From an optimization exercise on the open Yosys and OpenROAD flow, aimed at small area; shortcuts taken in it are not production practice. Where RTL was checked, it was by simulation tests only, not by an equivalence proof against the original. The series may have gaps, and a smaller design here may also do less where the tests do not look. For runs 2, 3, 6 and 7, only the layout was checked, not whether the RTL still works.

[design/flow/config.mk]
export PLATFORM = sky130hd
export DESIGN_NAME = sram_logger
export DESIGN_NICKNAME = sram_logger
export VERILOG_FILES = /design/flow/design.v
export SDC_FILE = /design/flow/constraint.sdc
export NUM_CORES = 4
export LEC_CHECK = 0
export CAP_MARGIN = 20
export CORE_MARGIN = 2
export CORE_UTILIZATION = 40
export SLEW_MARGIN = 20
[design/flow/constraint.sdc]
create_clock -name core_clock -period 10.0 [get_ports {CLK_48MHZ}]
set_input_delay 2.0000 -clock core_clock [delete_from_list [all_inputs] [get_ports {CLK_48MHZ}]]
set_output_delay 2.0000 -clock core_clock [all_outputs]
set_load 0.01 [all_outputs]
[design/flow/design.v]
module memory_controller( CLK_48MHZ,RESET,SRAM_STATUS,READ_CMD, GEIG_DATA, MAG_DATA
,READ_ADDRESS,READ_CHIP_SELECT,WRITE_ADDRESS,WRITE_CHIP_SELECT
,NEXT_READ,NEXT_WRITE,DATA_OUT,ADDRESS_OUT,CHIP_SELECT,CMD_OUT);
input CLK_48MHZ,RESET,SRAM_STATUS, READ_CMD;
input [79:0] GEIG_DATA;
input [79:0] MAG_DATA;
output [17:0] READ_ADDRESS;
output READ_CHIP_SELECT;
output [17:0] WRITE_ADDRESS;
output WRITE_CHIP_SELECT;
output NEXT_READ, NEXT_WRITE;
output [15:0] DATA_OUT;
output [17:0] ADDRESS_OUT;
output CHIP_SELECT;
output [1:0] CMD_OUT;
reg [79:0] geig_prev;
reg [79:0] geig_buffer;
parameter new_geig_cmd =2'b01;
parameter num_geig_cycles = 5;
reg [79:0] mag_prev;
reg [79:0] mag_buffer;
parameter new_mag_cmd =2'b10;
parameter num_mag_cycles = 5;
reg [79:0] data_buffer;
reg read_prev;
parameter new_read_cmd = 2'b11;
reg [7:0] schedule;
reg [2:0] num_cycles;
reg [2:0] write_count;
reg busy_hold;
reg next_write;
reg next_read;
reg [17:0] address_out;
reg chip_select;
reg [15:0] data_out;
reg [1:0] cmd_out;
assign NEXT_WRITE = next_write;
assign NEXT_READ = next_read;
assign CMD_OUT = cmd_out;
assign ADDRESS_OUT=address_out;
assign CHIP_SELECT=chip_select;
assign DATA_OUT = data_out;
reg [17:0] r_address;
reg r_chip_select;
reg [17:0] w_address;
reg w_chip_select;
assign READ_ADDRESS = r_address;
assign READ_CHIP_SELECT = r_chip_select;
assign WRITE_ADDRESS = w_address;
assign WRITE_CHIP_SELECT = w_chip_select;
always @(posedge CLK_48MHZ or negedge RESET)
begin
if (RESET==1'b0) begin
    schedule = 8'b00000000;
    busy_hold = 1'b0;
    write_count=4'b0000;
    next_write<=0;
    next_read<=0;
    cmd_out<=2'b00;
    num_cycles=0;
    address_out<=17'b0;
    chip_select<=1'b0;
    data_out<=0;
    mag_prev=80'b0;
    geig_prev=80'b0;
    geig_buffer=80'b0;
    mag_buffer=80'b0;
    data_buffer=80'b0;
    read_prev=1'b0;
    r_address<=18'b0;
    r_chip_select<=1'b0;
    w_address<=18'b0;
    w_chip_select<=1'b0;
end else begin
if (schedule[1:0] ==2'b00) begin
    schedule=schedule>>2;
end
if (geig_prev!=GEIG_DATA) begin
    geig_buffer = GEIG_DATA;
    geig_prev = GEIG_DATA;
    if (schedule[1:0] == 2'b00) begin
        schedule[1:0] = new_geig_cmd;
    end else if (schedule[3:2] ==2'b00) begin
        schedule[3:2] = new_geig_cmd;
    end else if (schedule[5:4] == 2'b00) begin
        schedule[5:4] = new_geig_cmd;
    end else begin
        schedule[7:6] = new_geig_cmd;
    end
end else begin
    geig_prev= GEIG_DATA;
end
if (mag_prev!=MAG_DATA) begin
    mag_buffer = MAG_DATA;
    mag_prev = MAG_DATA;
    if (schedule[1:0] == 2'b00) begin
        schedule[1:0] = new_mag_cmd;
    end else if (schedule[3:2] ==2'b00) begin
        schedule[3:2] = new_mag_cmd;
    end else if (schedule[5:4] == 2'b00) begin
        schedule[5:4] = new_mag_cmd;
    end else begin
        schedule[7:6] = new_mag_cmd;
    end
end else begin
    mag_prev=MAG_DATA;
end
if ((READ_CMD ==1'b1) && (read_prev ==1'b0) && (RESET==1'b1))begin
    read_prev=READ_CMD;
    if (schedule[1:0] == 2'b00) begin
        schedule[1:0] = new_read_cmd;
    end else if (schedule[3:2] ==2'b00) begin
        schedule[3:2] = new_read_cmd;
    end else if (schedule[5:4] == 2'b00) begin
        schedule[5:4] = new_read_cmd;
    end else begin
        schedule[7:6] = new_read_cmd;
    end
end else begin
    read_prev = READ_CMD;
end
if (((schedule[1:0] == new_geig_cmd) || (schedule[1:0] == new_mag_cmd)) && (RESET==1'b1)) begin
    if ((schedule[1:0] == new_geig_cmd) && (write_count==0)) begin
        num_cycles=num_geig_cycles;
        data_buffer[79:0] = geig_buffer;
    end else if ((schedule[1:0] == new_mag_cmd) && (write_count==0)) begin
        num_cycles = num_mag_cycles;
        data_buffer[79:0]=mag_buffer;
    end
    if (write_count<num_cycles) begin
        if ((busy_hold==1) && (SRAM_STATUS==1)) begin
            cmd_out<=2'b00;
        end
        if ((busy_hold==1'b1)&&(SRAM_STATUS==1'b0)) begin
            next_write<=1'b1;
            if (next_write==1'b0) begin
                if (w_address == 18'b111111111111111111) begin
                    w_address <= 18'b000000000000000000;
                    w_chip_select <= !w_chip_select;
                end else begin
                    w_address <= w_address+1;
                end
            end
            data_buffer = data_buffer >>16;
            busy_hold=1'b0;
            write_count=write_count+1;
        end else if ((SRAM_STATUS==1'b0) && (busy_hold==0)) begin
            next_write<=1'b0;
            cmd_out<=2'b10;
            address_out<=WRITE_ADDRESS;
            chip_select<=WRITE_CHIP_SELECT;
            data_out<=data_buffer[15:0];
            busy_hold=1'b1;
        end
    end else if (write_count==num_cycles) begin
        write_count=0;
        schedule=schedule>>2;
    end
end else if ((schedule[1:0]==new_read_cmd) && (RESET==1'b1)) begin
    if (READ_ADDRESS == WRITE_ADDRESS) begin 
        schedule=schedule>>2;
    end else begin
        if ((SRAM_STATUS==1'b1) && (busy_hold==1)) begin
            cmd_out<=2'b00;
        end    
        if ((SRAM_STATUS==1'b0) && (busy_hold==1)) begin
            next_read<=1'b1;
            if (next_read==1'b0) begin
                if (r_address == 18'b111111111111111111) begin
                    r_address <= 18'b000000000000000000;
                    r_chip_select <= !r_chip_select;
                end else begin
                    r_address <= r_address+1;
                end
            end
            busy_hold=0;
            schedule=schedule>>2;
        end else if ((SRAM_STATUS==1'b0) && (busy_hold==0)) begin
            next_read<=1'b0;
            cmd_out<=2'b01;
            address_out<=READ_ADDRESS;
            chip_select<=READ_CHIP_SELECT;
            busy_hold=1'b1;
        end
    end
end
end  
end
endmodule
module sram_interface(CLK_48MHZ,RESET,ADDRESS_IN,DATA_IN,CMD_IN, CHIP_SELECT,
SRAM_D_IN, SRAM_D_OUT, SRAM_D_OE,
SRAM_A0,SRAM_A1,SRAM_A2,SRAM_A3,SRAM_A4,SRAM_A5,SRAM_A6,SRAM_A7,SRAM_A8,SRAM_A9,SRAM_A10,SRAM_A11,
SRAM_A12,SRAM_A13, SRAM_A14, SRAM_A15, SRAM_A16, SRAM_A17,
SRAM_SRBS0,SRAM_SRBS1,SRAM_SRBS2,SRAM_SRBS3,SRAM_CE,SRAM_WE,SRAM_OE,
STATUS,DATA_READ);
input CLK_48MHZ, RESET;
input [17:0] ADDRESS_IN;
input CHIP_SELECT;
input [15:0] DATA_IN;
input [1:0] CMD_IN;
output SRAM_A0,SRAM_A1,SRAM_A2,SRAM_A3,SRAM_A4,SRAM_A5,SRAM_A6,SRAM_A7,SRAM_A8,SRAM_A9,SRAM_A10,SRAM_A11,
SRAM_A12, SRAM_A13, SRAM_A14, SRAM_A15, SRAM_A16, SRAM_A17;
output SRAM_SRBS0,SRAM_SRBS1,SRAM_SRBS2,SRAM_SRBS3,SRAM_CE,SRAM_WE,SRAM_OE;
output STATUS;
output [15:0] DATA_READ;
input [31:0] SRAM_D_IN;
output [15:0] SRAM_D_OUT;
output SRAM_D_OE;
wire SRAM_D0,SRAM_D1,SRAM_D2,SRAM_D3,SRAM_D4,SRAM_D5,SRAM_D6,SRAM_D7,SRAM_D8,SRAM_D9,SRAM_D10,SRAM_D11,
SRAM_D12,SRAM_D13,SRAM_D14,SRAM_D15,SRAM_D16,SRAM_D17,SRAM_D18,SRAM_D19,SRAM_D20,SRAM_D21,SRAM_D22,SRAM_D23,
SRAM_D24,SRAM_D25,SRAM_D26,SRAM_D27,SRAM_D28,SRAM_D29,SRAM_D30,SRAM_D31;
assign {SRAM_D31,SRAM_D30,SRAM_D29,SRAM_D28,SRAM_D27,SRAM_D26,SRAM_D25,SRAM_D24,
        SRAM_D23,SRAM_D22,SRAM_D21,SRAM_D20,SRAM_D19,SRAM_D18,SRAM_D17,SRAM_D16,
        SRAM_D15,SRAM_D14,SRAM_D13,SRAM_D12,SRAM_D11,SRAM_D10,SRAM_D9,SRAM_D8,
        SRAM_D7,SRAM_D6,SRAM_D5,SRAM_D4,SRAM_D3,SRAM_D2,SRAM_D1,SRAM_D0} = SRAM_D_IN;
reg [15:0] dout;     
reg [15:0] dread;    
reg [17:0] address;  
reg ce,we,oe,srbs0,srbs1,srbs2,srbs3;    
reg weVAL;                   
reg busy;                    
reg write_cycle;             
reg [3:0] write_counter;     
reg read_cycle;              
reg [3:0] read_counter;      
assign SRAM_A0 = address[0];
assign SRAM_A1 = address[1];
assign SRAM_A2 = address[2];
assign SRAM_A3 = address[3];
assign SRAM_A4 = address[4];
assign SRAM_A5 = address[5];
assign SRAM_A6 = address[6];
assign SRAM_A7 = address[7];
assign SRAM_A8 = address[8];
assign SRAM_A9 = address[9];
assign SRAM_A10 = address[10];
assign SRAM_A11 = address[11];
assign SRAM_A12 = address[12];
assign SRAM_A13 = address[13];
assign SRAM_A14 = address[14];
assign SRAM_A15 = address[15];
assign SRAM_A16 = address[16];
assign SRAM_A17 = address[17];
assign SRAM_D_OUT = dout;
assign SRAM_D_OE = weVAL;
assign DATA_READ[0] = dread[0];
assign DATA_READ[1] = dread[1];
assign DATA_READ[2] = dread[2];
assign DATA_READ[3] = dread[3];
assign DATA_READ[4] = dread[4];
assign DATA_READ[5] = dread[5];
assign DATA_READ[6] = dread[6];
assign DATA_READ[7] = dread[7];
assign DATA_READ[8] = dread[8];
assign DATA_READ[9] = dread[9];
assign DATA_READ[10] = dread[10];
assign DATA_READ[11] = dread[11];
assign DATA_READ[12] = dread[12];
assign DATA_READ[13] = dread[13];
assign DATA_READ[14] = dread[14];
assign DATA_READ[15] = dread[15];
assign SRAM_CE = ce;
assign SRAM_WE = we;
assign SRAM_OE = oe;
assign SRAM_SRBS0 = srbs0;
assign SRAM_SRBS1 = srbs1;
assign SRAM_SRBS2 = srbs2;
assign SRAM_SRBS3 = srbs3;
assign STATUS=busy;
always @(negedge CLK_48MHZ or negedge RESET)
begin
if (RESET==1'b0) begin
    dout = 16'b0;
    dread <= 16'b0;
    address = 18'b0;
    ce = 1'b0;
    we = 1'b1;
    oe = 1'b1;
    srbs0 = 1'b1;
    srbs1 = 1'b1;
    srbs2 = 1'b1;
    srbs3 = 1'b1;
    weVAL = 1'b0;
    write_cycle =1'b0;
    write_counter = 4'b0;
    read_counter = 4'b0;
    read_cycle = 1'b0;
    busy = 1'b0;
end else begin
    if (busy==0) begin
        if (CMD_IN==2) begin
            write_cycle=1;
        end else if (CMD_IN==1) begin
            read_cycle=1;
        end
    end
    if (write_cycle==1'b1) begin
        if (write_counter==0) begin
            busy=1'b1;
            address = ADDRESS_IN;
            if (CHIP_SELECT==1'b0) begin
                srbs0=1'b0;
                srbs1=1'b0;
                srbs2=1'b1;
                srbs3=1'b1;
            end else begin
                srbs0=1'b1;
                srbs1=1'b1;
                srbs2=1'b0;
                srbs3=1'b0;
            end
            oe=1'b1;
            we=1'b0;
            ce=1'b0;
            weVAL=1'b1;
            dout=DATA_IN;
            write_counter=write_counter+1;
        end else if (write_counter==1) begin
            srbs0=1'b1;
            srbs1=1'b1;
            srbs2=1'b1;
            srbs3=1'b1;
            oe=1'b1;
            we=1'b1;
            ce=1'b0;
            weVAL=1'b0;
            write_counter=0;
            write_cycle=1'b0;
            busy=1'b0;
        end
    end  
    if (read_cycle==1'b1) begin
        if (read_counter==0) begin
            busy=1'b1;
            address = ADDRESS_IN;  
            ce=1'b0;
            oe=1'b0;
            we=1'b1;
            if (CHIP_SELECT==1'b0) begin
                srbs0=1'b0;
                srbs1=1'b0;
                srbs2=1'b1;
                srbs3=1'b1;
            end else begin
                srbs0=1'b1;
                srbs1=1'b1;
                srbs2=1'b0;
                srbs3=1'b0;
            end
            read_counter=read_counter+1;
        end else if (read_counter==1) begin
            if (CHIP_SELECT==1'b0) begin
                dread[0]<=SRAM_D0;
                dread[1]<=SRAM_D1;
                dread[2]<=SRAM_D2;
                dread[3]<=SRAM_D3;
                dread[4]<=SRAM_D4;
                dread[5]<=SRAM_D5;
                dread[6]<=SRAM_D6;
                dread[7]<=SRAM_D7;
                dread[8]<=SRAM_D8;
                dread[9]<=SRAM_D9;
                dread[10]<=SRAM_D10;
                dread[11]<=SRAM_D11;
                dread[12]<=SRAM_D12;
                dread[13]<=SRAM_D13;
                dread[14]<=SRAM_D14;
                dread[15]<=SRAM_D15;
            end else begin
                dread[0]<=SRAM_D16;
                dread[1]<=SRAM_D17;
                dread[2]<=SRAM_D18;
                dread[3]<=SRAM_D19;
                dread[4]<=SRAM_D20;
                dread[5]<=SRAM_D21;
                dread[6]<=SRAM_D22;
                dread[7]<=SRAM_D23;
                dread[8]<=SRAM_D24;
                dread[9]<=SRAM_D25;
                dread[10]<=SRAM_D26;
                dread[11]<=SRAM_D27;
                dread[12]<=SRAM_D28;
                dread[13]<=SRAM_D29;
                dread[14]<=SRAM_D30;
                dread[15]<=SRAM_D31;
            end
            read_counter=read_counter+1;
        end else if (read_counter == 2) begin
            oe=1'b1;
            we=1'b1;
            srbs0=1'b1;
            srbs1=1'b1;
            srbs2=1'b1;
            srbs3=1'b1;
            ce=1'b0;
            read_cycle=1'b0;
            read_counter=0;
            busy=1'b0;
        end
    end  
end  
end  
endmodule
module sram_logger(
    input         CLK_48MHZ,
    input         RESET,           
    input         READ_CMD,
    input  [79:0] GEIG_DATA,
    input  [79:0] MAG_DATA,
    input  [31:0] SRAM_D_IN,
    output [17:0] SRAM_A,
    output [3:0]  SRAM_SRBS,
    output        SRAM_CE,
    output        SRAM_WE,
    output        SRAM_OE,
    output [15:0] SRAM_D_OUT,
    output        SRAM_D_OE,
    output [15:0] DATA_READ,
    output [17:0] W_ADDRESS,
    output        W_CHIP_SELECT,
    output [17:0] R_ADDRESS,
    output        R_CHIP_SELECT
);
wire        sram_status;
wire        chip_select;
wire [15:0] data_out;
wire [17:0] address_out;
wire [1:0]  cmd_out;
memory_controller memory_controller_0(
    .CLK_48MHZ         ( CLK_48MHZ ),
    .RESET             ( RESET ),
    .SRAM_STATUS       ( sram_status ),
    .READ_CMD          ( READ_CMD ),
    .GEIG_DATA         ( GEIG_DATA ),
    .MAG_DATA          ( MAG_DATA ),
    .READ_ADDRESS      ( R_ADDRESS ),
    .READ_CHIP_SELECT  ( R_CHIP_SELECT ),
    .WRITE_ADDRESS     ( W_ADDRESS ),
    .WRITE_CHIP_SELECT ( W_CHIP_SELECT ),
    .NEXT_READ         ( ),
    .NEXT_WRITE        ( ),
    .DATA_OUT          ( data_out ),
    .ADDRESS_OUT       ( address_out ),
    .CHIP_SELECT       ( chip_select ),
    .CMD_OUT           ( cmd_out )
);
sram_interface sram_interface_0(
    .CLK_48MHZ   ( CLK_48MHZ ),
    .RESET       ( RESET ),
    .ADDRESS_IN  ( address_out ),
    .DATA_IN     ( data_out ),
    .CMD_IN      ( cmd_out ),
    .CHIP_SELECT ( chip_select ),
    .SRAM_D_IN   ( SRAM_D_IN ),
    .SRAM_D_OUT  ( SRAM_D_OUT ),
    .SRAM_D_OE   ( SRAM_D_OE ),
    .SRAM_A0 ( SRAM_A[0] ),   .SRAM_A1 ( SRAM_A[1] ),   .SRAM_A2 ( SRAM_A[2] ),
    .SRAM_A3 ( SRAM_A[3] ),   .SRAM_A4 ( SRAM_A[4] ),   .SRAM_A5 ( SRAM_A[5] ),
    .SRAM_A6 ( SRAM_A[6] ),   .SRAM_A7 ( SRAM_A[7] ),   .SRAM_A8 ( SRAM_A[8] ),
    .SRAM_A9 ( SRAM_A[9] ),   .SRAM_A10 ( SRAM_A[10] ), .SRAM_A11 ( SRAM_A[11] ),
    .SRAM_A12 ( SRAM_A[12] ), .SRAM_A13 ( SRAM_A[13] ), .SRAM_A14 ( SRAM_A[14] ),
    .SRAM_A15 ( SRAM_A[15] ), .SRAM_A16 ( SRAM_A[16] ), .SRAM_A17 ( SRAM_A[17] ),
    .SRAM_SRBS0 ( SRAM_SRBS[0] ), .SRAM_SRBS1 ( SRAM_SRBS[1] ),
    .SRAM_SRBS2 ( SRAM_SRBS[2] ), .SRAM_SRBS3 ( SRAM_SRBS[3] ),
    .SRAM_CE ( SRAM_CE ),
    .SRAM_WE ( SRAM_WE ),
    .SRAM_OE ( SRAM_OE ),
    .STATUS  ( sram_status ),
    .DATA_READ ( DATA_READ )
);
endmodule
[design/flow/run.sh]
#!/bin/bash
# synth_recipe.tcl (not shown) runs the flow's synth.tcl, then flattens the netlist and writes it again
# the make line also repeats each setting of config.mk as NAME=value (left out here)
make -C /OpenROAD-flow-scripts/flow DESIGN_CONFIG=/design/flow/config.mk WORK_HOME=/design/flow/orfs CLKGATE_MAP_FILE= SYNTH_SCRIPT=/design/flow/synth_recipe.tcl finish
Figure 1. M4 wires (run 1).
(2 px per um) Supply wires on this layer in grey. Cells faint in the background.
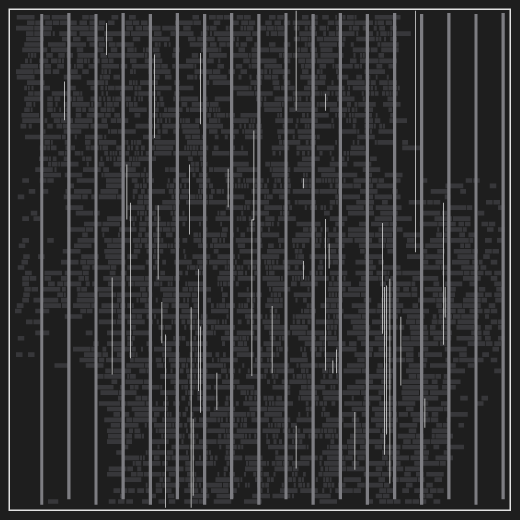
nets with wire on the layer: 24
longest straight run: 120 um
share of all routed wire: 2.3%
wire length on this layer: 1,670 um
main direction: vertical
via count: 17,643
WL final: 72,600 um

Figure 2. Clock wires, drivers and flops (run 1).
(2 px per um)
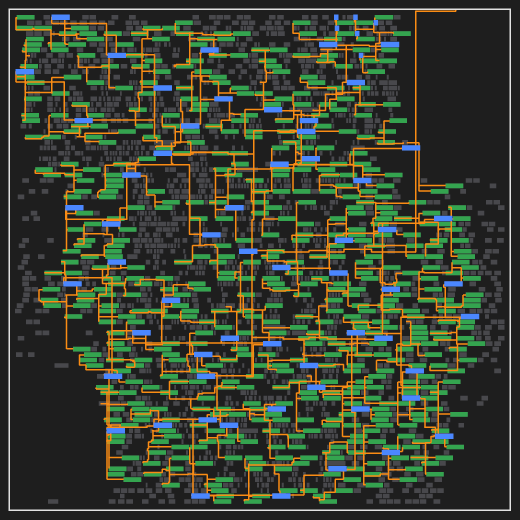
[clock wires] orange | length: 7,170 um
[flip-flops] green | count: 562
[clock drivers] blue | count: 65
flops lie: widely spread
clock latency on the worst-skew pair: 0.65 ns
worst clock skew: 0.0783 ns

==> results.txt, run 1 <==
port bufs=290; commonest cells in the netlist=dfrtp_1 (493), nand2_1 (463), o21ai_0 (163); detailed-route DRC error count=0; number of global-route vias before repair=17,355; cell count after placement=3,179; top cell family by delay on the critical path=buffers and inverters; Routed WL per cell=22.0 um; Reg area=14,100 sq um; CTS resizes=0; hold buffer count at cts=0; num sequential=562; GRT overflow=0; critical path endpoint category=primary output; Final HPWL DP=52,700 um; compound-gate portion of the synthesized area=0.113; multi-input logic area=9340 sq um; Tightest Hold Check Type=flip-flop to flip-flop; Worst Path Buf+Inv=1; largest family of logic cells by synthesized area=simple AND/OR/NAND/NOR gates; die footprint=62,400 sq um; slack of the worst reg-to-reg path=2.25 ns; Layout non-clock buf frac=0.105; area share of the largest cell type after synthesis=0.510; CP max FO=2; sequential fraction of the synthesis area=0.582; Area-dominant class=flip-flops and latches; bufs w/o clock=312; router iterations before antenna repair=5; wire length on met2=32,900 um; Initial Utilization=0.403; Multi-input comb cells=1,497; cell chain of the critical path=clkdlybuf4s50_1; r2r startpoint=memory_controller_0.cmd_out[0]; status=timing/DRC/antenna clean; FP Rows=90; GRT met2 Usage=0.355; synthesized flop and latch total=562; critical path depth=1; fillers=5,382; Signal inverters=26; initial antenna violation count=5; GRT Total Usage=0.230; crit path from=sram_interface_0.oe; Clock-cell share=0.0691
Figure 3. Cell placement (run 1).
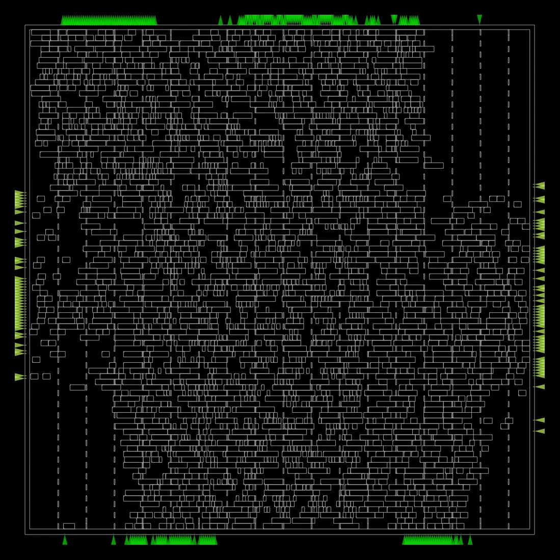
sequential cell area share: 0.474
core area: 60,000 sq um

Figure 4. Metal 1 (run 1).
(2 px per um) Supply wires on this layer in grey. Cells faint in the background.
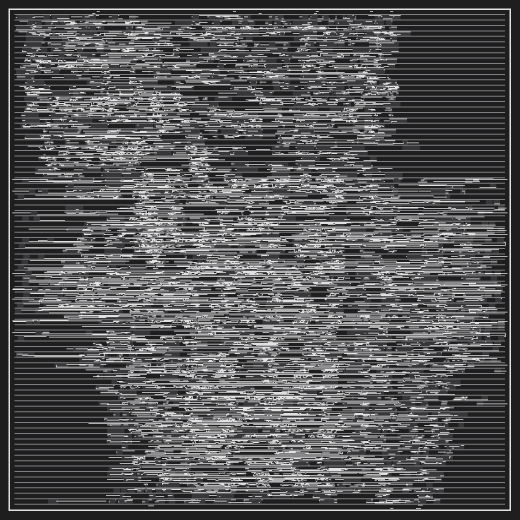
longest straight run: 96.1 um
main direction: horizontal
GR Util met1: 0.332

Figure 5. Supply network (run 1).
(2 px per um) Pins as bars on the die edge.
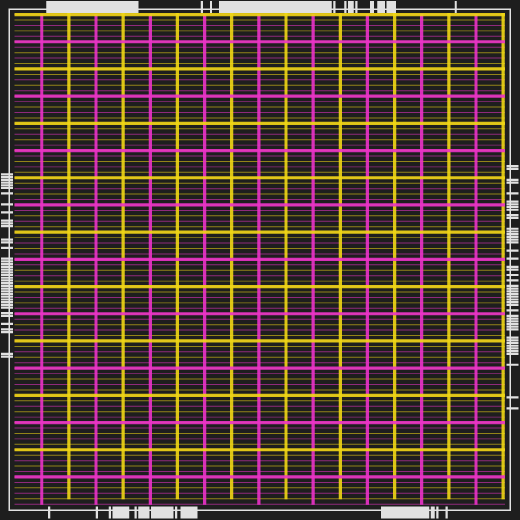

--- run 2 (changed files replaced; the others as in run 1) ---
removed: design/flow/run.sh
==> design/flow/design.v <==
module sram_logger(
    input         CLK_48MHZ,
    input         RESET,           
    input         READ_CMD,
    input  [79:0] GEIG_DATA,
    input  [79:0] MAG_DATA,
    input  [31:0] SRAM_D_IN,
    output [17:0] SRAM_A,
    output [3:0]  SRAM_SRBS,
    output        SRAM_CE,
    output        SRAM_WE,
    output        SRAM_OE,
    output [15:0] SRAM_D_OUT,
    output        SRAM_D_OE,
    output [15:0] DATA_READ,
    output [17:0] W_ADDRESS,
    output        W_CHIP_SELECT,
    output [17:0] R_ADDRESS,
    output        R_CHIP_SELECT
);
reg [79:0] geig_prev;
reg [79:0] mag_prev;
reg        read_prev;
reg [7:0]  schedule;      
reg [2:0]  write_count;   
reg [1:0]  phase;         
reg [79:0] data_buffer;   
reg [17:0] w_address;
reg        w_chip_select;
reg [17:0] r_address;
reg        r_chip_select;
reg [17:0] sram_a;
reg        sram_cs;       
reg        sram_wr;       
reg        sram_rd;       
reg [15:0] dread;
reg  first;
wire geig_new = first ? (|GEIG_DATA) : (GEIG_DATA != geig_prev);
wire mag_new  = first ? (|MAG_DATA)  : (MAG_DATA != mag_prev);
wire read_new = READ_CMD & ~read_prev;
reg [7:0] sched_ins;
always @(*) begin
    sched_ins = schedule;
    if (geig_new) begin
        if (sched_ins[1:0] == 2'b00)      sched_ins[1:0] = 2'd1;
        else if (sched_ins[3:2] == 2'b00) sched_ins[3:2] = 2'd1;
        else if (sched_ins[5:4] == 2'b00) sched_ins[5:4] = 2'd1;
        else                              sched_ins[7:6] = 2'd1;
    end
    if (mag_new) begin
        if (sched_ins[1:0] == 2'b00)      sched_ins[1:0] = 2'd2;
        else if (sched_ins[3:2] == 2'b00) sched_ins[3:2] = 2'd2;
        else if (sched_ins[5:4] == 2'b00) sched_ins[5:4] = 2'd2;
        else                              sched_ins[7:6] = 2'd2;
    end
    if (read_new) begin
        if (sched_ins[1:0] == 2'b00)      sched_ins[1:0] = 2'd3;
        else if (sched_ins[3:2] == 2'b00) sched_ins[3:2] = 2'd3;
        else if (sched_ins[5:4] == 2'b00) sched_ins[5:4] = 2'd3;
        else                              sched_ins[7:6] = 2'd3;
    end
end
wire head_write = sched_ins[0] ^ sched_ins[1];
wire head_read  = sched_ins[0] & sched_ins[1];
wire head_geig  = sched_ins[0];            
wire [79:0] src = head_geig ? GEIG_DATA : MAG_DATA;
wire write_done  = head_write & (write_count == 3'd5);
wire write_word  = head_write & ~write_count[2] | head_write & (write_count == 3'd4);
wire read_drop   = head_read & (r_address == w_address);
wire read_go     = head_read & ~read_drop;
wire write_step3 = write_word & (phase == 2'd2);
wire read_step3  = read_go & (phase == 2'd3);
wire shift       = write_done | read_drop | read_step3;
wire [18:0] addr_inc = {sram_cs, sram_a} + 19'd1;
always @(posedge CLK_48MHZ or negedge RESET) begin
    if (!RESET) begin
        first         <= 1'b1;
        read_prev     <= 1'b0;
        schedule      <= 8'b0;
        write_count   <= 3'b0;
        phase         <= 2'b0;
        w_address     <= 18'b0;
        w_chip_select <= 1'b0;
        r_address     <= 18'b0;
        r_chip_select <= 1'b0;
    end else begin
        first     <= 1'b0;
        read_prev <= READ_CMD;
        schedule  <= shift ? {2'b00, sched_ins[7:2]} : sched_ins;
        if (write_done)
            write_count <= 3'd0;
        else if (write_step3)
            write_count <= write_count + 3'd1;
        if (write_step3 | read_step3)
            phase <= 2'd0;
        else if (write_word | read_go)
            phase <= phase + 2'd1;
        if (write_step3)
            {w_chip_select, w_address} <= addr_inc;
        if (read_step3)
            {r_chip_select, r_address} <= addr_inc;
    end
end
always @(posedge CLK_48MHZ) begin
    geig_prev <= GEIG_DATA;
    mag_prev  <= MAG_DATA;
end
always @(posedge CLK_48MHZ) begin
    if (head_write & (write_count == 3'd0) & (phase == 2'd0))
        data_buffer[15:0] <= src[15:0];
    if (head_write & (write_count == 3'd0))
        data_buffer[79:16] <= src[79:16];
end
wire [7:0] head = schedule;
wire cyc_write = (head[0] ^ head[1]);
wire cyc_read  = (head[0] & head[1]);
always @(negedge CLK_48MHZ or negedge RESET) begin
    if (!RESET) begin
        sram_a  <= 18'b0;
        sram_wr <= 1'b0;
        sram_rd <= 1'b0;
        dread   <= 16'b0;
    end else begin
        if (phase == 2'd1)
            sram_a <= cyc_read ? r_address : w_address;
        sram_wr <= cyc_write & (phase == 2'd1);
        sram_rd <= cyc_read & (phase == 2'd1 | phase == 2'd2);
        if (cyc_read & (phase == 2'd2))
            dread <= sram_cs ? SRAM_D_IN[31:16] : SRAM_D_IN[15:0];
    end
end
always @(negedge CLK_48MHZ) begin
    if (phase == 2'd1)
        sram_cs <= cyc_read ? r_chip_select : w_chip_select;
end
wire sram_active = sram_wr | sram_rd;
assign SRAM_A        = sram_a;
assign SRAM_SRBS     = {~(sram_active & sram_cs), ~(sram_active & sram_cs),
                        ~(sram_active & ~sram_cs), ~(sram_active & ~sram_cs)};
assign SRAM_CE       = 1'b0;
assign SRAM_WE       = ~sram_wr;
assign SRAM_OE       = ~sram_rd;
assign SRAM_D_OE     = sram_wr;
assign SRAM_D_OUT    = (write_count == 3'd0) ? data_buffer[15:0]  :
                       (write_count == 3'd1) ? data_buffer[31:16] :
                       (write_count == 3'd2) ? data_buffer[47:32] :
                       (write_count == 3'd3) ? data_buffer[63:48] :
                                               data_buffer[79:64];
assign DATA_READ     = dread;
assign W_ADDRESS     = w_address;
assign W_CHIP_SELECT = w_chip_select;
assign R_ADDRESS     = r_address;
assign R_CHIP_SELECT = r_chip_select;
endmodule
==> design/flow/flow/run.sh <==
#!/bin/bash
# The standard layout (standard.sh, all steps from synthesis to finish),
# with one change: the port buffers that ORFS inserts on every input and output
# are sky130_fd_sc_hd__buf_1 instead of the tool's default pick.
# make's full output goes to flow_make.log in this folder; each ORFS step also
# keeps its own log under orfs/logs/.
set -euo pipefail
export BUFFER_PORTS_ARGS="-buffer_cell sky130_fd_sc_hd__buf_1"
bash standard.sh finish > flow_make.log 2>&1
==> design/flow/standard.sh <==
#!/bin/bash
# synth_recipe.tcl (not shown) runs the flow's synth.tcl, then flattens the netlist and writes it again
# the make line also repeats each setting of config.mk as NAME=value (left out here)
make -C /OpenROAD-flow-scripts/flow DESIGN_CONFIG=/design/flow/config.mk WORK_HOME=/design/flow/orfs CLKGATE_MAP_FILE= SYNTH_SCRIPT=/design/flow/synth_recipe.tcl "${@:-finish}"
==> design/flow/config.mk <==
export PLATFORM = sky130hd
export DESIGN_NAME = sram_logger
export DESIGN_NICKNAME = sram_logger
export VERILOG_FILES = /design/flow/design.v
export SDC_FILE = /design/flow/constraint.sdc
export NUM_CORES = 4
export LEC_CHECK = 0
export CAP_MARGIN = 20
export CORE_MARGIN = 2
export CORE_UTILIZATION = 40
export CTS_BUF_LIST = sky130_fd_sc_hd__clkbuf_8
export SLEW_MARGIN = 20
Figure 6. Supply network (run 2).
(2 px per um) Pins as bars on the die edge.
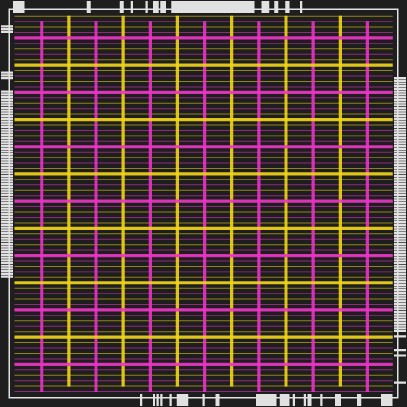
[VDD] yellow
[VSS] magenta
rows: 69
met5 straps: 13
core area: 35,500 sq um
Die W: 193 um
Die H: 193 um

Figure 7. Clock wires, drivers and flops (run 2).
(3 px per um)
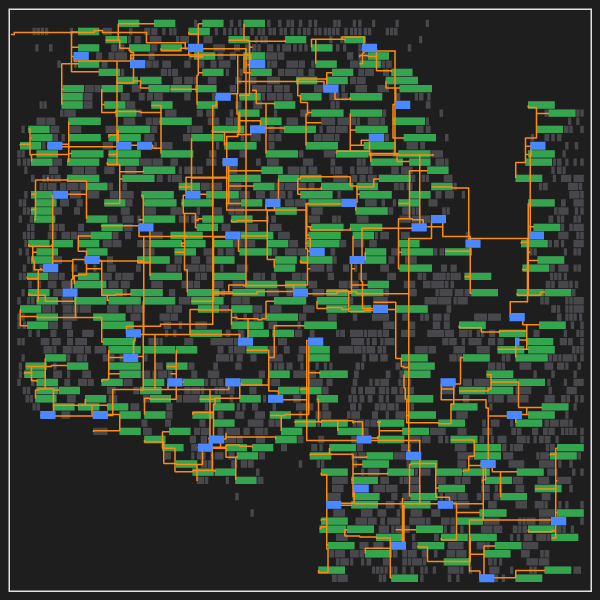
[clock wires] orange | length: 4,490 um
[clock drivers] blue | count: 56
[flip-flops] green | count: 330
flops lie: widely spread
worst clock skew: 0.0628 ns
clock latency on the worst-skew pair: 0.62 ns

Figure 8. Worst path highlighted (run 2).
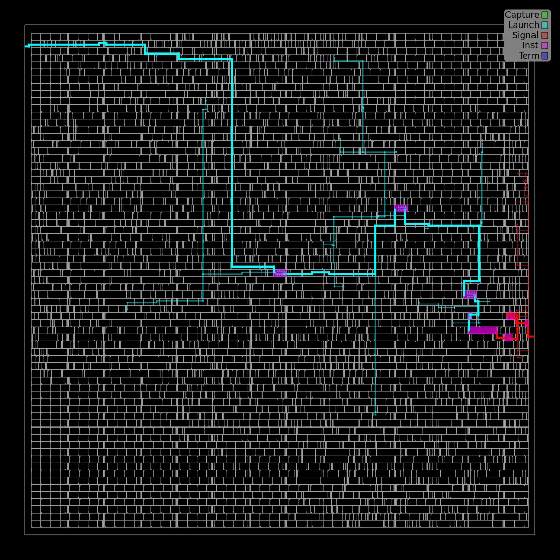
worst setup margin: 1.41 ns
Non-Filler Instances: 2,046
final core occ: 0.481

Figure 9. Cell placement (run 2).
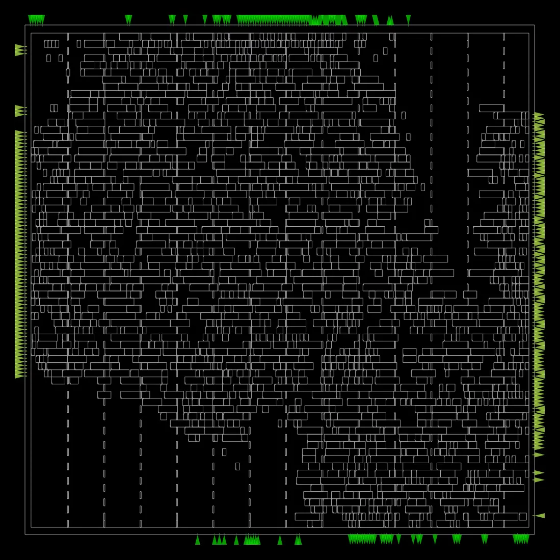
fillers: 3,305
Tap Cells: 461

==> run 2 against run 1 <==
Still clean. Design area shrank 42%. Critical path depth up 2. Sequential share of layout area down 1.4 points. Hold slack improved by 0.16 ns. Via count fell by 39%. Setup slack gained 0.079 ns. Register-to-register slack improved by 0.46 ns. Global-route usage increased by 1.2 points. Routed wire length is 37% lower. Synthesized area decreased by 41%. Sequential cell count is 232 lower. Critical path type unchanged. Critical endpoint is now SRAM_SRBS[0].
==> results.txt, run 2 <==
number of global-route vias before repair=10,612 (was 17,355); commonest cells in the netlist=dfxtp_1 (160), xnor2_1 (103), nor2_1 (85) (was dfrtp_1 (493), nand2_1 (463), o21ai_0 (163)); multi-input logic area=6130 sq um (was 9340 sq um); hold buffer count at cts=0 (unchanged); detailed-route DRC error count=0 (unchanged); critical path endpoint category=primary output (unchanged); compound-gate portion of the synthesized area=0.0763 (was 0.113); port bufs=289 (was 290); status=timing/DRC/antenna clean (unchanged); sequential cell area share=0.460 (was 0.474); via count=10,768 (was 17,643); GRT Total Usage=0.242 (was 0.230); initial antenna violation count=3 (was 5); bufs w/o clock=301 (was 312); Routed WL per cell=22.5 um (was 22.0 um); die footprint=37,400 sq um (was 62,400 sq um); Area-dominant class=flip-flops and latches (unchanged); crit path from=sram_cs (was sram_interface_0.oe); CP max FO=18 (was 2); GRT overflow=0 (unchanged); GR Util met1=0.342 (was 0.332); router iterations before antenna repair=5 (unchanged); cell chain of the critical path=buf_4, o21bai_1, buf_1 (was clkdlybuf4s50_1); slack of the worst reg-to-reg path=2.71 ns (was 2.25 ns); Tightest Hold Check Type=flip-flop to flip-flop (unchanged); r2r startpoint=sram_a[2] (was memory_controller_0.cmd_out[0]); num sequential=330 (was 562); CTS resizes=0 (unchanged)
==> run 3, diff against run 2 <==
==> design/flow/run.sh (new file) <==
#!/bin/bash
# synth_recipe.tcl (not shown) runs the flow's synth.tcl, then flattens the netlist and writes it again
# the make line also repeats each setting of config.mk as NAME=value (left out here)
make -C /OpenROAD-flow-scripts/flow DESIGN_CONFIG=/design/flow/config.mk WORK_HOME=/design/flow/orfs CLKGATE_MAP_FILE= SYNTH_SCRIPT=/design/flow/synth_recipe.tcl finish
removed: design/flow/flow/run.sh
removed: design/flow/standard.sh
Figure 10. Cell placement (run 3).
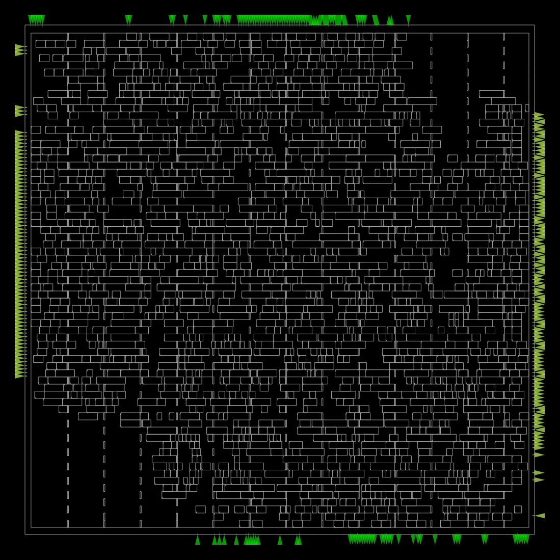
sequential cell area share: 0.418
Non-Filler Instances: 2,049
num sequential: 330

Figure 11. Clock wires, drivers and flops (run 3).
(3 px per um)
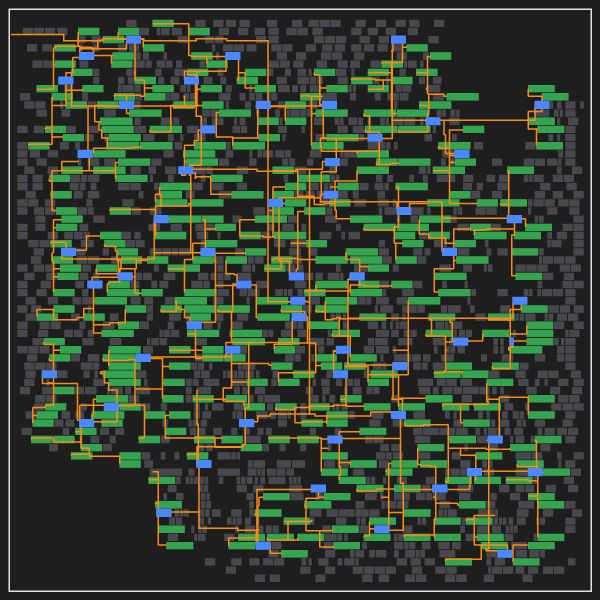
[clock drivers] blue | count: 57
[clock wires] orange | length: 4,510 um
[flip-flops] green | count: 330
flops lie: widely spread
routed clock nets: 58
worst clock skew: 0.0663 ns

==> run 3 against run 2 <==
Clock skew grew 0.0036 ns. Register-to-register slack lost 0.06 ns. Design area grew 10%. Sequential share of layout area shrank 4.3 points. Critical path depth is the same. Cell count grew 0.15%. Routed wire length grew 4.7%. Synthesized area is the same. Critical endpoint is now SRAM_SRBS[3].
==> results.txt, run 3 <==
status=timing/DRC/antenna clean (unchanged); Clock-cell share=0.0581 (was 0.0671); hold buffer count at cts=0 (unchanged); CP max FO=14 (was 18); top cell family by delay on the critical path=buffers and inverters (unchanged); clock latency on the worst-skew pair=0.62 ns (about the same); wire length on met2=21,300 um (was 20,500 um); Worst Path Buf+Inv=2 (unchanged); Routed WL per cell=23.5 um (was 22.5 um); Final HPWL DP=37,200 um (was 35,300 um); r2r startpoint=schedule[0] (was sram_a[2]); bufs w/o clock=301 (unchanged); largest family of logic cells by synthesized area=multiplexers (unchanged); cell count after placement=1,943 (unchanged); number of global-route vias before repair=10,723 (was 10,612); Signal inverters=48 (unchanged); critical path endpoint category=primary output (unchanged); detailed-route DRC error count=0 (unchanged); critical path depth=3 (unchanged); Layout non-clock buf frac=0.158 (was 0.0690); slack of the worst reg-to-reg path=2.65 ns (was 2.71 ns); die footprint=37,400 sq um (unchanged); initial antenna violation count=0 (was 3); Initial Utilization=0.405 (unchanged); GRT met2 Usage=0.387 (was 0.375); FP Rows=69 (unchanged); commonest cells in the netlist=dfxtp_1 (160), xnor2_1 (103), nor2_1 (85) (unchanged); crit path from=sram_cs (unchanged); worst setup margin=0.907 ns (was 1.41 ns); fillers=3,130 (was 3,305); port bufs=289 (unchanged); Tap Cells=461 (unchanged); core area=35,500 sq um (unchanged); cell chain of the critical path=buf_4, o21ai_0, clkdlybuf4s50_1 (was buf_4, o21bai_1, buf_1); Area-dominant class=flip-flops and latches (unchanged); Die W=193 um (unchanged); Multi-input comb cells=802 (unchanged); GRT Total Usage=0.252 (was 0.242); Tightest Hold Check Type=flip-flop to flip-flop (unchanged); GR Util met1=0.358 (was 0.342)
Figure 12. Metal 1 (run 3).
(3 px per um) Supply wires on this layer in grey. Cells faint in the background.
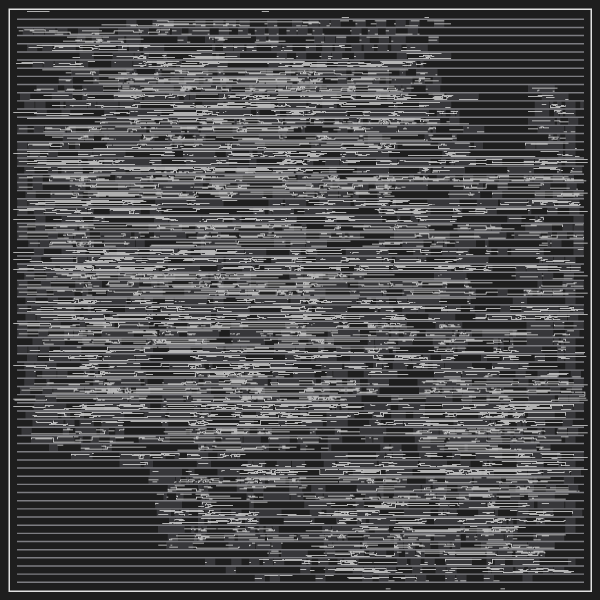
nets with wire on the layer: 1,574
longest straight run: 95.7 um
share of all routed wire: 46%
wire length on this layer: 22.2 mm
WL final: 48,100 um
via count: 10,851

Figure 13. Worst path highlighted (run 3).
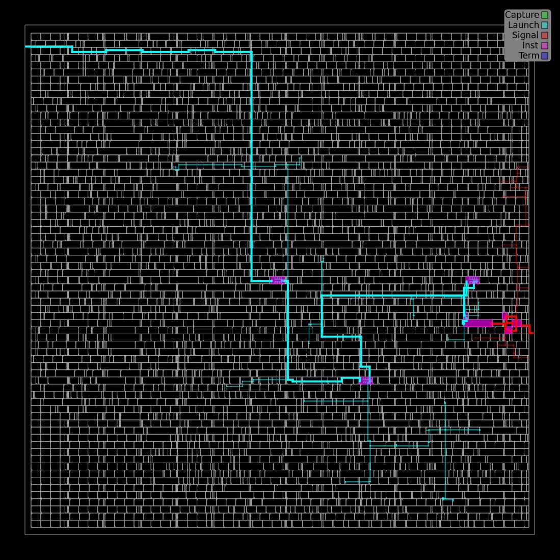
final core occ: 0.531
Setup TNS: 0 ns

==> run 4, diff against run 3 <==
--- a/design/flow/design.v
+++ b/design/flow/design.v
@@ -32,10 +32,9 @@
 reg [17:0] sram_a;
 reg        sram_cs;       
-reg        sram_wr;       
-reg        sram_rd;       
+reg        sram_we;
+reg        sram_oe;
 reg [15:0] dread;
-reg  first;
-wire geig_new = first ? (|GEIG_DATA) : (GEIG_DATA != geig_prev);
-wire mag_new  = first ? (|MAG_DATA)  : (MAG_DATA != mag_prev);
+wire geig_new = (GEIG_DATA != geig_prev);
+wire mag_new  = (MAG_DATA != mag_prev);
 wire read_new = READ_CMD & ~read_prev;
 reg [7:0] sched_ins;
@@ -75,5 +74,6 @@
 always @(posedge CLK_48MHZ or negedge RESET) begin
     if (!RESET) begin
-        first         <= 1'b1;
+        geig_prev     <= 80'b0;
+        mag_prev      <= 80'b0;
         read_prev     <= 1'b0;
         schedule      <= 8'b0;
@@ -85,5 +85,6 @@
         r_chip_select <= 1'b0;
     end else begin
-        first     <= 1'b0;
+        geig_prev <= GEIG_DATA;
+        mag_prev  <= MAG_DATA;
         read_prev <= READ_CMD;
         schedule  <= shift ? {2'b00, sched_ins[7:2]} : sched_ins;
@@ -103,8 +104,4 @@
 end
 always @(posedge CLK_48MHZ) begin
-    geig_prev <= GEIG_DATA;
-    mag_prev  <= MAG_DATA;
-end
-always @(posedge CLK_48MHZ) begin
     if (head_write & (write_count == 3'd0) & (phase == 2'd0))
         data_buffer[15:0] <= src[15:0];
@@ -118,12 +115,12 @@
     if (!RESET) begin
         sram_a  <= 18'b0;
-        sram_wr <= 1'b0;
-        sram_rd <= 1'b0;
+        sram_we <= 1'b1;
+        sram_oe <= 1'b1;
         dread   <= 16'b0;
     end else begin
         if (phase == 2'd1)
             sram_a <= cyc_read ? r_address : w_address;
-        sram_wr <= cyc_write & (phase == 2'd1);
-        sram_rd <= cyc_read & (phase == 2'd1 | phase == 2'd2);
+        sram_we <= ~(cyc_write & (phase == 2'd1));
+        sram_oe <= ~(cyc_read & (phase == 2'd1 | phase == 2'd2));
         if (cyc_read & (phase == 2'd2))
             dread <= sram_cs ? SRAM_D_IN[31:16] : SRAM_D_IN[15:0];
@@ -134,12 +131,12 @@
         sram_cs <= cyc_read ? r_chip_select : w_chip_select;
 end
-wire sram_active = sram_wr | sram_rd;
+wire sram_active = ~sram_we | ~sram_oe;
 assign SRAM_A        = sram_a;
 assign SRAM_SRBS     = {~(sram_active & sram_cs), ~(sram_active & sram_cs),
                         ~(sram_active & ~sram_cs), ~(sram_active & ~sram_cs)};
 assign SRAM_CE       = 1'b0;
-assign SRAM_WE       = ~sram_wr;
-assign SRAM_OE       = ~sram_rd;
-assign SRAM_D_OE     = sram_wr;
+assign SRAM_WE       = sram_we;
+assign SRAM_OE       = sram_oe;
+assign SRAM_D_OE     = ~sram_we;
 assign SRAM_D_OUT    = (write_count == 3'd0) ? data_buffer[15:0]  :
                        (write_count == 3'd1) ? data_buffer[31:16] :
--- a/design/flow/config.mk
+++ b/design/flow/config.mk
@@ -9,4 +9,3 @@
 export CORE_MARGIN = 2
 export CORE_UTILIZATION = 40
-export CTS_BUF_LIST = sky130_fd_sc_hd__clkbuf_8
 export SLEW_MARGIN = 20
Figure 14. Clock wires, drivers and flops (run 4).
(3 px per um)
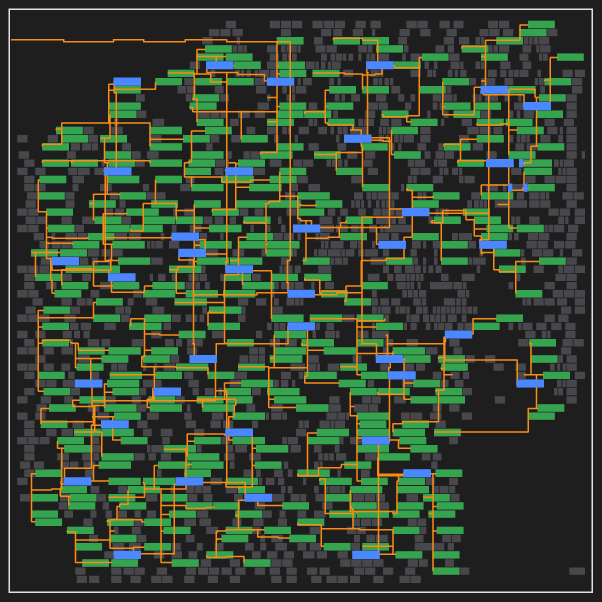
[clock wires] orange | length: 4,250 um
[flip-flops] green | count: 329
[clock drivers] blue | count: 40
flops lie: widely spread
routed clock nets: 41
worst clock skew: 0.0628 ns

Figure 15. Cell placement (run 4).
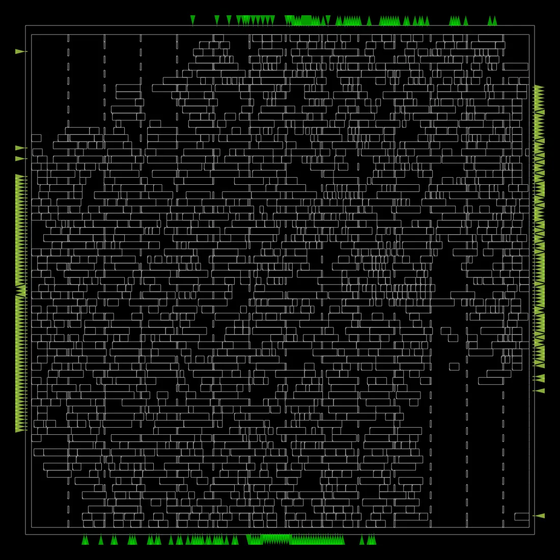
sequential cell area share: 0.456
FP Rows: 69
final core occ: 0.533

Figure 16. M4 wires (run 4).
(3 px per um) Supply wires on this layer in grey. Cells faint in the background.
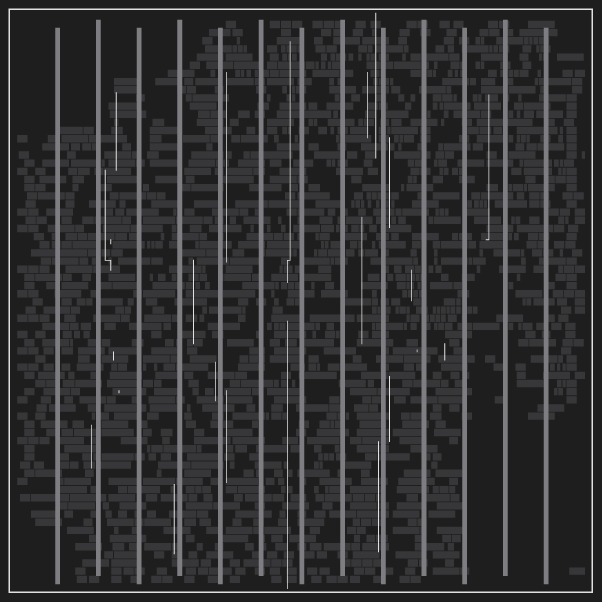
share of all routed wire: 1.7%
longest straight run: 89.1 um
main direction: vertical
WL final: 40,600 um
via count: 9,870

Figure 17. Supply network (run 4).
(2 px per um) Pins as bars on the die edge.
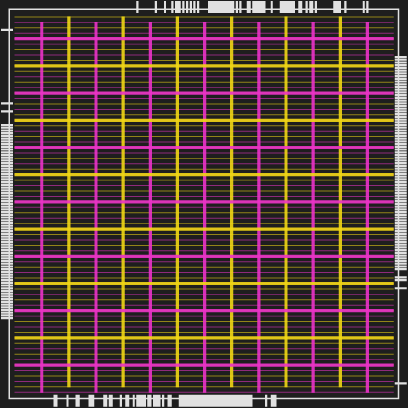
[VDD] yellow
[VSS] magenta
met5 straps: 13
rows: 69
met4 straps: 13
core area: 35,600 sq um
Die H: 194 um

==> run 4 against run 3 <==
Register-to-register slack better by 0.10 ns. Setup slack better by 0.15 ns. Critical path depth stayed put. Die area grew 0.38%. Core utilization grew 0.23 points. Synthesized area rose by 0.39%. Hold slack got worse by 0.00069 ns. Critical path type unchanged. Still clean on timing, DRC and antenna. Cell count is 5.5% lower. Non-clock buffer count is 2 higher.
==> results.txt, run 4 <==
status=timing/DRC/antenna clean (unchanged); area share of the largest cell type after synthesis=0.368 (was 0.223); Setup TNS=0 ns (unchanged); port bufs=289 (unchanged); Final HPWL DP=30,000 um (was 37,200 um); Layout non-clock buf frac=0.160 (was 0.158); Non-Filler Instances=1,937 (was 2,049); bufs w/o clock=303 (was 301); Routed WL per cell=20.9 um (was 23.5 um); crit path from=sram_cs (unchanged); multi-input logic area=5450 sq um (was 6130 sq um); GRT Total Usage=0.216 (was 0.252); IO Count=291 (unchanged); top cell family by delay on the critical path=buffers and inverters (unchanged); detailed-route DRC error count=0 (unchanged); Tap Cells=461 (unchanged); initial antenna violation count=5 (was 0); Area-dominant class=flip-flops and latches (unchanged); router iterations before antenna repair=5 (unchanged); Die W=194 um (was 193 um); CTS resizes=0 (unchanged); die footprint=37,600 sq um (was 37,400 sq um); Avg Vias per Cell=5.10 (was 5.30); Tightest Hold Check Type=flip-flop to flip-flop (unchanged); synthesized flop and latch total=329 (was 330); compound-gate portion of the synthesized area=0.0664 (was 0.0763); fillers=3,137 (was 3,130); clock latency on the worst-skew pair=0.57 ns (was 0.62 ns); Simple-Gate Fraction of Synth Area=0.0819 (was 0.120); largest family of logic cells by synthesized area=XOR/XNOR gates (was multiplexers); Clock-cell share=0.0626 (was 0.0581); critical path depth=3 (unchanged); M1 wire length=18,300 um (was 22,200 um); hold buffer count at cts=0 (unchanged); cell chain of the critical path=buf_4, nand2b_1, clkdlybuf4s50_1 (was buf_4, o21ai_0, clkdlybuf4s50_1); wire length on met2=19,300 um (was 21,300 um); cell count after placement=1,867 (was 1,943); commonest cells in the netlist=dfrtp_1 (212), xnor2_1 (135), nor2_1 (87) (was dfxtp_1 (160), xnor2_1 (103), nor2_1 (85)); GRT overflow=0 (unchanged); r2r startpoint=schedule[1] (was schedule[0]); slack of the worst reg-to-reg path=2.75 ns (was 2.65 ns); Synth area leader=dfrtp_1 (was dfxtp_1); sequential fraction of the synthesis area=0.599 (was 0.548); multi-input combinational area share=0.288 (was 0.326); GR Util met1=0.300 (was 0.358); worst setup margin=1.05 ns (was 0.907 ns); Reg area=8640 sq um (was 7860 sq um); num sequential=329 (was 330); Multi-input comb cells=754 (was 802); Signal inverters=20 (was 48); post-CTS setup buffers=0 (unchanged); number of global-route vias before repair=10,059 (was 10,723)
==> run 5, diff against run 4 <==
--- a/design/flow/design.v
+++ b/design/flow/design.v
@@ -25,5 +25,5 @@
 reg [2:0]  write_count;   
 reg [1:0]  phase;         
-reg [79:0] data_buffer;   
+reg [63:0] data_buffer;   
 reg [17:0] w_address;
 reg        w_chip_select;
@@ -32,9 +32,10 @@
 reg [17:0] sram_a;
 reg        sram_cs;       
-reg        sram_we;
-reg        sram_oe;
+reg        sram_wr;       
+reg        sram_rd;       
 reg [15:0] dread;
-wire geig_new = (GEIG_DATA != geig_prev);
-wire mag_new  = (MAG_DATA != mag_prev);
+reg  started;             
+wire geig_new = started ? (GEIG_DATA != geig_prev) : (|GEIG_DATA);
+wire mag_new  = started ? (MAG_DATA != mag_prev)   : (|MAG_DATA);
 wire read_new = READ_CMD & ~read_prev;
 reg [7:0] sched_ins;
@@ -74,6 +75,5 @@
 always @(posedge CLK_48MHZ or negedge RESET) begin
     if (!RESET) begin
-        geig_prev     <= 80'b0;
-        mag_prev      <= 80'b0;
+        started       <= 1'b0;
         read_prev     <= 1'b0;
         schedule      <= 8'b0;
@@ -85,6 +85,5 @@
         r_chip_select <= 1'b0;
     end else begin
-        geig_prev <= GEIG_DATA;
-        mag_prev  <= MAG_DATA;
+        started   <= 1'b1;
         read_prev <= READ_CMD;
         schedule  <= shift ? {2'b00, sched_ins[7:2]} : sched_ins;
@@ -104,8 +103,14 @@
 end
 always @(posedge CLK_48MHZ) begin
+    geig_prev <= GEIG_DATA;
+    mag_prev  <= MAG_DATA;
+end
+always @(posedge CLK_48MHZ) begin
     if (head_write & (write_count == 3'd0) & (phase == 2'd0))
         data_buffer[15:0] <= src[15:0];
+    if (head_write & (write_count == 3'd0) & (phase == 2'd2))
+        data_buffer[15:0] <= src[79:64];
     if (head_write & (write_count == 3'd0))
-        data_buffer[79:16] <= src[79:16];
+        data_buffer[63:16] <= src[63:16];
 end
 wire [7:0] head = schedule;
@@ -115,12 +120,12 @@
     if (!RESET) begin
         sram_a  <= 18'b0;
-        sram_we <= 1'b1;
-        sram_oe <= 1'b1;
+        sram_wr <= 1'b0;
+        sram_rd <= 1'b0;
         dread   <= 16'b0;
     end else begin
         if (phase == 2'd1)
             sram_a <= cyc_read ? r_address : w_address;
-        sram_we <= ~(cyc_write & (phase == 2'd1));
-        sram_oe <= ~(cyc_read & (phase == 2'd1 | phase == 2'd2));
+        sram_wr <= cyc_write & (phase == 2'd1);
+        sram_rd <= cyc_read & (phase == 2'd1 | phase == 2'd2);
         if (cyc_read & (phase == 2'd2))
             dread <= sram_cs ? SRAM_D_IN[31:16] : SRAM_D_IN[15:0];
@@ -131,17 +136,16 @@
         sram_cs <= cyc_read ? r_chip_select : w_chip_select;
 end
-wire sram_active = ~sram_we | ~sram_oe;
+wire sram_active = sram_wr | sram_rd;
 assign SRAM_A        = sram_a;
 assign SRAM_SRBS     = {~(sram_active & sram_cs), ~(sram_active & sram_cs),
                         ~(sram_active & ~sram_cs), ~(sram_active & ~sram_cs)};
 assign SRAM_CE       = 1'b0;
-assign SRAM_WE       = sram_we;
-assign SRAM_OE       = sram_oe;
-assign SRAM_D_OE     = ~sram_we;
-assign SRAM_D_OUT    = (write_count == 3'd0) ? data_buffer[15:0]  :
-                       (write_count == 3'd1) ? data_buffer[31:16] :
-                       (write_count == 3'd2) ? data_buffer[47:32] :
-                       (write_count == 3'd3) ? data_buffer[63:48] :
-                                               data_buffer[79:64];
+assign SRAM_WE       = ~sram_wr;
+assign SRAM_OE       = ~sram_rd;
+assign SRAM_D_OE     = sram_wr;
+assign SRAM_D_OUT    = (write_count[1:0] == 2'd1) ? data_buffer[31:16] :
+                       (write_count[1:0] == 2'd2) ? data_buffer[47:32] :
+                       (write_count[1:0] == 2'd3) ? data_buffer[63:48] :
+                                                    data_buffer[15:0];
 assign DATA_READ     = dread;
 assign W_ADDRESS     = w_address;
--- a/design/flow/config.mk
+++ b/design/flow/config.mk
@@ -6,6 +6,9 @@
 export NUM_CORES = 4
 export LEC_CHECK = 0
-export CAP_MARGIN = 20
+export CAP_MARGIN = 0
 export CORE_MARGIN = 2
-export CORE_UTILIZATION = 40
-export SLEW_MARGIN = 20
+export CORE_UTILIZATION = 65
+export CTS_BUF_LIST = sky130_fd_sc_hd__clkbuf_8
+export CTS_CLUSTER_DIAMETER = 60
+export CTS_CLUSTER_SIZE = 15
+export SLEW_MARGIN = 0
Figure 18. Worst path highlighted (run 5).
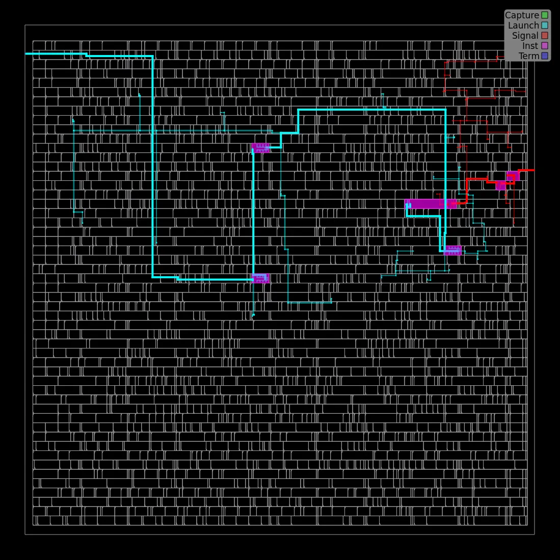
worst setup margin: 1.00 ns
Non-Filler Instances: 1,846
final core occ: 0.843

Figure 19. M4 wires (run 5).
(4 px per um) Supply wires on this layer in grey. Cells faint in the background.
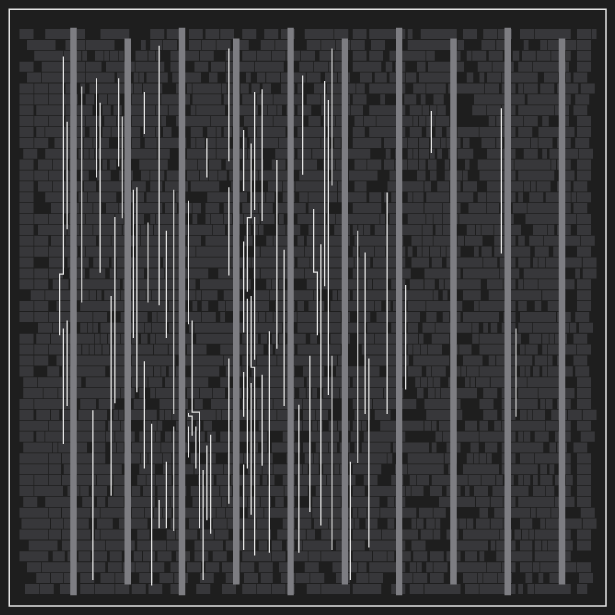
via count: 11,203
WL final: 39,800 um

Figure 20. Metal 1 (run 5).
(4 px per um) Supply wires on this layer in grey. Cells faint in the background.
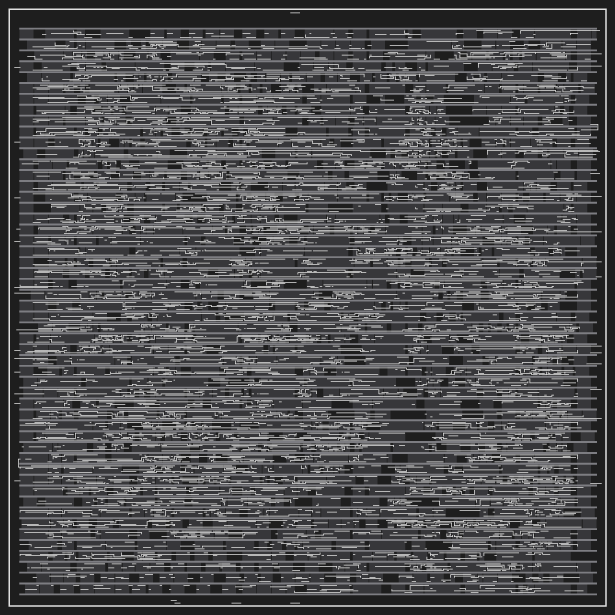
longest straight run: 48.3 um
main direction: horizontal
wire length on this layer: 14,500 um
share of all routed wire: 37%
nets with wire on the layer: 1,577
GR Util met1: 0.445

Figure 21. Supply network (run 5).
(3 px per um) Pins as bars on the die edge.
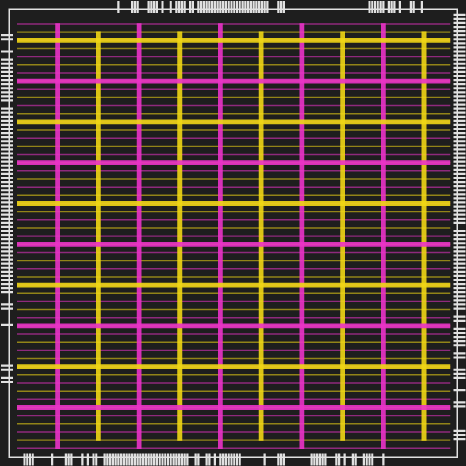
core area: 20,400 sq um
Die H: 149 um
Die W: 149 um

==> run 5 against run 4 <==
Hold slack got worse by 0.0047 ns. First-iteration DRC count rose by 47%. Setup slack got worse by 0.054 ns. Design area fell by 9.2%. Synthesized area fell by 5.5%.
==> results.txt, run 5 <==
bufs w/o clock=300 (was 303); compound-gate portion of the synthesized area=0.104 (was 0.0664); number of global-route vias before repair=10,929 (was 10,059); post-CTS setup buffers=0 (unchanged); Simple-Gate Fraction of Synth Area=0.124 (was 0.0819); wire length on met2=19,100 um (was 19,300 um); Clock-cell share=0.0279 (was 0.0626); slack of the worst reg-to-reg path=2.71 ns (was 2.75 ns); synthesized flop and latch total=314 (was 329); crit path from=sram_cs (unchanged); Tightest Hold Check Type=flip-flop to flip-flop (unchanged); port bufs=289 (unchanged); Area-dominant class=flip-flops and latches (unchanged); num sequential=314 (was 329); Multi-input comb cells=845 (was 754); die footprint=22,100 sq um (was 37,600 sq um); Tap Cells=270 (was 461); initial antenna violation count=0 (was 5); status=timing/DRC/antenna clean (unchanged); FP Rows=52 (was 69); cell count after placement=1,801 (was 1,867); Final HPWL DP=30,500 um (was 30,000 um); sequential fraction of the synthesis area=0.542 (was 0.599); IO Count=291 (unchanged); GRT met2 Usage=0.606 (was 0.355); GRT Total Usage=0.357 (was 0.216)
==> run 6, diff against run 5 <==
--- a/design/flow/design.v
+++ b/design/flow/design.v
@@ -35,7 +35,7 @@
 reg        sram_rd;       
 reg [15:0] dread;
-reg  started;             
-wire geig_new = started ? (GEIG_DATA != geig_prev) : (|GEIG_DATA);
-wire mag_new  = started ? (MAG_DATA != mag_prev)   : (|MAG_DATA);
+reg  first;
+wire geig_new = first ? (|GEIG_DATA) : (GEIG_DATA != geig_prev);
+wire mag_new  = first ? (|MAG_DATA)  : (MAG_DATA != mag_prev);
 wire read_new = READ_CMD & ~read_prev;
 reg [7:0] sched_ins;
@@ -75,5 +75,5 @@
 always @(posedge CLK_48MHZ or negedge RESET) begin
     if (!RESET) begin
-        started       <= 1'b0;
+        first         <= 1'b1;
         read_prev     <= 1'b0;
         schedule      <= 8'b0;
@@ -85,5 +85,5 @@
         r_chip_select <= 1'b0;
     end else begin
-        started   <= 1'b1;
+        first     <= 1'b0;
         read_prev <= READ_CMD;
         schedule  <= shift ? {2'b00, sched_ins[7:2]} : sched_ins;
==> design/flow/flow/run.sh (new file) <==
#!/bin/bash
# The standard layout (standard.sh, all steps from synthesis to finish),
# with two changes:
#  - the port buffers that ORFS inserts on every input and output are
#    sky130_fd_sc_hd__buf_1 instead of the tool's default pick;
#  - clock tree synthesis clusters more flip-flops per leaf buffer and adds no
#    dummy loads.
# make's full output goes to flow_make.log in this folder; each ORFS step also
# keeps its own log under orfs/logs/.
set -euo pipefail
export BUFFER_PORTS_ARGS="-buffer_cell sky130_fd_sc_hd__buf_1"
export CTS_ARGS="-sink_clustering_enable -repair_clock_nets -sink_clustering_size 15 -sink_clustering_max_diameter 60 -buf_list sky130_fd_sc_hd__clkbuf_8 -dont_use_dummy_load"
bash standard.sh finish > flow_make.log 2>&1
==> design/flow/standard.sh (new file) <==
#!/bin/bash
# synth_recipe.tcl (not shown) runs the flow's synth.tcl, then flattens the netlist and writes it again
# the make line also repeats each setting of config.mk as NAME=value (left out here)
make -C /OpenROAD-flow-scripts/flow DESIGN_CONFIG=/design/flow/config.mk WORK_HOME=/design/flow/orfs CLKGATE_MAP_FILE= SYNTH_SCRIPT=/design/flow/synth_recipe.tcl "${@:-finish}"
==> design/flow/config.mk (replaced) <==
export PLATFORM = sky130hd
export DESIGN_NAME = sram_logger
export DESIGN_NICKNAME = sram_logger
export VERILOG_FILES = /design/flow/design.v
export SDC_FILE = /design/flow/constraint.sdc
export NUM_CORES = 4
export LEC_CHECK = 0
export CAP_MARGIN = 20
export CORE_MARGIN = 2
export CORE_UTILIZATION = 40
export SLEW_MARGIN = 20
removed: design/flow/run.sh
Figure 22. M4 wires (run 6).
(3 px per um) Supply wires on this layer in grey. Cells faint in the background.
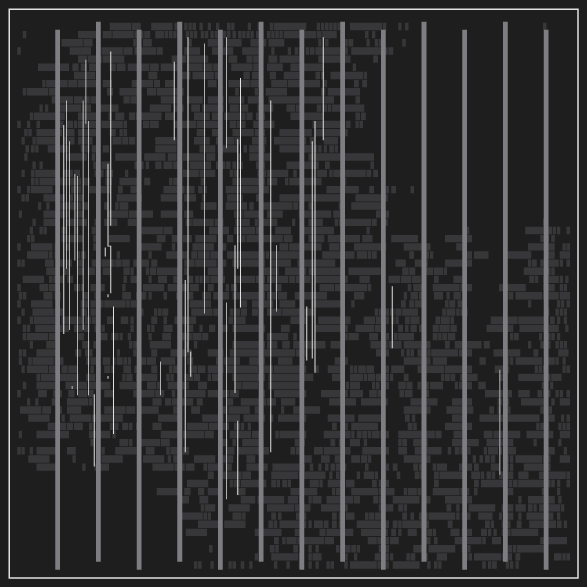
WL final: 42,300 um
via count: 10,481

Figure 23. Clock wires, drivers and flops (run 6).
(3 px per um)
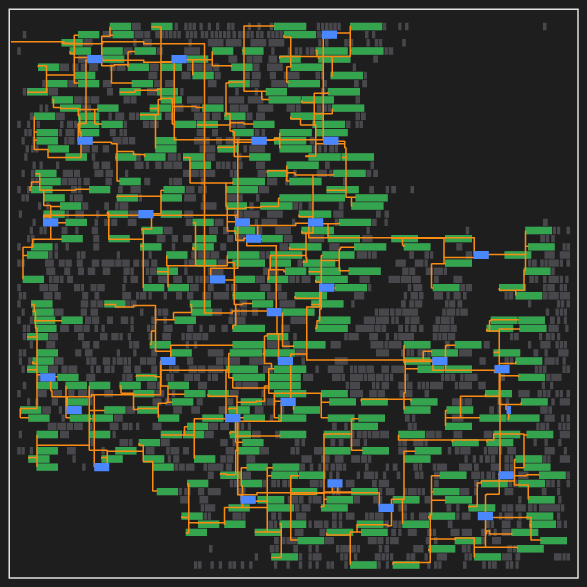
clock latency on the worst-skew pair: 0.60 ns

==> run 6 against run 5 <==
Clock-buffer cell count increased by 4. Synthesized area increased by 0.53%. Setup slack improved by 0.44 ns. Die area increased by 61%. Highest routed layer is now met5. Routed wire length increased by 6.3%. Global-route usage decreased by 13 points. Critical endpoint unchanged. Sequential cell count unchanged. Design area decreased by 9.1%. First-iteration DRC count decreased by 14%. Cell count increased by 8.2%. Clock skew increased by 0.0015 ns.
==> results.txt, run 6 <==
Synth area leader=dfxtp_1 (unchanged); detailed-route DRC error count=0 (unchanged); sequential fraction of the synthesis area=0.539 (was 0.542); largest family of logic cells by synthesized area=simple AND/OR/NAND/NOR gates (unchanged); number of global-route vias before repair=9,944 (was 10,929); Layout non-clock buf frac=0.0766 (was 0.173); IO Count=291 (unchanged); r2r startpoint=schedule[1] (unchanged); initial antenna violation count=6 (was 0); core area=33,600 sq um (was 20,400 sq um); Signal inverters=52 (was 71); GRT overflow=0 (unchanged); worst clock skew=0.0648 ns (was 0.0633 ns); Tightest Hold Check Type=flip-flop to flip-flop (unchanged); synthesized flop and latch total=314 (unchanged); Fin. Hold Viols=0 (unchanged); FP Rows=67 (was 52); sequential cell area share=0.472 (was 0.429); R2R depth=4 (unchanged); commonest cells in the netlist=dfxtp_1 (160), xnor2_1 (115), nand2_1 (111) (was dfxtp_1 (160), xnor2_1 (105), nor2_1 (94)); crit path from=sram_cs (unchanged); area share of the largest cell type after synthesis=0.234 (was 0.235); slack of the worst reg-to-reg path=2.69 ns (was 2.71 ns); compound-gate portion of the synthesized area=0.102 (was 0.104); CTS resizes=0 (unchanged); critical path depth=3 (unchanged); Tap Cells=448 (was 270); die footprint=35,800 sq um (was 22,100 sq um); top cell family by delay on the critical path=buffers and inverters (unchanged); cell count after placement=1,965 (was 1,801); Setup TNS=0 ns (unchanged); Area-dominant class=flip-flops and latches (unchanged); wire length on met2=19,600 um (was 19,100 um); Simple-Gate Fraction of Synth Area=0.129 (was 0.124); Non-Filler Instances=1,997 (was 1,846); port bufs=289 (unchanged); GRT met2 Usage=0.371 (was 0.606); Clock-cell share=0.0258 (was 0.0279); CP max FO=19 (was 18); multi-input logic area=5890 sq um (was 5770 sq um); status=timing/DRC/antenna clean (unchanged); router iterations before antenna repair=7 (was 5); Worst Path Buf+Inv=2 (unchanged); Initial Utilization=0.408 (was 0.667); multi-input combinational area share=0.377 (was 0.335); bufs w/o clock=302 (was 300); M1 wire length=18,100 um (was 14,500 um); Multi-input comb cells=849 (was 845); Avg Vias per Cell=5.25 (was 6.07); Reg area=7380 sq um (about the same); Routed WL per cell=21.2 um (was 21.6 um); post-CTS setup buffers=0 (unchanged); GRT Total Usage=0.230 (was 0.357); num sequential=314 (unchanged)
Figure 24. Supply network (run 6).
(2 px per um) Pins as bars on the die edge.
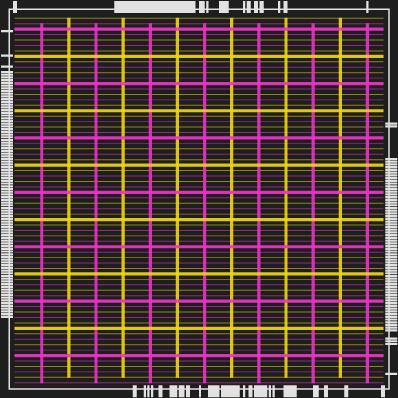
[VSS] magenta
[VDD] yellow
signal pins: 291
met1 rails: 68
rows: 67
Die W: 189 um

Figure 25. Worst path highlighted (run 6).
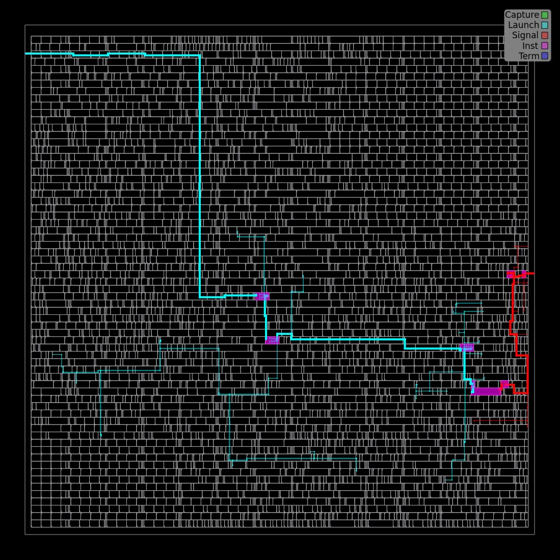
final core occ: 0.465
worst setup margin: 1.44 ns

==> run 7, diff against run 6 <==
--- a/design/flow/flow/run.sh
+++ b/design/flow/flow/run.sh
@@ -10,4 +10,4 @@
 set -euo pipefail
 export BUFFER_PORTS_ARGS="-buffer_cell sky130_fd_sc_hd__buf_1"
-export CTS_ARGS="-sink_clustering_enable -repair_clock_nets -sink_clustering_size 15 -sink_clustering_max_diameter 60 -buf_list sky130_fd_sc_hd__clkbuf_8 -dont_use_dummy_load"
+export CTS_ARGS="-sink_clustering_enable -repair_clock_nets -sink_clustering_size 24 -sink_clustering_max_diameter 60 -buf_list sky130_fd_sc_hd__clkbuf_16 -dont_use_dummy_load"
 bash standard.sh finish > flow_make.log 2>&1
Figure 26. M4 wires (run 7).
(3 px per um) Supply wires on this layer in grey. Cells faint in the background.
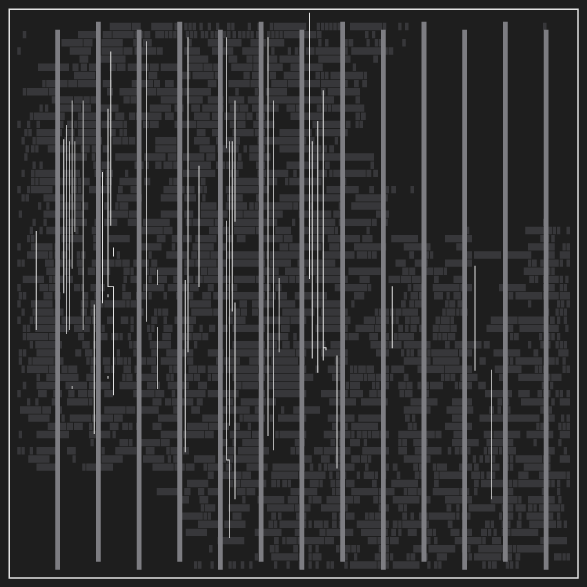
longest straight run: 133 um
wire length on this layer: 2,090 um
main direction: vertical
via count: 10,525
WL final: 42,500 um

Figure 27. Clock wires, drivers and flops (run 7).
(3 px per um)
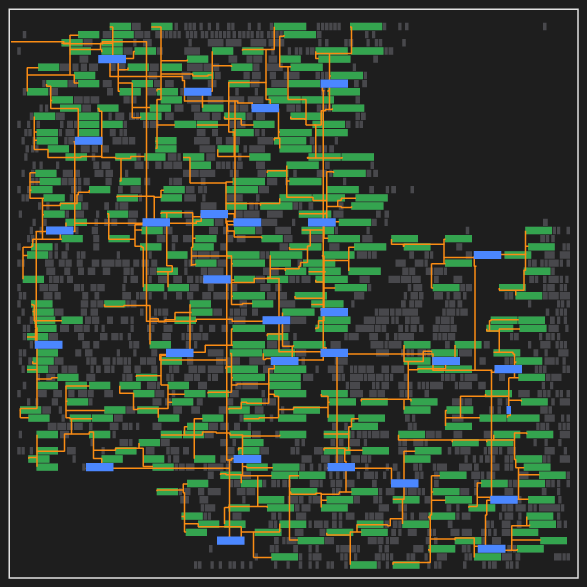
[clock wires] orange | length: 3,670 um
[clock drivers] blue | count: 28
[flip-flops] green | count: 314
routed clock nets: 29
flops lie: widely spread
clock latency on the worst-skew pair: 0.57 ns
worst clock skew: 0.0661 ns

==> run 7 against run 6 <==
Setup slack better by 0.031 ns. Routed wire length is 0.48% higher. Core utilization is 0.82 points higher. Sequential cell count stayed put. Design area is 1.8% higher. Non-clock buffer count stayed put. Highest routed layer unchanged. Via count is 0.42% higher. Clock-buffer cell count is 2 lower.
==> results.txt, run 7 <==
Simple-Gate Fraction of Synth Area=0.129 (unchanged); Die W=189 um (unchanged); number of global-route vias before repair=9,957 (was 9,944); router iterations before antenna repair=5 (was 7); multi-input combinational area share=0.370 (was 0.377); Setup TNS=0 ns (unchanged); Area-dominant class=flip-flops and latches (unchanged); Avg Vias per Cell=5.28 (was 5.25); Reg area=7380 sq um (unchanged); Worst Path Buf+Inv=2 (unchanged); top cell family by delay on the critical path=buffers and inverters (unchanged); Fin. Hold Viols=0 (unchanged); detailed-route DRC error count=0 (unchanged); Tightest Hold Check Type=flip-flop to flip-flop (unchanged); Final HPWL DP=33,200 um (unchanged); status=timing/DRC/antenna clean (unchanged); Routed WL per cell=21.3 um (was 21.2 um); Multi-input comb cells=849 (unchanged); commonest cells in the netlist=dfxtp_1 (160), xnor2_1 (115), nand2_1 (111) (unchanged); core area=33,600 sq um (unchanged); die footprint=35,800 sq um (unchanged); critical path depth=3 (unchanged); GRT Total Usage=0.231 (was 0.230); r2r startpoint=schedule[1] (unchanged); Layout non-clock buf frac=0.0753 (was 0.0766); IO Count=291 (unchanged); GRT met2 Usage=0.370 (was 0.371); slack of the worst reg-to-reg path=2.74 ns (was 2.69 ns); post-CTS setup buffers=0 (unchanged); Tap Cells=448 (unchanged)
Figure 28. Worst path highlighted (run 7).
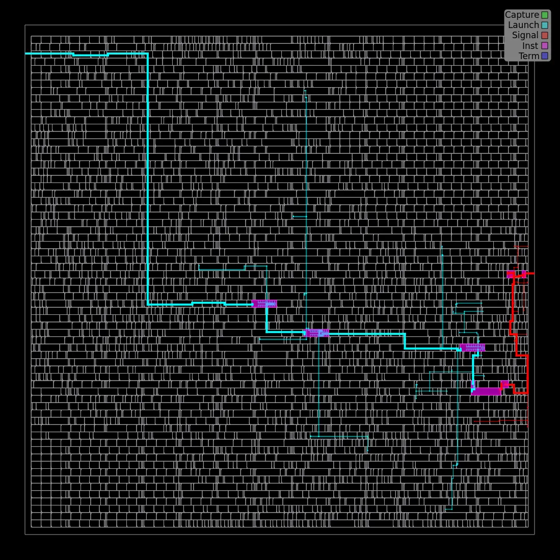
worst setup margin: 1.47 ns
final core occ: 0.473
Non-Filler Instances: 1,995

Figure 29. Metal 1 (run 7).
(3 px per um) Supply wires on this layer in grey. Cells faint in the background.
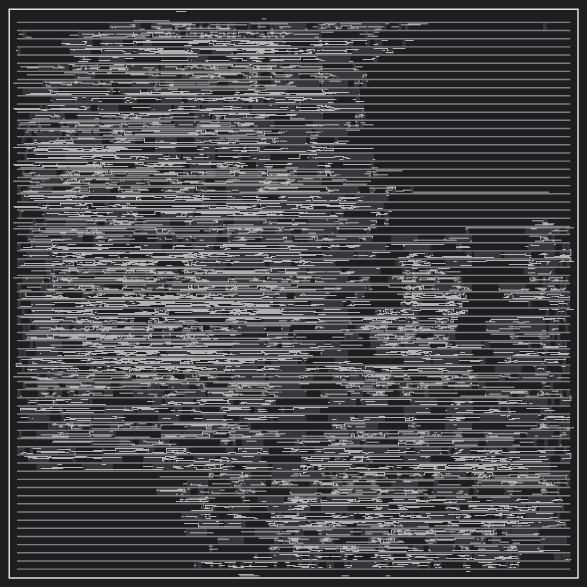
main direction: horizontal
wire length on this layer: 18,100 um
GR Util met1: 0.303

==> run 8, diff against run 7 <==
--- a/design/flow/design.v
+++ b/design/flow/design.v
@@ -35,7 +35,7 @@
 reg        sram_rd;       
 reg [15:0] dread;
-reg  first;
-wire geig_new = first ? (|GEIG_DATA) : (GEIG_DATA != geig_prev);
-wire mag_new  = first ? (|MAG_DATA)  : (MAG_DATA != mag_prev);
+reg  started;             
+wire geig_new = started ? (GEIG_DATA != geig_prev) : (|GEIG_DATA);
+wire mag_new  = started ? (MAG_DATA != mag_prev)   : (|MAG_DATA);
 wire read_new = READ_CMD & ~read_prev;
 reg [7:0] sched_ins;
@@ -75,5 +75,5 @@
 always @(posedge CLK_48MHZ or negedge RESET) begin
     if (!RESET) begin
-        first         <= 1'b1;
+        started       <= 1'b0;
         read_prev     <= 1'b0;
         schedule      <= 8'b0;
@@ -85,5 +85,5 @@
         r_chip_select <= 1'b0;
     end else begin
-        first     <= 1'b0;
+        started   <= 1'b1;
         read_prev <= READ_CMD;
         schedule  <= shift ? {2'b00, sched_ins[7:2]} : sched_ins;
==> design/flow/flow/run.sh (replaced) <==
#!/bin/bash
# The standard layout (standard.sh), with these changes:
#  1. after the standard synthesis, the combinational cells are re-mapped by
#     ABC with an area-oriented script (resynth.ys, area.abc); the register
#     instances, their names and cell types are left as the standard synthesis
#     made them;
#  2. the port buffers that ORFS inserts on every input and output are
#     sky130_fd_sc_hd__buf_1 instead of the tool's default pick;
#  3. clock tree synthesis clusters up to 15 flip-flops per clkbuf_8 leaf
#     buffer and adds no dummy loads.
# Each tool's full output goes to a log of its own in this folder:
# synth_make.log, resynth_models.log, resynth.log, layout_make.log (and each
# ORFS step also keeps its log under orfs/logs/).
set -euo pipefail
here=$(pwd)
res=$here/orfs/results/$FLOW_PLATFORM/sram_logger/base
lib=$FLOW_HOME/platforms/$FLOW_PLATFORM/lib/sky130_fd_sc_hd__tt_025C_1v80.lib

bash standard.sh synth > synth_make.log 2>&1
cp "$res/1_2_yosys.v" standard_synth.v

# Function models of the library's combinational cells.
seq=$(awk '/^    cell \(/{c=$2} /^        (ff|latch|statetable) *\(/{print c}' "$lib" | tr -d '"();' | sort -u | tr '\n' ' ')
yosys -l resynth_models.log -p "read_liberty -ignore_miss_func $lib; delete $seq; write_verilog -noattr comb_models.v" > /dev/null 2>&1
dontuse=$(sed -n '/^export DONT_USE_CELLS += /,/^#/p' "$FLOW_HOME/platforms/$FLOW_PLATFORM/config.mk" | grep -o 'sky130_fd_sc_hd__[a-z0-9_]*' | sed 's/^/-dont_use /' | tr '\n' ' ')
printf 'set_driving_cell sky130_fd_sc_hd__buf_1\nset_load 5\n' > abc.constr
sed -e "s#@LIB@#$lib#g" -e "s#@IN@#$here/standard_synth.v#" -e "s#@OUT@#$here/resynth.v#" \
    -e "s#@SCR@#$here/flow/area.abc#" -e "s#@CONSTR@#$here/abc.constr#" -e "s#@DONTUSE@#$dontuse#" \
    -e "s#@MODELS@#$here/comb_models.v#" -e "s#@TOP@#$FLOW_TOP#g" flow/resynth.ys > resynth_run.ys
yosys -l resynth.log -s resynth_run.ys > /dev/null 2>&1
cp resynth.v "$res/1_2_yosys.v"
touch "$res/1_2_yosys.v"

export BUFFER_PORTS_ARGS="-buffer_cell sky130_fd_sc_hd__buf_1"
export CTS_ARGS="-sink_clustering_enable -repair_clock_nets -sink_clustering_size 15 -sink_clustering_max_diameter 60 -buf_list sky130_fd_sc_hd__clkbuf_8 -dont_use_dummy_load"
export RECOVER_POWER=100
bash standard.sh finish > layout_make.log 2>&1
==> design/flow/flow/area.abc (new file) <==
&get -n
&st
&syn2
&dch
&nf -R 1000 -p
&put
==> design/flow/flow/resynth.ys (new file) <==
# Re-map the combinational logic of the standard synthesis netlist for area.
# Every register instance (its name and cell type) is kept exactly as the
# standard synthesis made it: only the cells between registers and ports are
# replaced.  Run by run.sh with the paths substituted.
read_liberty -lib @LIB@
read_verilog -overwrite @MODELS@
read_verilog @IN@
hierarchy -top @TOP@
flatten
rename -hide w:*.*
opt_clean -purge
techmap
opt -fast
abc -liberty @LIB@ @DONTUSE@ -script @SCR@ -constr @CONSTR@
opt_clean -purge
read_liberty -lib -overwrite @LIB@
hierarchy -top @TOP@
hilomap -singleton -hicell sky130_fd_sc_hd__conb_1 HI -locell sky130_fd_sc_hd__conb_1 LO
insbuf -buf sky130_fd_sc_hd__buf_4 A X
splitnets
opt_clean -purge
stat -liberty @LIB@
check -assert -mapped
write_verilog -noattr -nohex -nodec @OUT@
Figure 30. Worst path highlighted (run 8).
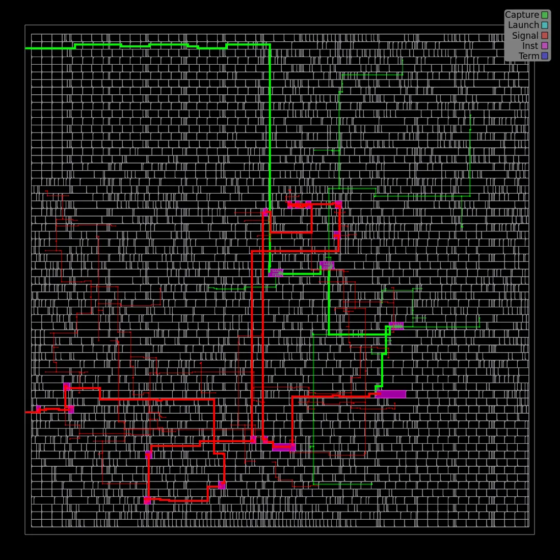
worst setup margin: 1.29 ns
final core occ: 0.470
Non-Filler Instances: 1,836
min cycle time layout: 8.71 ns

Figure 31. Cell placement (run 8).
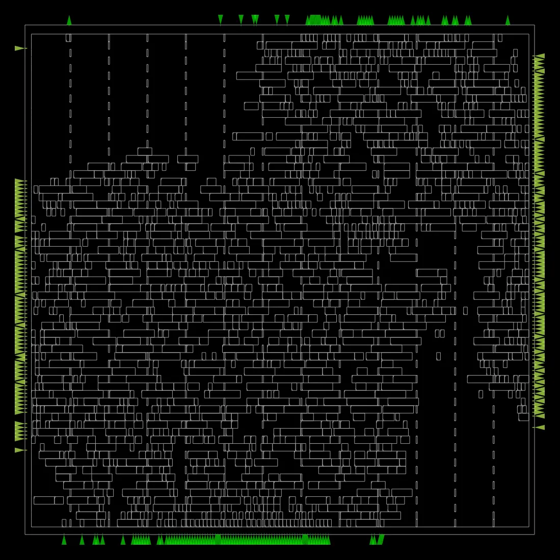
num sequential: 314
FP Rows: 65

Figure 32. M4 wires (run 8).
(3 px per um) Supply wires on this layer in grey. Cells faint in the background.
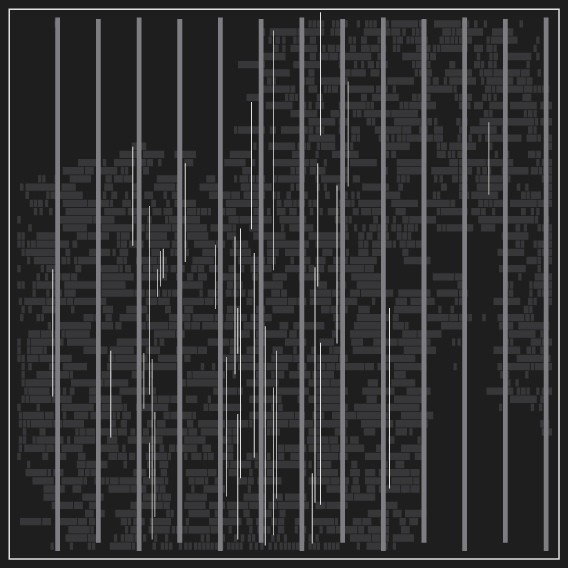
WL final: 42,000 um
via count: 10,125

Figure 33. Supply network (run 8).
(2 px per um) Pins as bars on the die edge.
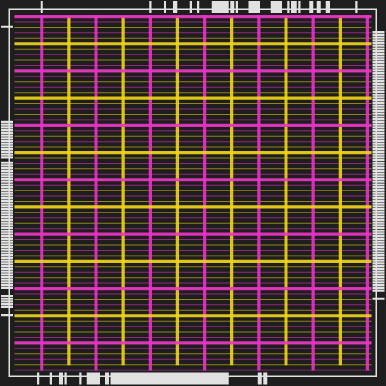
Die W: 183 um
core area: 31,600 sq um

==> run 8 against run 7 <==
The layout now fails its checks (max-capacitance violations, max-slew violations). Synthesized area decreased by 6.7%. Clock skew decreased by 0.0014 ns. Cell count decreased by 8.0%. Core utilization decreased by 0.35 points. Setup slack got worse by 0.18 ns. Design area decreased by 6.8%. Via count decreased by 3.8%. Largest cell class unchanged.
==> results.txt, run 8 <==
critical path depth=15 (was 3); GRT met2 Usage=0.389 (was 0.370); sequential cell area share=0.498 (was 0.464); Final HPWL DP=32,300 um (was 33,200 um); Fin. Hold Viols=0 (unchanged); Reg area=7380 sq um (about the same); post-CTS setup buffers=0 (unchanged); worst clock skew=0.0647 ns (was 0.0661 ns); cell count after placement=1,806 (was 1,965); Signal inverters=66 (was 52); clock latency on the worst-skew pair=0.58 ns (was 0.57 ns); status=failed layout checks (was timing/DRC/antenna clean); max_cap viols=3 (was 0); Slew Viols, Final=103 (was 0); IO Count=291 (unchanged); r2r startpoint=phase[0] (was schedule[1]); CTS resizes=0 (unchanged); router iterations before antenna repair=5 (unchanged); die footprint=33,400 sq um (was 35,800 sq um); crit path from=GEIG_DATA[61] (was sram_cs); critical path endpoint category=flip-flop (was primary output); CP max FO=49 (was 19); fillers=2,995 (was 3,211); Worst Path Buf+Inv=3 (was 2); Tap Cells=402 (was 448); detailed-route DRC error count=0 (unchanged); layout check faults=max-capacitance violations, max-slew violations
==> run 9, diff against run 8 <==
--- a/design/flow/flow/run.sh
+++ b/design/flow/flow/run.sh
@@ -34,4 +34,3 @@
 export BUFFER_PORTS_ARGS="-buffer_cell sky130_fd_sc_hd__buf_1"
 export CTS_ARGS="-sink_clustering_enable -repair_clock_nets -sink_clustering_size 15 -sink_clustering_max_diameter 60 -buf_list sky130_fd_sc_hd__clkbuf_8 -dont_use_dummy_load"
-export RECOVER_POWER=100
 bash standard.sh finish > layout_make.log 2>&1
Figure 34. Worst path highlighted (run 9).
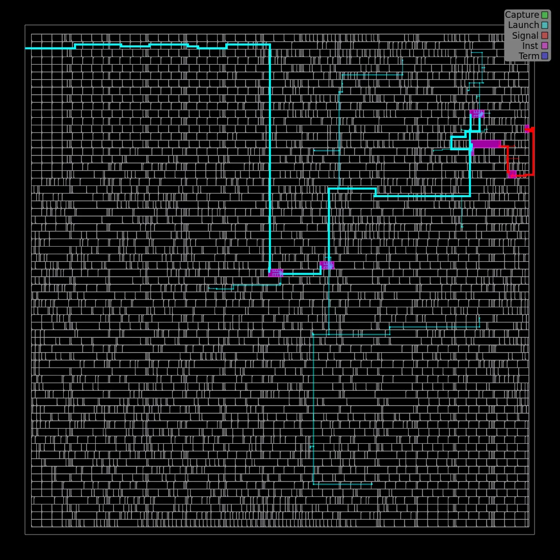
worst setup margin: 1.66 ns
final core occ: 0.471

Figure 35. Cell placement (run 9).
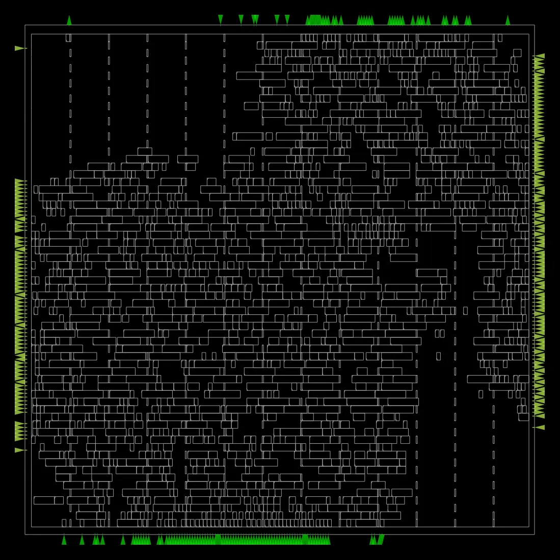
fillers: 2,989
sequential cell area share: 0.497
Tap Cells: 402

==> run 9 against run 8 <==
Now clean on timing, DRC and antenna. Core utilization increased by 0.12 points. Clock-buffer cell count unchanged. Critical path depth decreased by 13. Routed wire length decreased by 0.31%. Register-to-register slack improved by 0.15 ns. Via count decreased by 0.39%. Non-clock buffer count unchanged. Sequential share of layout area decreased by 0.13 points. Largest cell class unchanged.
==> results.txt, run 9 <==
Reg area=7380 sq um (unchanged); Non-Filler Instances=1,836 (unchanged); number of global-route vias before repair=9,698 (unchanged); Multi-input comb cells=723 (unchanged); Slew Viols, Final=0 (was 103); GRT overflow=0 (unchanged); M1 wire length=18,500 um (about the same); Area-dominant class=flip-flops and latches (unchanged); Final HPWL DP=32,300 um (unchanged); port bufs=289 (unchanged); FP Rows=65 (unchanged); router iterations before antenna repair=5 (unchanged); cell count after placement=1,806 (unchanged); r2r startpoint=sram_a[0] (was phase[0]); GRT met2 Usage=0.389 (unchanged); bufs w/o clock=301 (unchanged); crit path from=sram_cs (was GEIG_DATA[61]); Tightest Hold Check Type=flip-flop to flip-flop (unchanged); slack of the worst reg-to-reg path=2.12 ns (was 1.97 ns); CTS resizes=0 (unchanged); Fin. Hold Viols=0 (unchanged); Clock-cell share=0.0262 (about the same); cell chain of the critical path=o21bai_1, buf_1 (was clkbuf_1, o21ai_0, nor4_1, nand4_1, nor4_1, nand4_1, o21ai_0, and3_1, nand2b_1, nor2_1, nand2_1, clkinv_2, nand2_1, clkbuf_1, mux4_2); IO Count=291 (unchanged); num sequential=314 (unchanged); initial antenna violation count=1 (unchanged); R2R depth=10 (was 5); core area=31,600 sq um (unchanged); Initial Utilization=0.405 (unchanged); status=timing/DRC/antenna clean (was failed layout checks); critical path endpoint category=primary output (was flip-flop); CP max FO=4 (was 49); wire length on met2=18,500 um (about the same); GRT Total Usage=0.250 (unchanged); top cell family by delay on the critical path=flip-flops (was simple AND/OR/NAND/NOR gates); max_cap viols=0 (was 3); multi-input combinational area share=0.346 (was 0.347); die footprint=33,400 sq um (unchanged); Signal inverters=66 (unchanged)
Figure 36. Clock wires, drivers and flops (run 9).
(3 px per um)
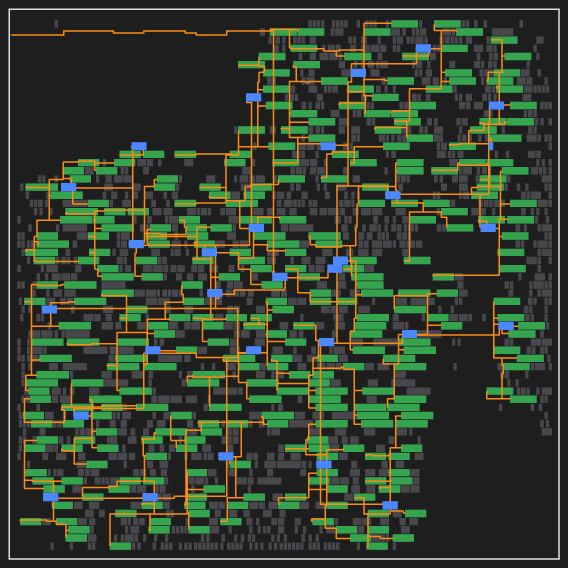
[clock wires] orange | length: 3,620 um
[clock drivers] blue | count: 29
[flip-flops] green | count: 314
routed clock nets: 30
flops lie: widely spread
worst clock skew: 0.0645 ns
clock latency on the worst-skew pair: 0.59 ns

Figure 37. Metal 1 (run 9).
(3 px per um) Supply wires on this layer in grey. Cells faint in the background.
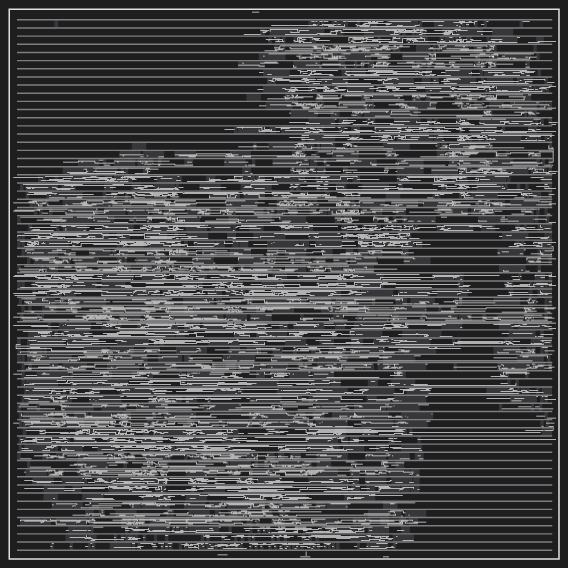
longest straight run: 63.5 um
share of all routed wire: 44%
via count: 10,086
GR Util met1: 0.354
WL final: 41,900 um

==> run 10, diff against run 9 <==
--- a/design/flow/config.mk
+++ b/design/flow/config.mk
@@ -6,6 +6,6 @@
 export NUM_CORES = 4
 export LEC_CHECK = 0
-export CAP_MARGIN = 20
+export CAP_MARGIN = 0
 export CORE_MARGIN = 2
-export CORE_UTILIZATION = 40
-export SLEW_MARGIN = 20
+export CORE_UTILIZATION = 65
+export SLEW_MARGIN = 0
Figure 38. M4 wires (run 10).
(4 px per um) Supply wires on this layer in grey. Cells faint in the background.
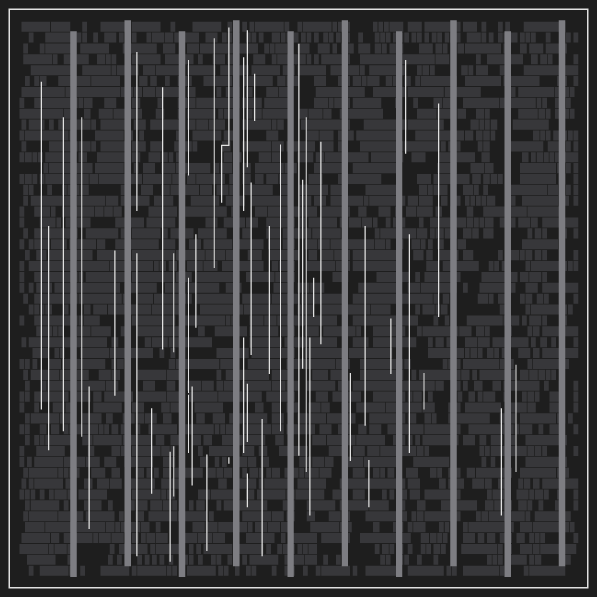
share of all routed wire: 5.0%
main direction: vertical
wire length on this layer: 1,830 um
longest straight run: 103 um
via count: 10,078
WL final: 36,400 um

Figure 39. Worst path highlighted (run 10).
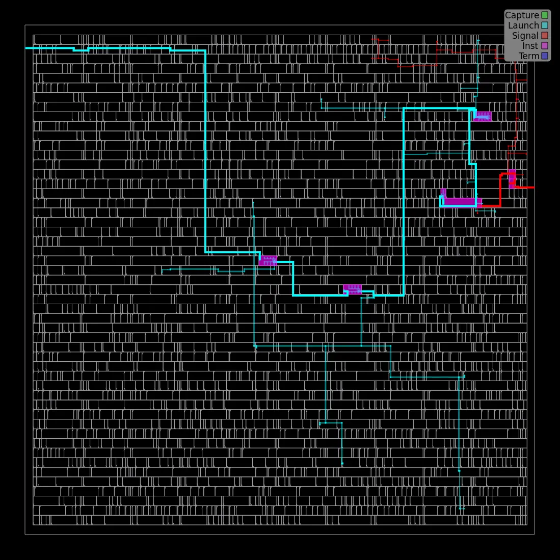
final core occ: 0.753
worst setup margin: 1.04 ns
Non-Filler Instances: 1,691

==> run 10 against run 9 <==
Critical path depth unchanged. Non-clock buffer count is 4 lower. Sequential share of layout area up 0.91 points. Core utilization is 28 points higher. Critical endpoint is now SRAM_SRBS[3]. Highest routed layer unchanged.
==> results.txt, run 10 <==
status=timing/DRC/antenna clean (unchanged); crit path from=sram_cs (unchanged); multi-input combinational area share=0.352 (was 0.346); GR Util met1=0.440 (was 0.354); bufs w/o clock=297 (was 301); M1 wire length=13,900 um (was 18,500 um); router iterations before antenna repair=5 (unchanged); die footprint=20,800 sq um (was 33,400 sq um); GRT met2 Usage=0.571 (was 0.389); GRT Total Usage=0.343 (was 0.250); Routed WL per cell=21.5 um (was 22.8 um); CP max FO=19 (was 4); cell chain of the critical path=o21ai_0, buf_1 (was o21bai_1, buf_1); Fin. Hold Viols=0 (unchanged); max_cap viols=0 (unchanged); Area-dominant class=flip-flops and latches (unchanged); critical path endpoint category=primary output (unchanged); Worst Path Buf+Inv=1 (unchanged); cell count after placement=1,666 (was 1,806); sequential cell area share=0.506 (was 0.497); number of global-route vias before repair=9,326 (was 9,698); Slew Viols, Final=0 (unchanged); Layout non-clock buf frac=0.0787 (was 0.0801); Avg Vias per Cell=5.96 (was 5.49); IO Count=291 (unchanged); R2R depth=10 (unchanged); r2r startpoint=sram_a[0] (unchanged); top cell family by delay on the critical path=flip-flops (unchanged); GRT overflow=0 (unchanged); fillers=1,462 (was 2,989); initial antenna violation count=0 (was 1); slack of the worst reg-to-reg path=2.08 ns (was 2.12 ns); Final HPWL DP=27,800 um (was 32,300 um); Tightest Hold Check Type=flip-flop to flip-flop (unchanged); CTS resizes=0 (unchanged); multi-input logic area=5140 sq um (was 5150 sq um); Clock-cell share=0.0238 (was 0.0262)
Figure 40. Supply network (run 10).
(3 px per um) Pins as bars on the die edge.
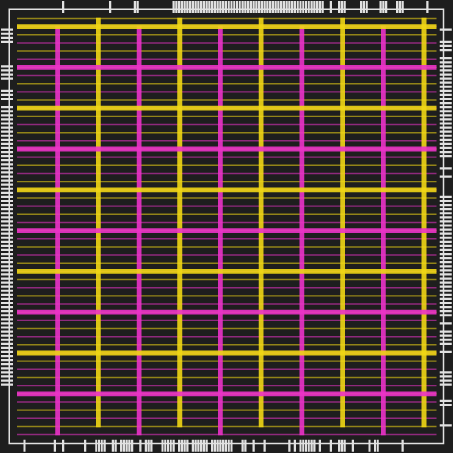
core area: 19,400 sq um
Die H: 144 um
Die W: 144 um

Figure 41. Clock wires, drivers and flops (run 10).
(4 px per um)
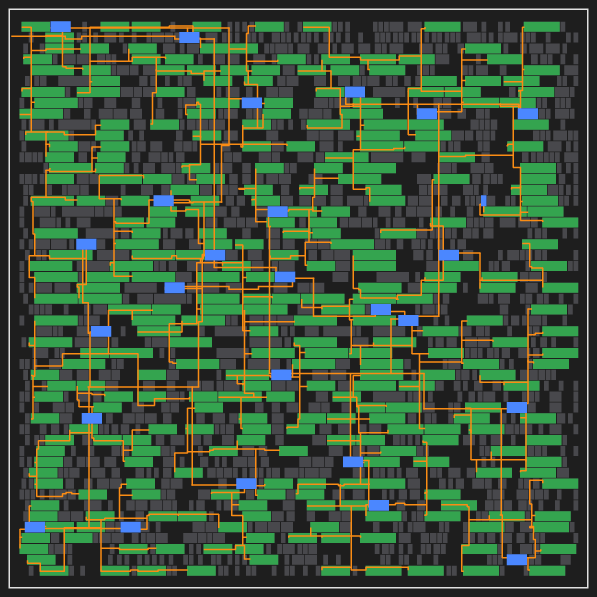
[clock drivers] blue | count: 26
[flip-flops] green | count: 314
[clock wires] orange | length: 3,210 um
flops lie: widely spread
routed clock nets: 27
worst clock skew: 0.0478 ns
clock latency on the worst-skew pair: 0.57 ns

==> run 11, diff against run 10 <==
--- a/design/flow/config.mk
+++ b/design/flow/config.mk
@@ -8,4 +8,4 @@
 export CAP_MARGIN = 0
 export CORE_MARGIN = 2
-export CORE_UTILIZATION = 65
+export CORE_UTILIZATION = 80
 export SLEW_MARGIN = 0
Figure 42. Clock wires, drivers and flops (run 11).
(4 px per um)
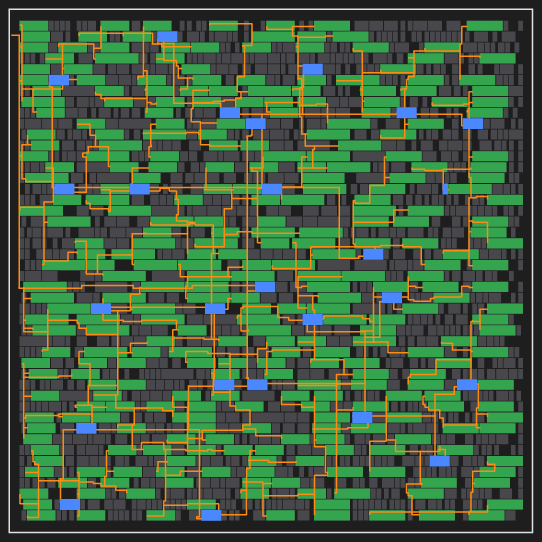
[flip-flops] green | count: 314
[clock wires] orange | length: 3,100 um
[clock drivers] blue | count: 25
flops lie: widely spread
worst clock skew: 0.0453 ns

Figure 43. M4 wires (run 11).
(4 px per um) Supply wires on this layer in grey. Cells faint in the background.
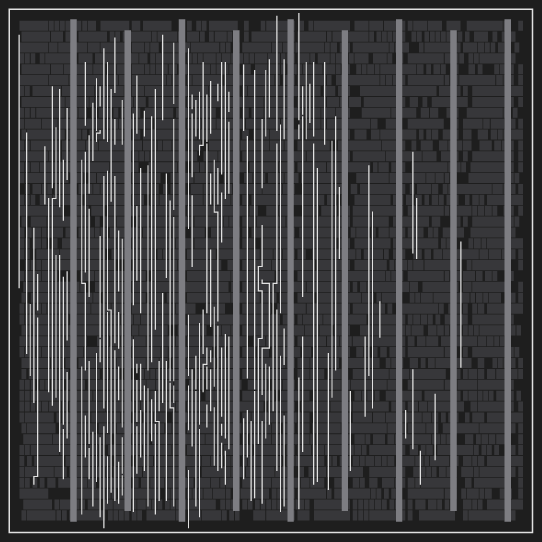
main direction: vertical
nets with wire on the layer: 151
via count: 11,490
WL final: 42,300 um

Figure 44. Cell placement (run 11).
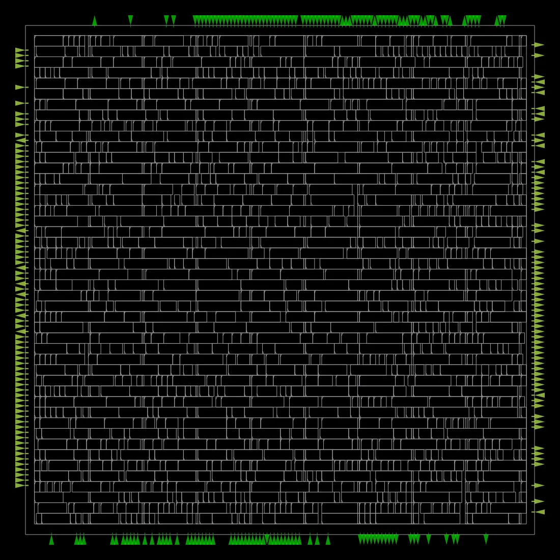
FP Rows: 46
final core occ: 0.921
fillers: 635
core area: 15,800 sq um
sequential cell area share: 0.508

Figure 45. Metal 1 (run 11).
(4 px per um) Supply wires on this layer in grey. Cells faint in the background.
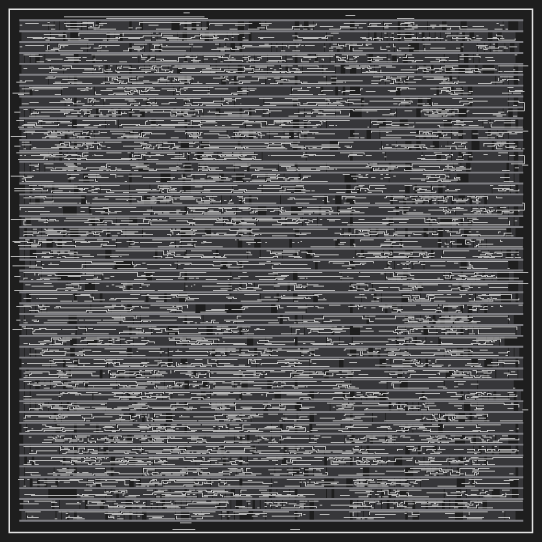
nets with wire on the layer: 1,414
longest straight run: 42.3 um
main direction: horizontal
share of all routed wire: 30%
wire length on this layer: 12,800 um
GR Util met1: 0.558

==> run 11 against run 10 <==
Synthesized cell count unchanged. Cell count shrank 2.9%. Still clean. Synthesized area unchanged. Critical endpoint is now SRAM_SRBS[2]. Setup slack lost 0.016 ns. Register-to-register slack got worse by 0.19 ns. Clock skew down 0.0025 ns. Clock-buffer cell count is 1 lower. Routed wire length grew 16%.
==> results.txt, run 11 <==
IO Count=291 (unchanged); Gate Count Post-Synth=1,107 (unchanged); GRT met2 Usage=0.784 (was 0.571); CP max FO=19 (unchanged); Layout non-clock buf frac=0.0786 (was 0.0787); M1 wire length=12,800 um (was 13,900 um); initial antenna violation count=2 (was 0); post-CTS setup buffers=0 (unchanged); Final HPWL DP=29,900 um (was 27,800 um); Clock-cell share=0.0230 (was 0.0238); Signal inverters=66 (unchanged); Slew Viols, Final=0 (unchanged); Initial Utilization=0.811 (was 0.659); status=timing/DRC/antenna clean (unchanged); Non-Filler Instances=1,642 (was 1,691); Tap Cells=216 (was 265); Avg Vias per Cell=7.00 (was 5.96); detailed-route DRC error count=0 (unchanged); critical path endpoint category=primary output (unchanged); port bufs=289 (unchanged); Die W=130 um (was 144 um); number of global-route vias before repair=11,218 (was 9,326); Area-dominant class=flip-flops and latches (unchanged); router iterations before antenna repair=8 (was 5); top cell family by delay on the critical path=flip-flops (unchanged); Setup TNS=0 ns (unchanged); clk buf depth=3 (unchanged); die footprint=17,000 sq um (was 20,800 sq um); cell count after placement=1,616 (was 1,666); multi-input logic area=5140 sq um (unchanged); cell chain of the critical path=o21ai_0, buf_1 (unchanged); Die H=130 um (was 144 um); multi-input combinational area share=0.354 (was 0.352); Reg area=7380 sq um (unchanged); worst setup margin=1.02 ns (was 1.04 ns); CTS resizes=0 (unchanged); Routed WL per cell=25.8 um (was 21.5 um); GRT overflow=0 (unchanged); wire length on met2=19,200 um (was 17,300 um); syn avg cell area=11.6 sq um (unchanged); R2R depth=10 (unchanged); hold buffer count at cts=0 (unchanged); Fin. Hold Viols=0 (unchanged); clock latency on the worst-skew pair=0.57 ns (about the same); Tightest Hold Check Type=flip-flop to flip-flop (unchanged); critical path depth=2 (unchanged)
==> run 12, diff against run 11 <==
--- a/design/flow/flow/run.sh
+++ b/design/flow/flow/run.sh
@@ -7,5 +7,5 @@
 #  2. the port buffers that ORFS inserts on every input and output are
 #     sky130_fd_sc_hd__buf_1 instead of the tool's default pick;
-#  3. clock tree synthesis clusters up to 15 flip-flops per clkbuf_8 leaf
+#  3. clock tree synthesis clusters up to 10 flip-flops per clkbuf_4 leaf
 #     buffer and adds no dummy loads.
 # Each tool's full output goes to a log of its own in this folder:
@@ -33,4 +33,4 @@
 
 export BUFFER_PORTS_ARGS="-buffer_cell sky130_fd_sc_hd__buf_1"
-export CTS_ARGS="-sink_clustering_enable -repair_clock_nets -sink_clustering_size 15 -sink_clustering_max_diameter 60 -buf_list sky130_fd_sc_hd__clkbuf_8 -dont_use_dummy_load"
+export CTS_ARGS="-sink_clustering_enable -repair_clock_nets -sink_clustering_size 10 -sink_clustering_max_diameter 50 -buf_list sky130_fd_sc_hd__clkbuf_4 -dont_use_dummy_load"
 bash standard.sh finish > layout_make.log 2>&1
--- a/design/flow/config.mk
+++ b/design/flow/config.mk
@@ -8,4 +8,4 @@
 export CAP_MARGIN = 0
 export CORE_MARGIN = 2
-export CORE_UTILIZATION = 80
+export CORE_UTILIZATION = 65
 export SLEW_MARGIN = 0
==> run 12 against run 11 <==
Still clean. Hold slack lost 0.0028 ns. Sequential cell count is the same. Global-route usage shrank 15 points. Critical endpoint is now SRAM_SRBS[3]. Cell count grew 3.9%. Clock-buffer cell count grew 15. Core utilization shrank 17 points. Routed wire length shrank 15%. Register-to-register slack gained 0.20 ns. Clock skew grew 0.031 ns.
==> results.txt, run 12 <==
GRT overflow=0 (unchanged); cell count after placement=1,666 (was 1,616); Slew Viols, Final=0 (unchanged); bufs w/o clock=297 (was 296); worst setup margin=0.995 ns (was 1.02 ns); syn avg cell area=11.6 sq um (unchanged); Multi-input comb cells=723 (unchanged); Signal inverters=66 (unchanged); Avg Vias per Cell=5.94 (was 7.00); cell chain of the critical path=o21ai_0, buf_1 (unchanged); Layout non-clock buf frac=0.0789 (was 0.0786); GRT met2 Usage=0.581 (was 0.784); RR Endpoint=w_chip_select (unchanged); multi-input combinational area share=0.353 (was 0.354); multi-input logic area=5140 sq um (unchanged); die footprint=20,800 sq um (was 17,000 sq um); CTS resizes=0 (unchanged); wire length on met2=17,500 um (was 19,200 um); r2r startpoint=sram_a[0] (unchanged); router iterations before antenna repair=5 (was 8); initial antenna violation count=1 (was 2); M1 wire length=14,100 um (was 12,800 um); Initial Utilization=0.659 (was 0.811); Routed WL per cell=21.2 um (was 25.8 um); Die W=144 um (was 130 um); post-CTS setup buffers=0 (unchanged); FP Rows=51 (was 46); port bufs=289 (unchanged); num sequential=314 (unchanged); Final HPWL DP=27,800 um (was 29,900 um); Tightest Hold Check Type=flip-flop to flip-flop (unchanged); Clock-cell share=0.0204 (was 0.0230); status=timing/DRC/antenna clean (unchanged); CP max FO=19 (unchanged); clk buf depth=3 (unchanged); critical path endpoint category=primary output (unchanged); Reg area=7380 sq um (unchanged); ant diodes=1 (was 2); Worst Path Buf+Inv=1 (unchanged); slack of the worst reg-to-reg path=2.09 ns (was 1.89 ns); detailed-route DRC error count=0 (unchanged); R2R depth=10 (unchanged); max_cap viols=0 (unchanged); crit path from=sram_cs (unchanged)
Figure 46. Cell placement (run 12).
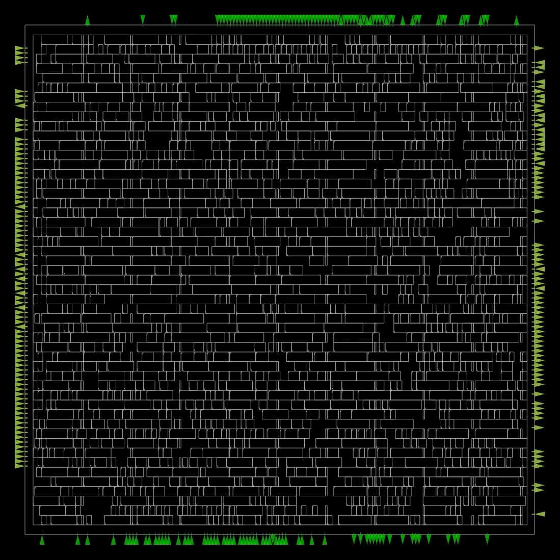
sequential cell area share: 0.507
fillers: 1,460

Figure 47. Clock wires, drivers and flops (run 12).
(4 px per um)
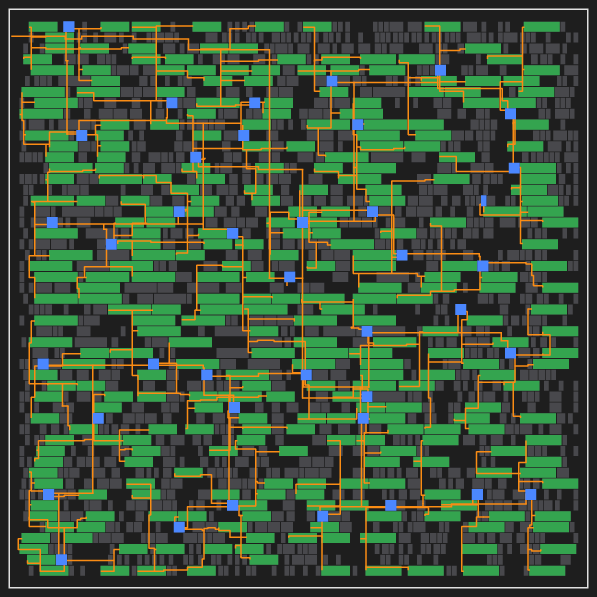
[clock drivers] blue | count: 40
[flip-flops] green | count: 314
[clock wires] orange | length: 3,280 um
routed clock nets: 41
flops lie: widely spread
clock latency on the worst-skew pair: 0.63 ns
worst clock skew: 0.0760 ns

Figure 48. Metal 1 (run 12).
(4 px per um) Supply wires on this layer in grey. Cells faint in the background.
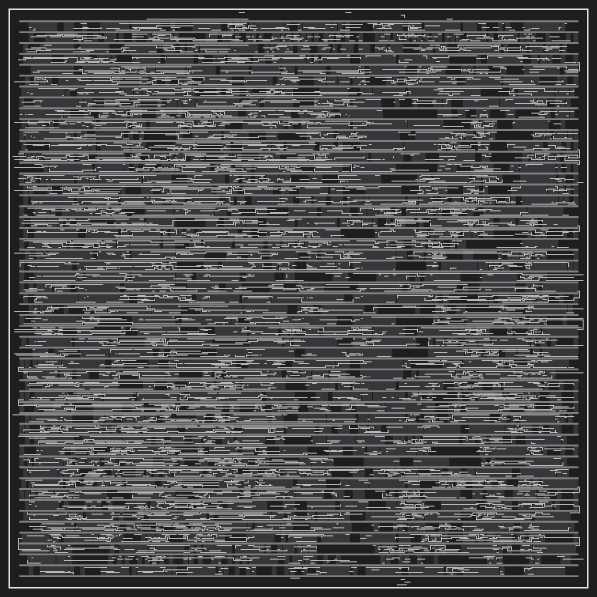
via count: 10,134
WL final: 36,200 um
GR Util met1: 0.453

Figure 49. Worst path highlighted (run 12).
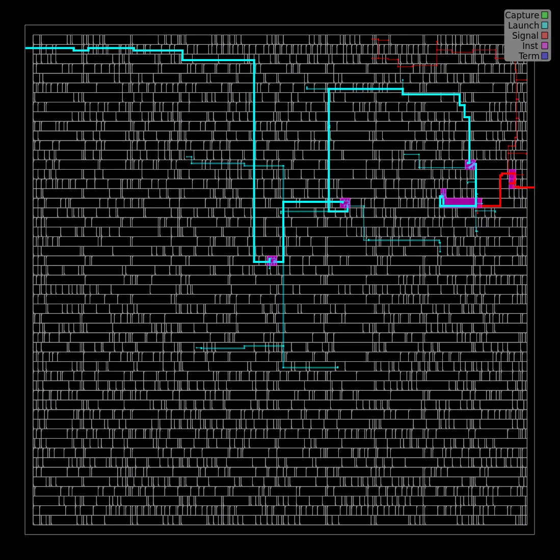
Non-Filler Instances: 1,706
final core occ: 0.750

==> run 13, diff against run 12 <==
==> design/flow/flow/area.abc (replaced) <==
&get -n
&st
&syn2
&dch
&nf -R 1000 -p -C 32 -F 8 -A 4
&put
--- a/design/flow/config.mk
+++ b/design/flow/config.mk
@@ -8,4 +8,4 @@
 export CAP_MARGIN = 0
 export CORE_MARGIN = 2
-export CORE_UTILIZATION = 65
+export CORE_UTILIZATION = 75
 export SLEW_MARGIN = 0
Figure 50. M4 wires (run 13).
(4 px per um) Supply wires on this layer in grey. Cells faint in the background.
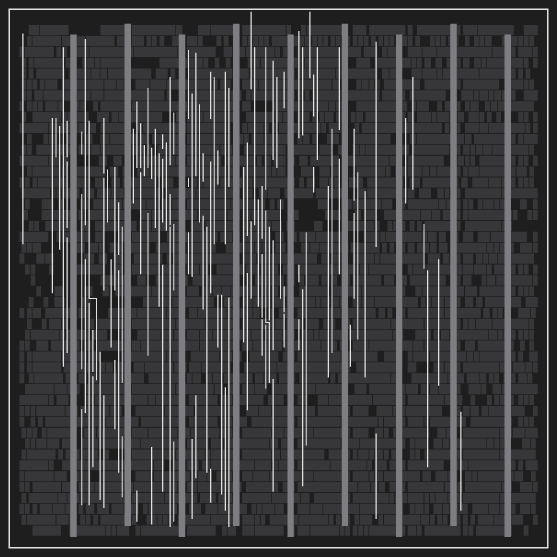
main direction: vertical
nets with wire on the layer: 103
WL final: 41,000 um
via count: 10,849

Figure 51. Metal 1 (run 13).
(4 px per um) Supply wires on this layer in grey. Cells faint in the background.
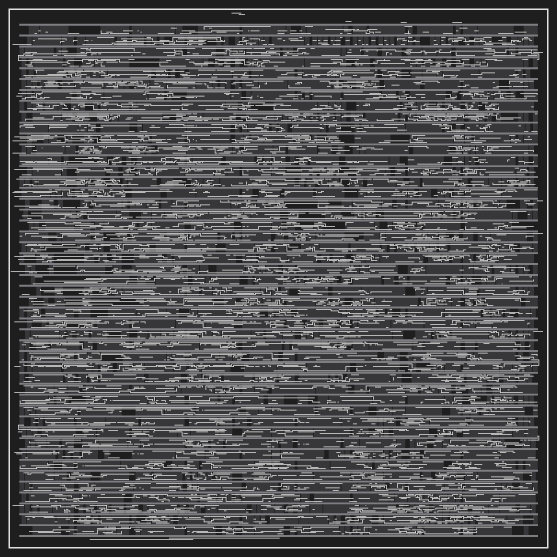
wire length on this layer: 13,300 um
main direction: horizontal
nets with wire on the layer: 1,382
longest straight run: 80.5 um
GR Util met1: 0.549

==> run 13 against run 12 <==
Hold slack better by 0.012 ns. Critical path depth unchanged. Synthesized cell count down 4.8%. Clock skew up 0.0068 ns. Via count up 7.1%.
==> results.txt, run 13 <==
status=timing/DRC/antenna clean (unchanged); router iterations before antenna repair=6 (was 5); cell chain of the critical path=o21ai_0, buf_1 (unchanged); worst clock skew=0.0828 ns (was 0.0760 ns); Avg Vias per Cell=6.75 (was 5.94); Signal inverters=64 (was 66); Worst Path Buf+Inv=1 (unchanged); Fin. Hold Viols=0 (unchanged); GRT Total Usage=0.461 (was 0.346); Routed WL per cell=25.5 um (was 21.2 um); Tightest Hold Check Type=flip-flop to flip-flop (unchanged); num sequential=314 (unchanged); number of global-route vias before repair=10,805 (was 9,419); M1 wire length=13,300 um (was 14,100 um); Multi-input comb cells=672 (was 723); multi-input logic area=5100 sq um (was 5140 sq um); FP Rows=47 (was 51); syn avg cell area=12.1 sq um (was 11.6 sq um); bufs w/o clock=299 (was 297); ant diodes=1 (unchanged); worst setup margin=0.922 ns (was 0.995 ns); cell count after placement=1,570 (was 1,666); Area-dominant class=flip-flops and latches (unchanged); Slew Viols, Final=0 (unchanged); final core occ=0.871 (was 0.750); R2R depth=10 (unchanged); fillers=862 (was 1,460); clk buf depth=3 (unchanged); CP max FO=19 (unchanged); Layout non-clock buf frac=0.0806 (was 0.0789); post-CTS setup buffers=0 (unchanged); Die W=134 um (was 144 um); multi-input combinational area share=0.353 (about the same); IO Count=291 (unchanged); Gate Count Post-Synth=1,054 (was 1,107)
Figure 52. Cell placement (run 13).
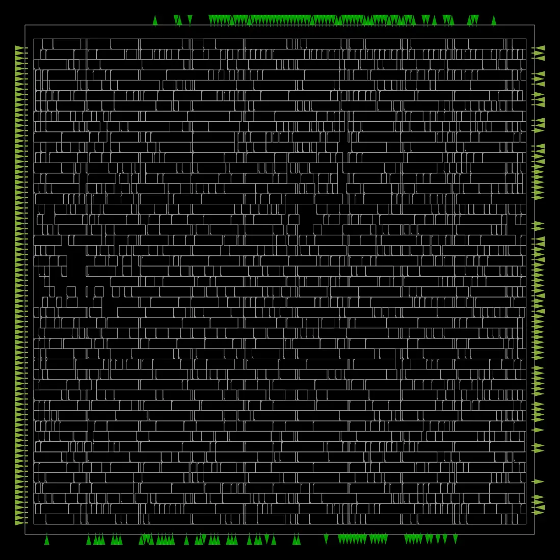
Tap Cells: 220
Non-Filler Instances: 1,608
sequential cell area share: 0.511

Figure 53. Supply network (run 13).
(4 px per um) Pins as bars on the die edge.
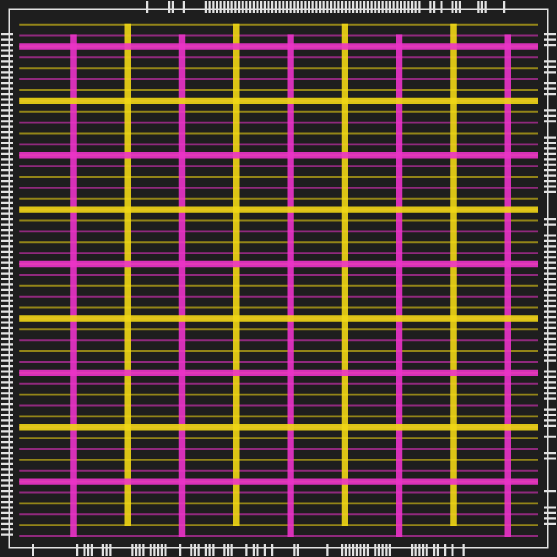
[VSS] magenta
[VDD] yellow
met5 straps: 9
rows: 47
met4 straps: 9
signal pins: 291
core area: 16,600 sq um

==> run 14, diff against run 13 <==
--- a/design/flow/config.mk
+++ b/design/flow/config.mk
@@ -8,4 +8,4 @@
 export CAP_MARGIN = 0
 export CORE_MARGIN = 2
-export CORE_UTILIZATION = 75
+export CORE_UTILIZATION = 70
 export SLEW_MARGIN = 0
Figure 54. M4 wires (run 14).
(4 px per um) Supply wires on this layer in grey. Cells faint in the background.
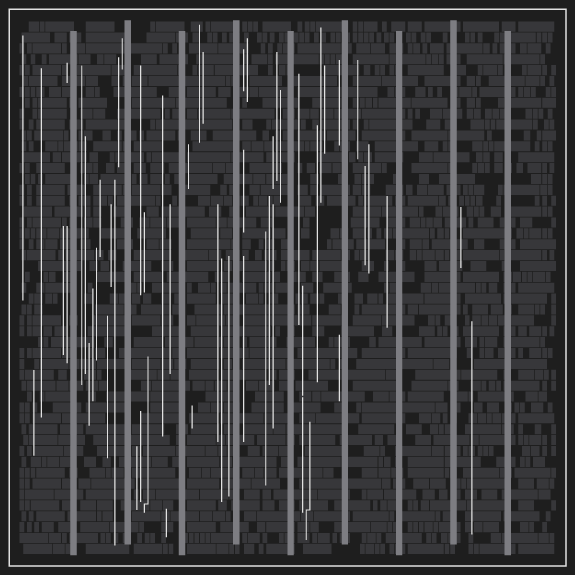
WL final: 37,300 um
via count: 10,180

Figure 55. Worst path highlighted (run 14).
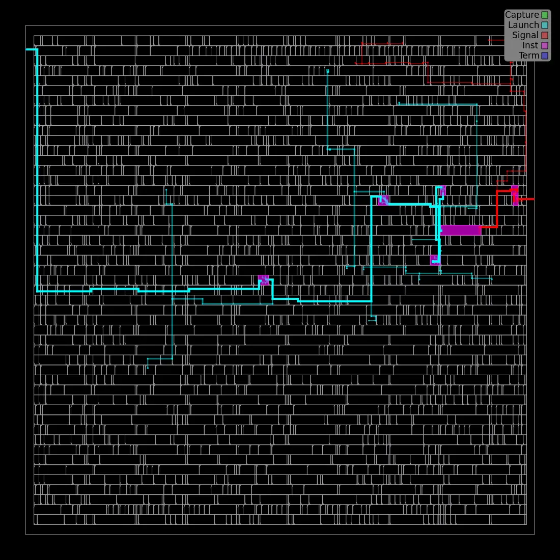
final core occ: 0.807
Non-Filler Instances: 1,616

Figure 56. Supply network (run 14).
(3 px per um) Pins as bars on the die edge.
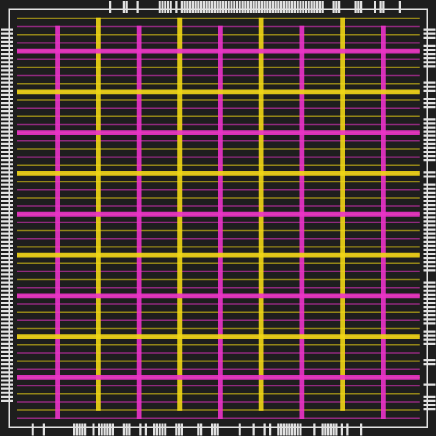
core area: 17,900 sq um
Die W: 139 um

Figure 57. Cell placement (run 14).
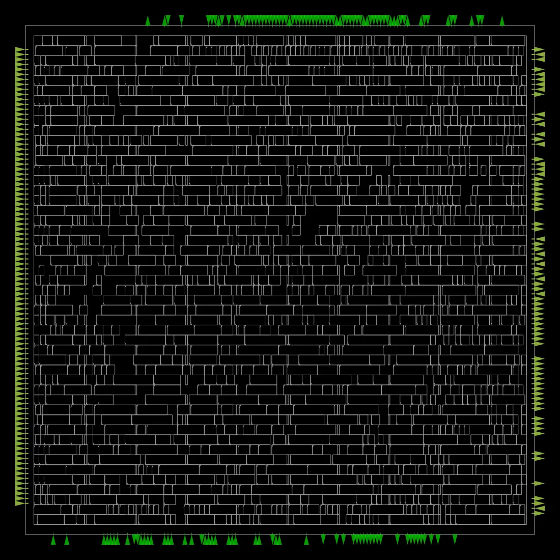
fillers: 1,169
FP Rows: 49
sequential cell area share: 0.511
Tap Cells: 229

==> run 14 against run 13 <==
Routed wire length is 8.9% lower. Register-to-register slack better by 0.06 ns. Synthesized cell count stayed put. Die area is 6.9% higher. Sequential cell count stayed put. Highest routed layer is now met4.
==> results.txt, run 14 <==
status=timing/DRC/antenna clean (unchanged); slack of the worst reg-to-reg path=2.03 ns (was 1.97 ns); clock latency on the worst-skew pair=0.64 ns (was 0.67 ns); detailed-route DRC error count=0 (unchanged); worst setup margin=0.976 ns (was 0.922 ns); Initial Utilization=0.711 (was 0.767); wire length on met2=18,100 um (was 19,300 um); Worst Path Buf+Inv=1 (unchanged); worst clock skew=0.0669 ns (was 0.0828 ns); Final HPWL DP=28,700 um (was 30,300 um); multi-input logic area=5100 sq um (unchanged); CP max FO=19 (unchanged); hold buffer count at cts=0 (unchanged); top cell family by delay on the critical path=flip-flops (unchanged); Tightest Hold Check Type=flip-flop to flip-flop (unchanged); max_cap viols=0 (unchanged); syn avg cell area=12.1 sq um (unchanged); Gate Count Post-Synth=1,054 (unchanged); crit path kind=flip-flop to primary output (unchanged); R2R depth=10 (unchanged); ant diodes=2 (was 1); Reg area=7380 sq um (unchanged); most common cell after layout, fill and taps aside=buf_1 (unchanged); GRT met2 Usage=0.639 (was 0.755); Routed WL per cell=23.1 um (was 25.5 um); cell count after placement=1,577 (was 1,570); die footprint=19,300 sq um (was 18,000 sq um); number of global-route vias before repair=10,095 (was 10,805); router iterations before antenna repair=5 (was 6); GRT Total Usage=0.386 (was 0.461); critical path endpoint category=primary output (unchanged); hold path depth=2 (unchanged); Area-dominant class=flip-flops and latches (unchanged); CTS resizes=0 (unchanged); Layout non-clock buf frac=0.0795 (was 0.0806); bufs w/o clock=297 (was 299); Setup TNS=0 ns (unchanged); critical path depth=2 (unchanged); M1 wire length=13,100 um (was 13,300 um); Slew Viols, Final=0 (unchanged); Avg Vias per Cell=6.30 (was 6.75); Signal inverters=64 (unchanged); Multi-input comb cells=672 (unchanged); first-pass GRT wire length=56,500 um (was 61,300 um); Fin. Hold Viols=0 (unchanged); RR Endpoint=w_chip_select (unchanged); IO Count=291 (unchanged); initial antenna violation count=2 (unchanged); GR Util met1=0.489 (was 0.549); Clock-cell share=0.0195 (about the same); post-CTS setup buffers=0 (unchanged); clk buf depth=3 (unchanged); multi-input combinational area share=0.353 (about the same); crit path from=sram_cs (unchanged)
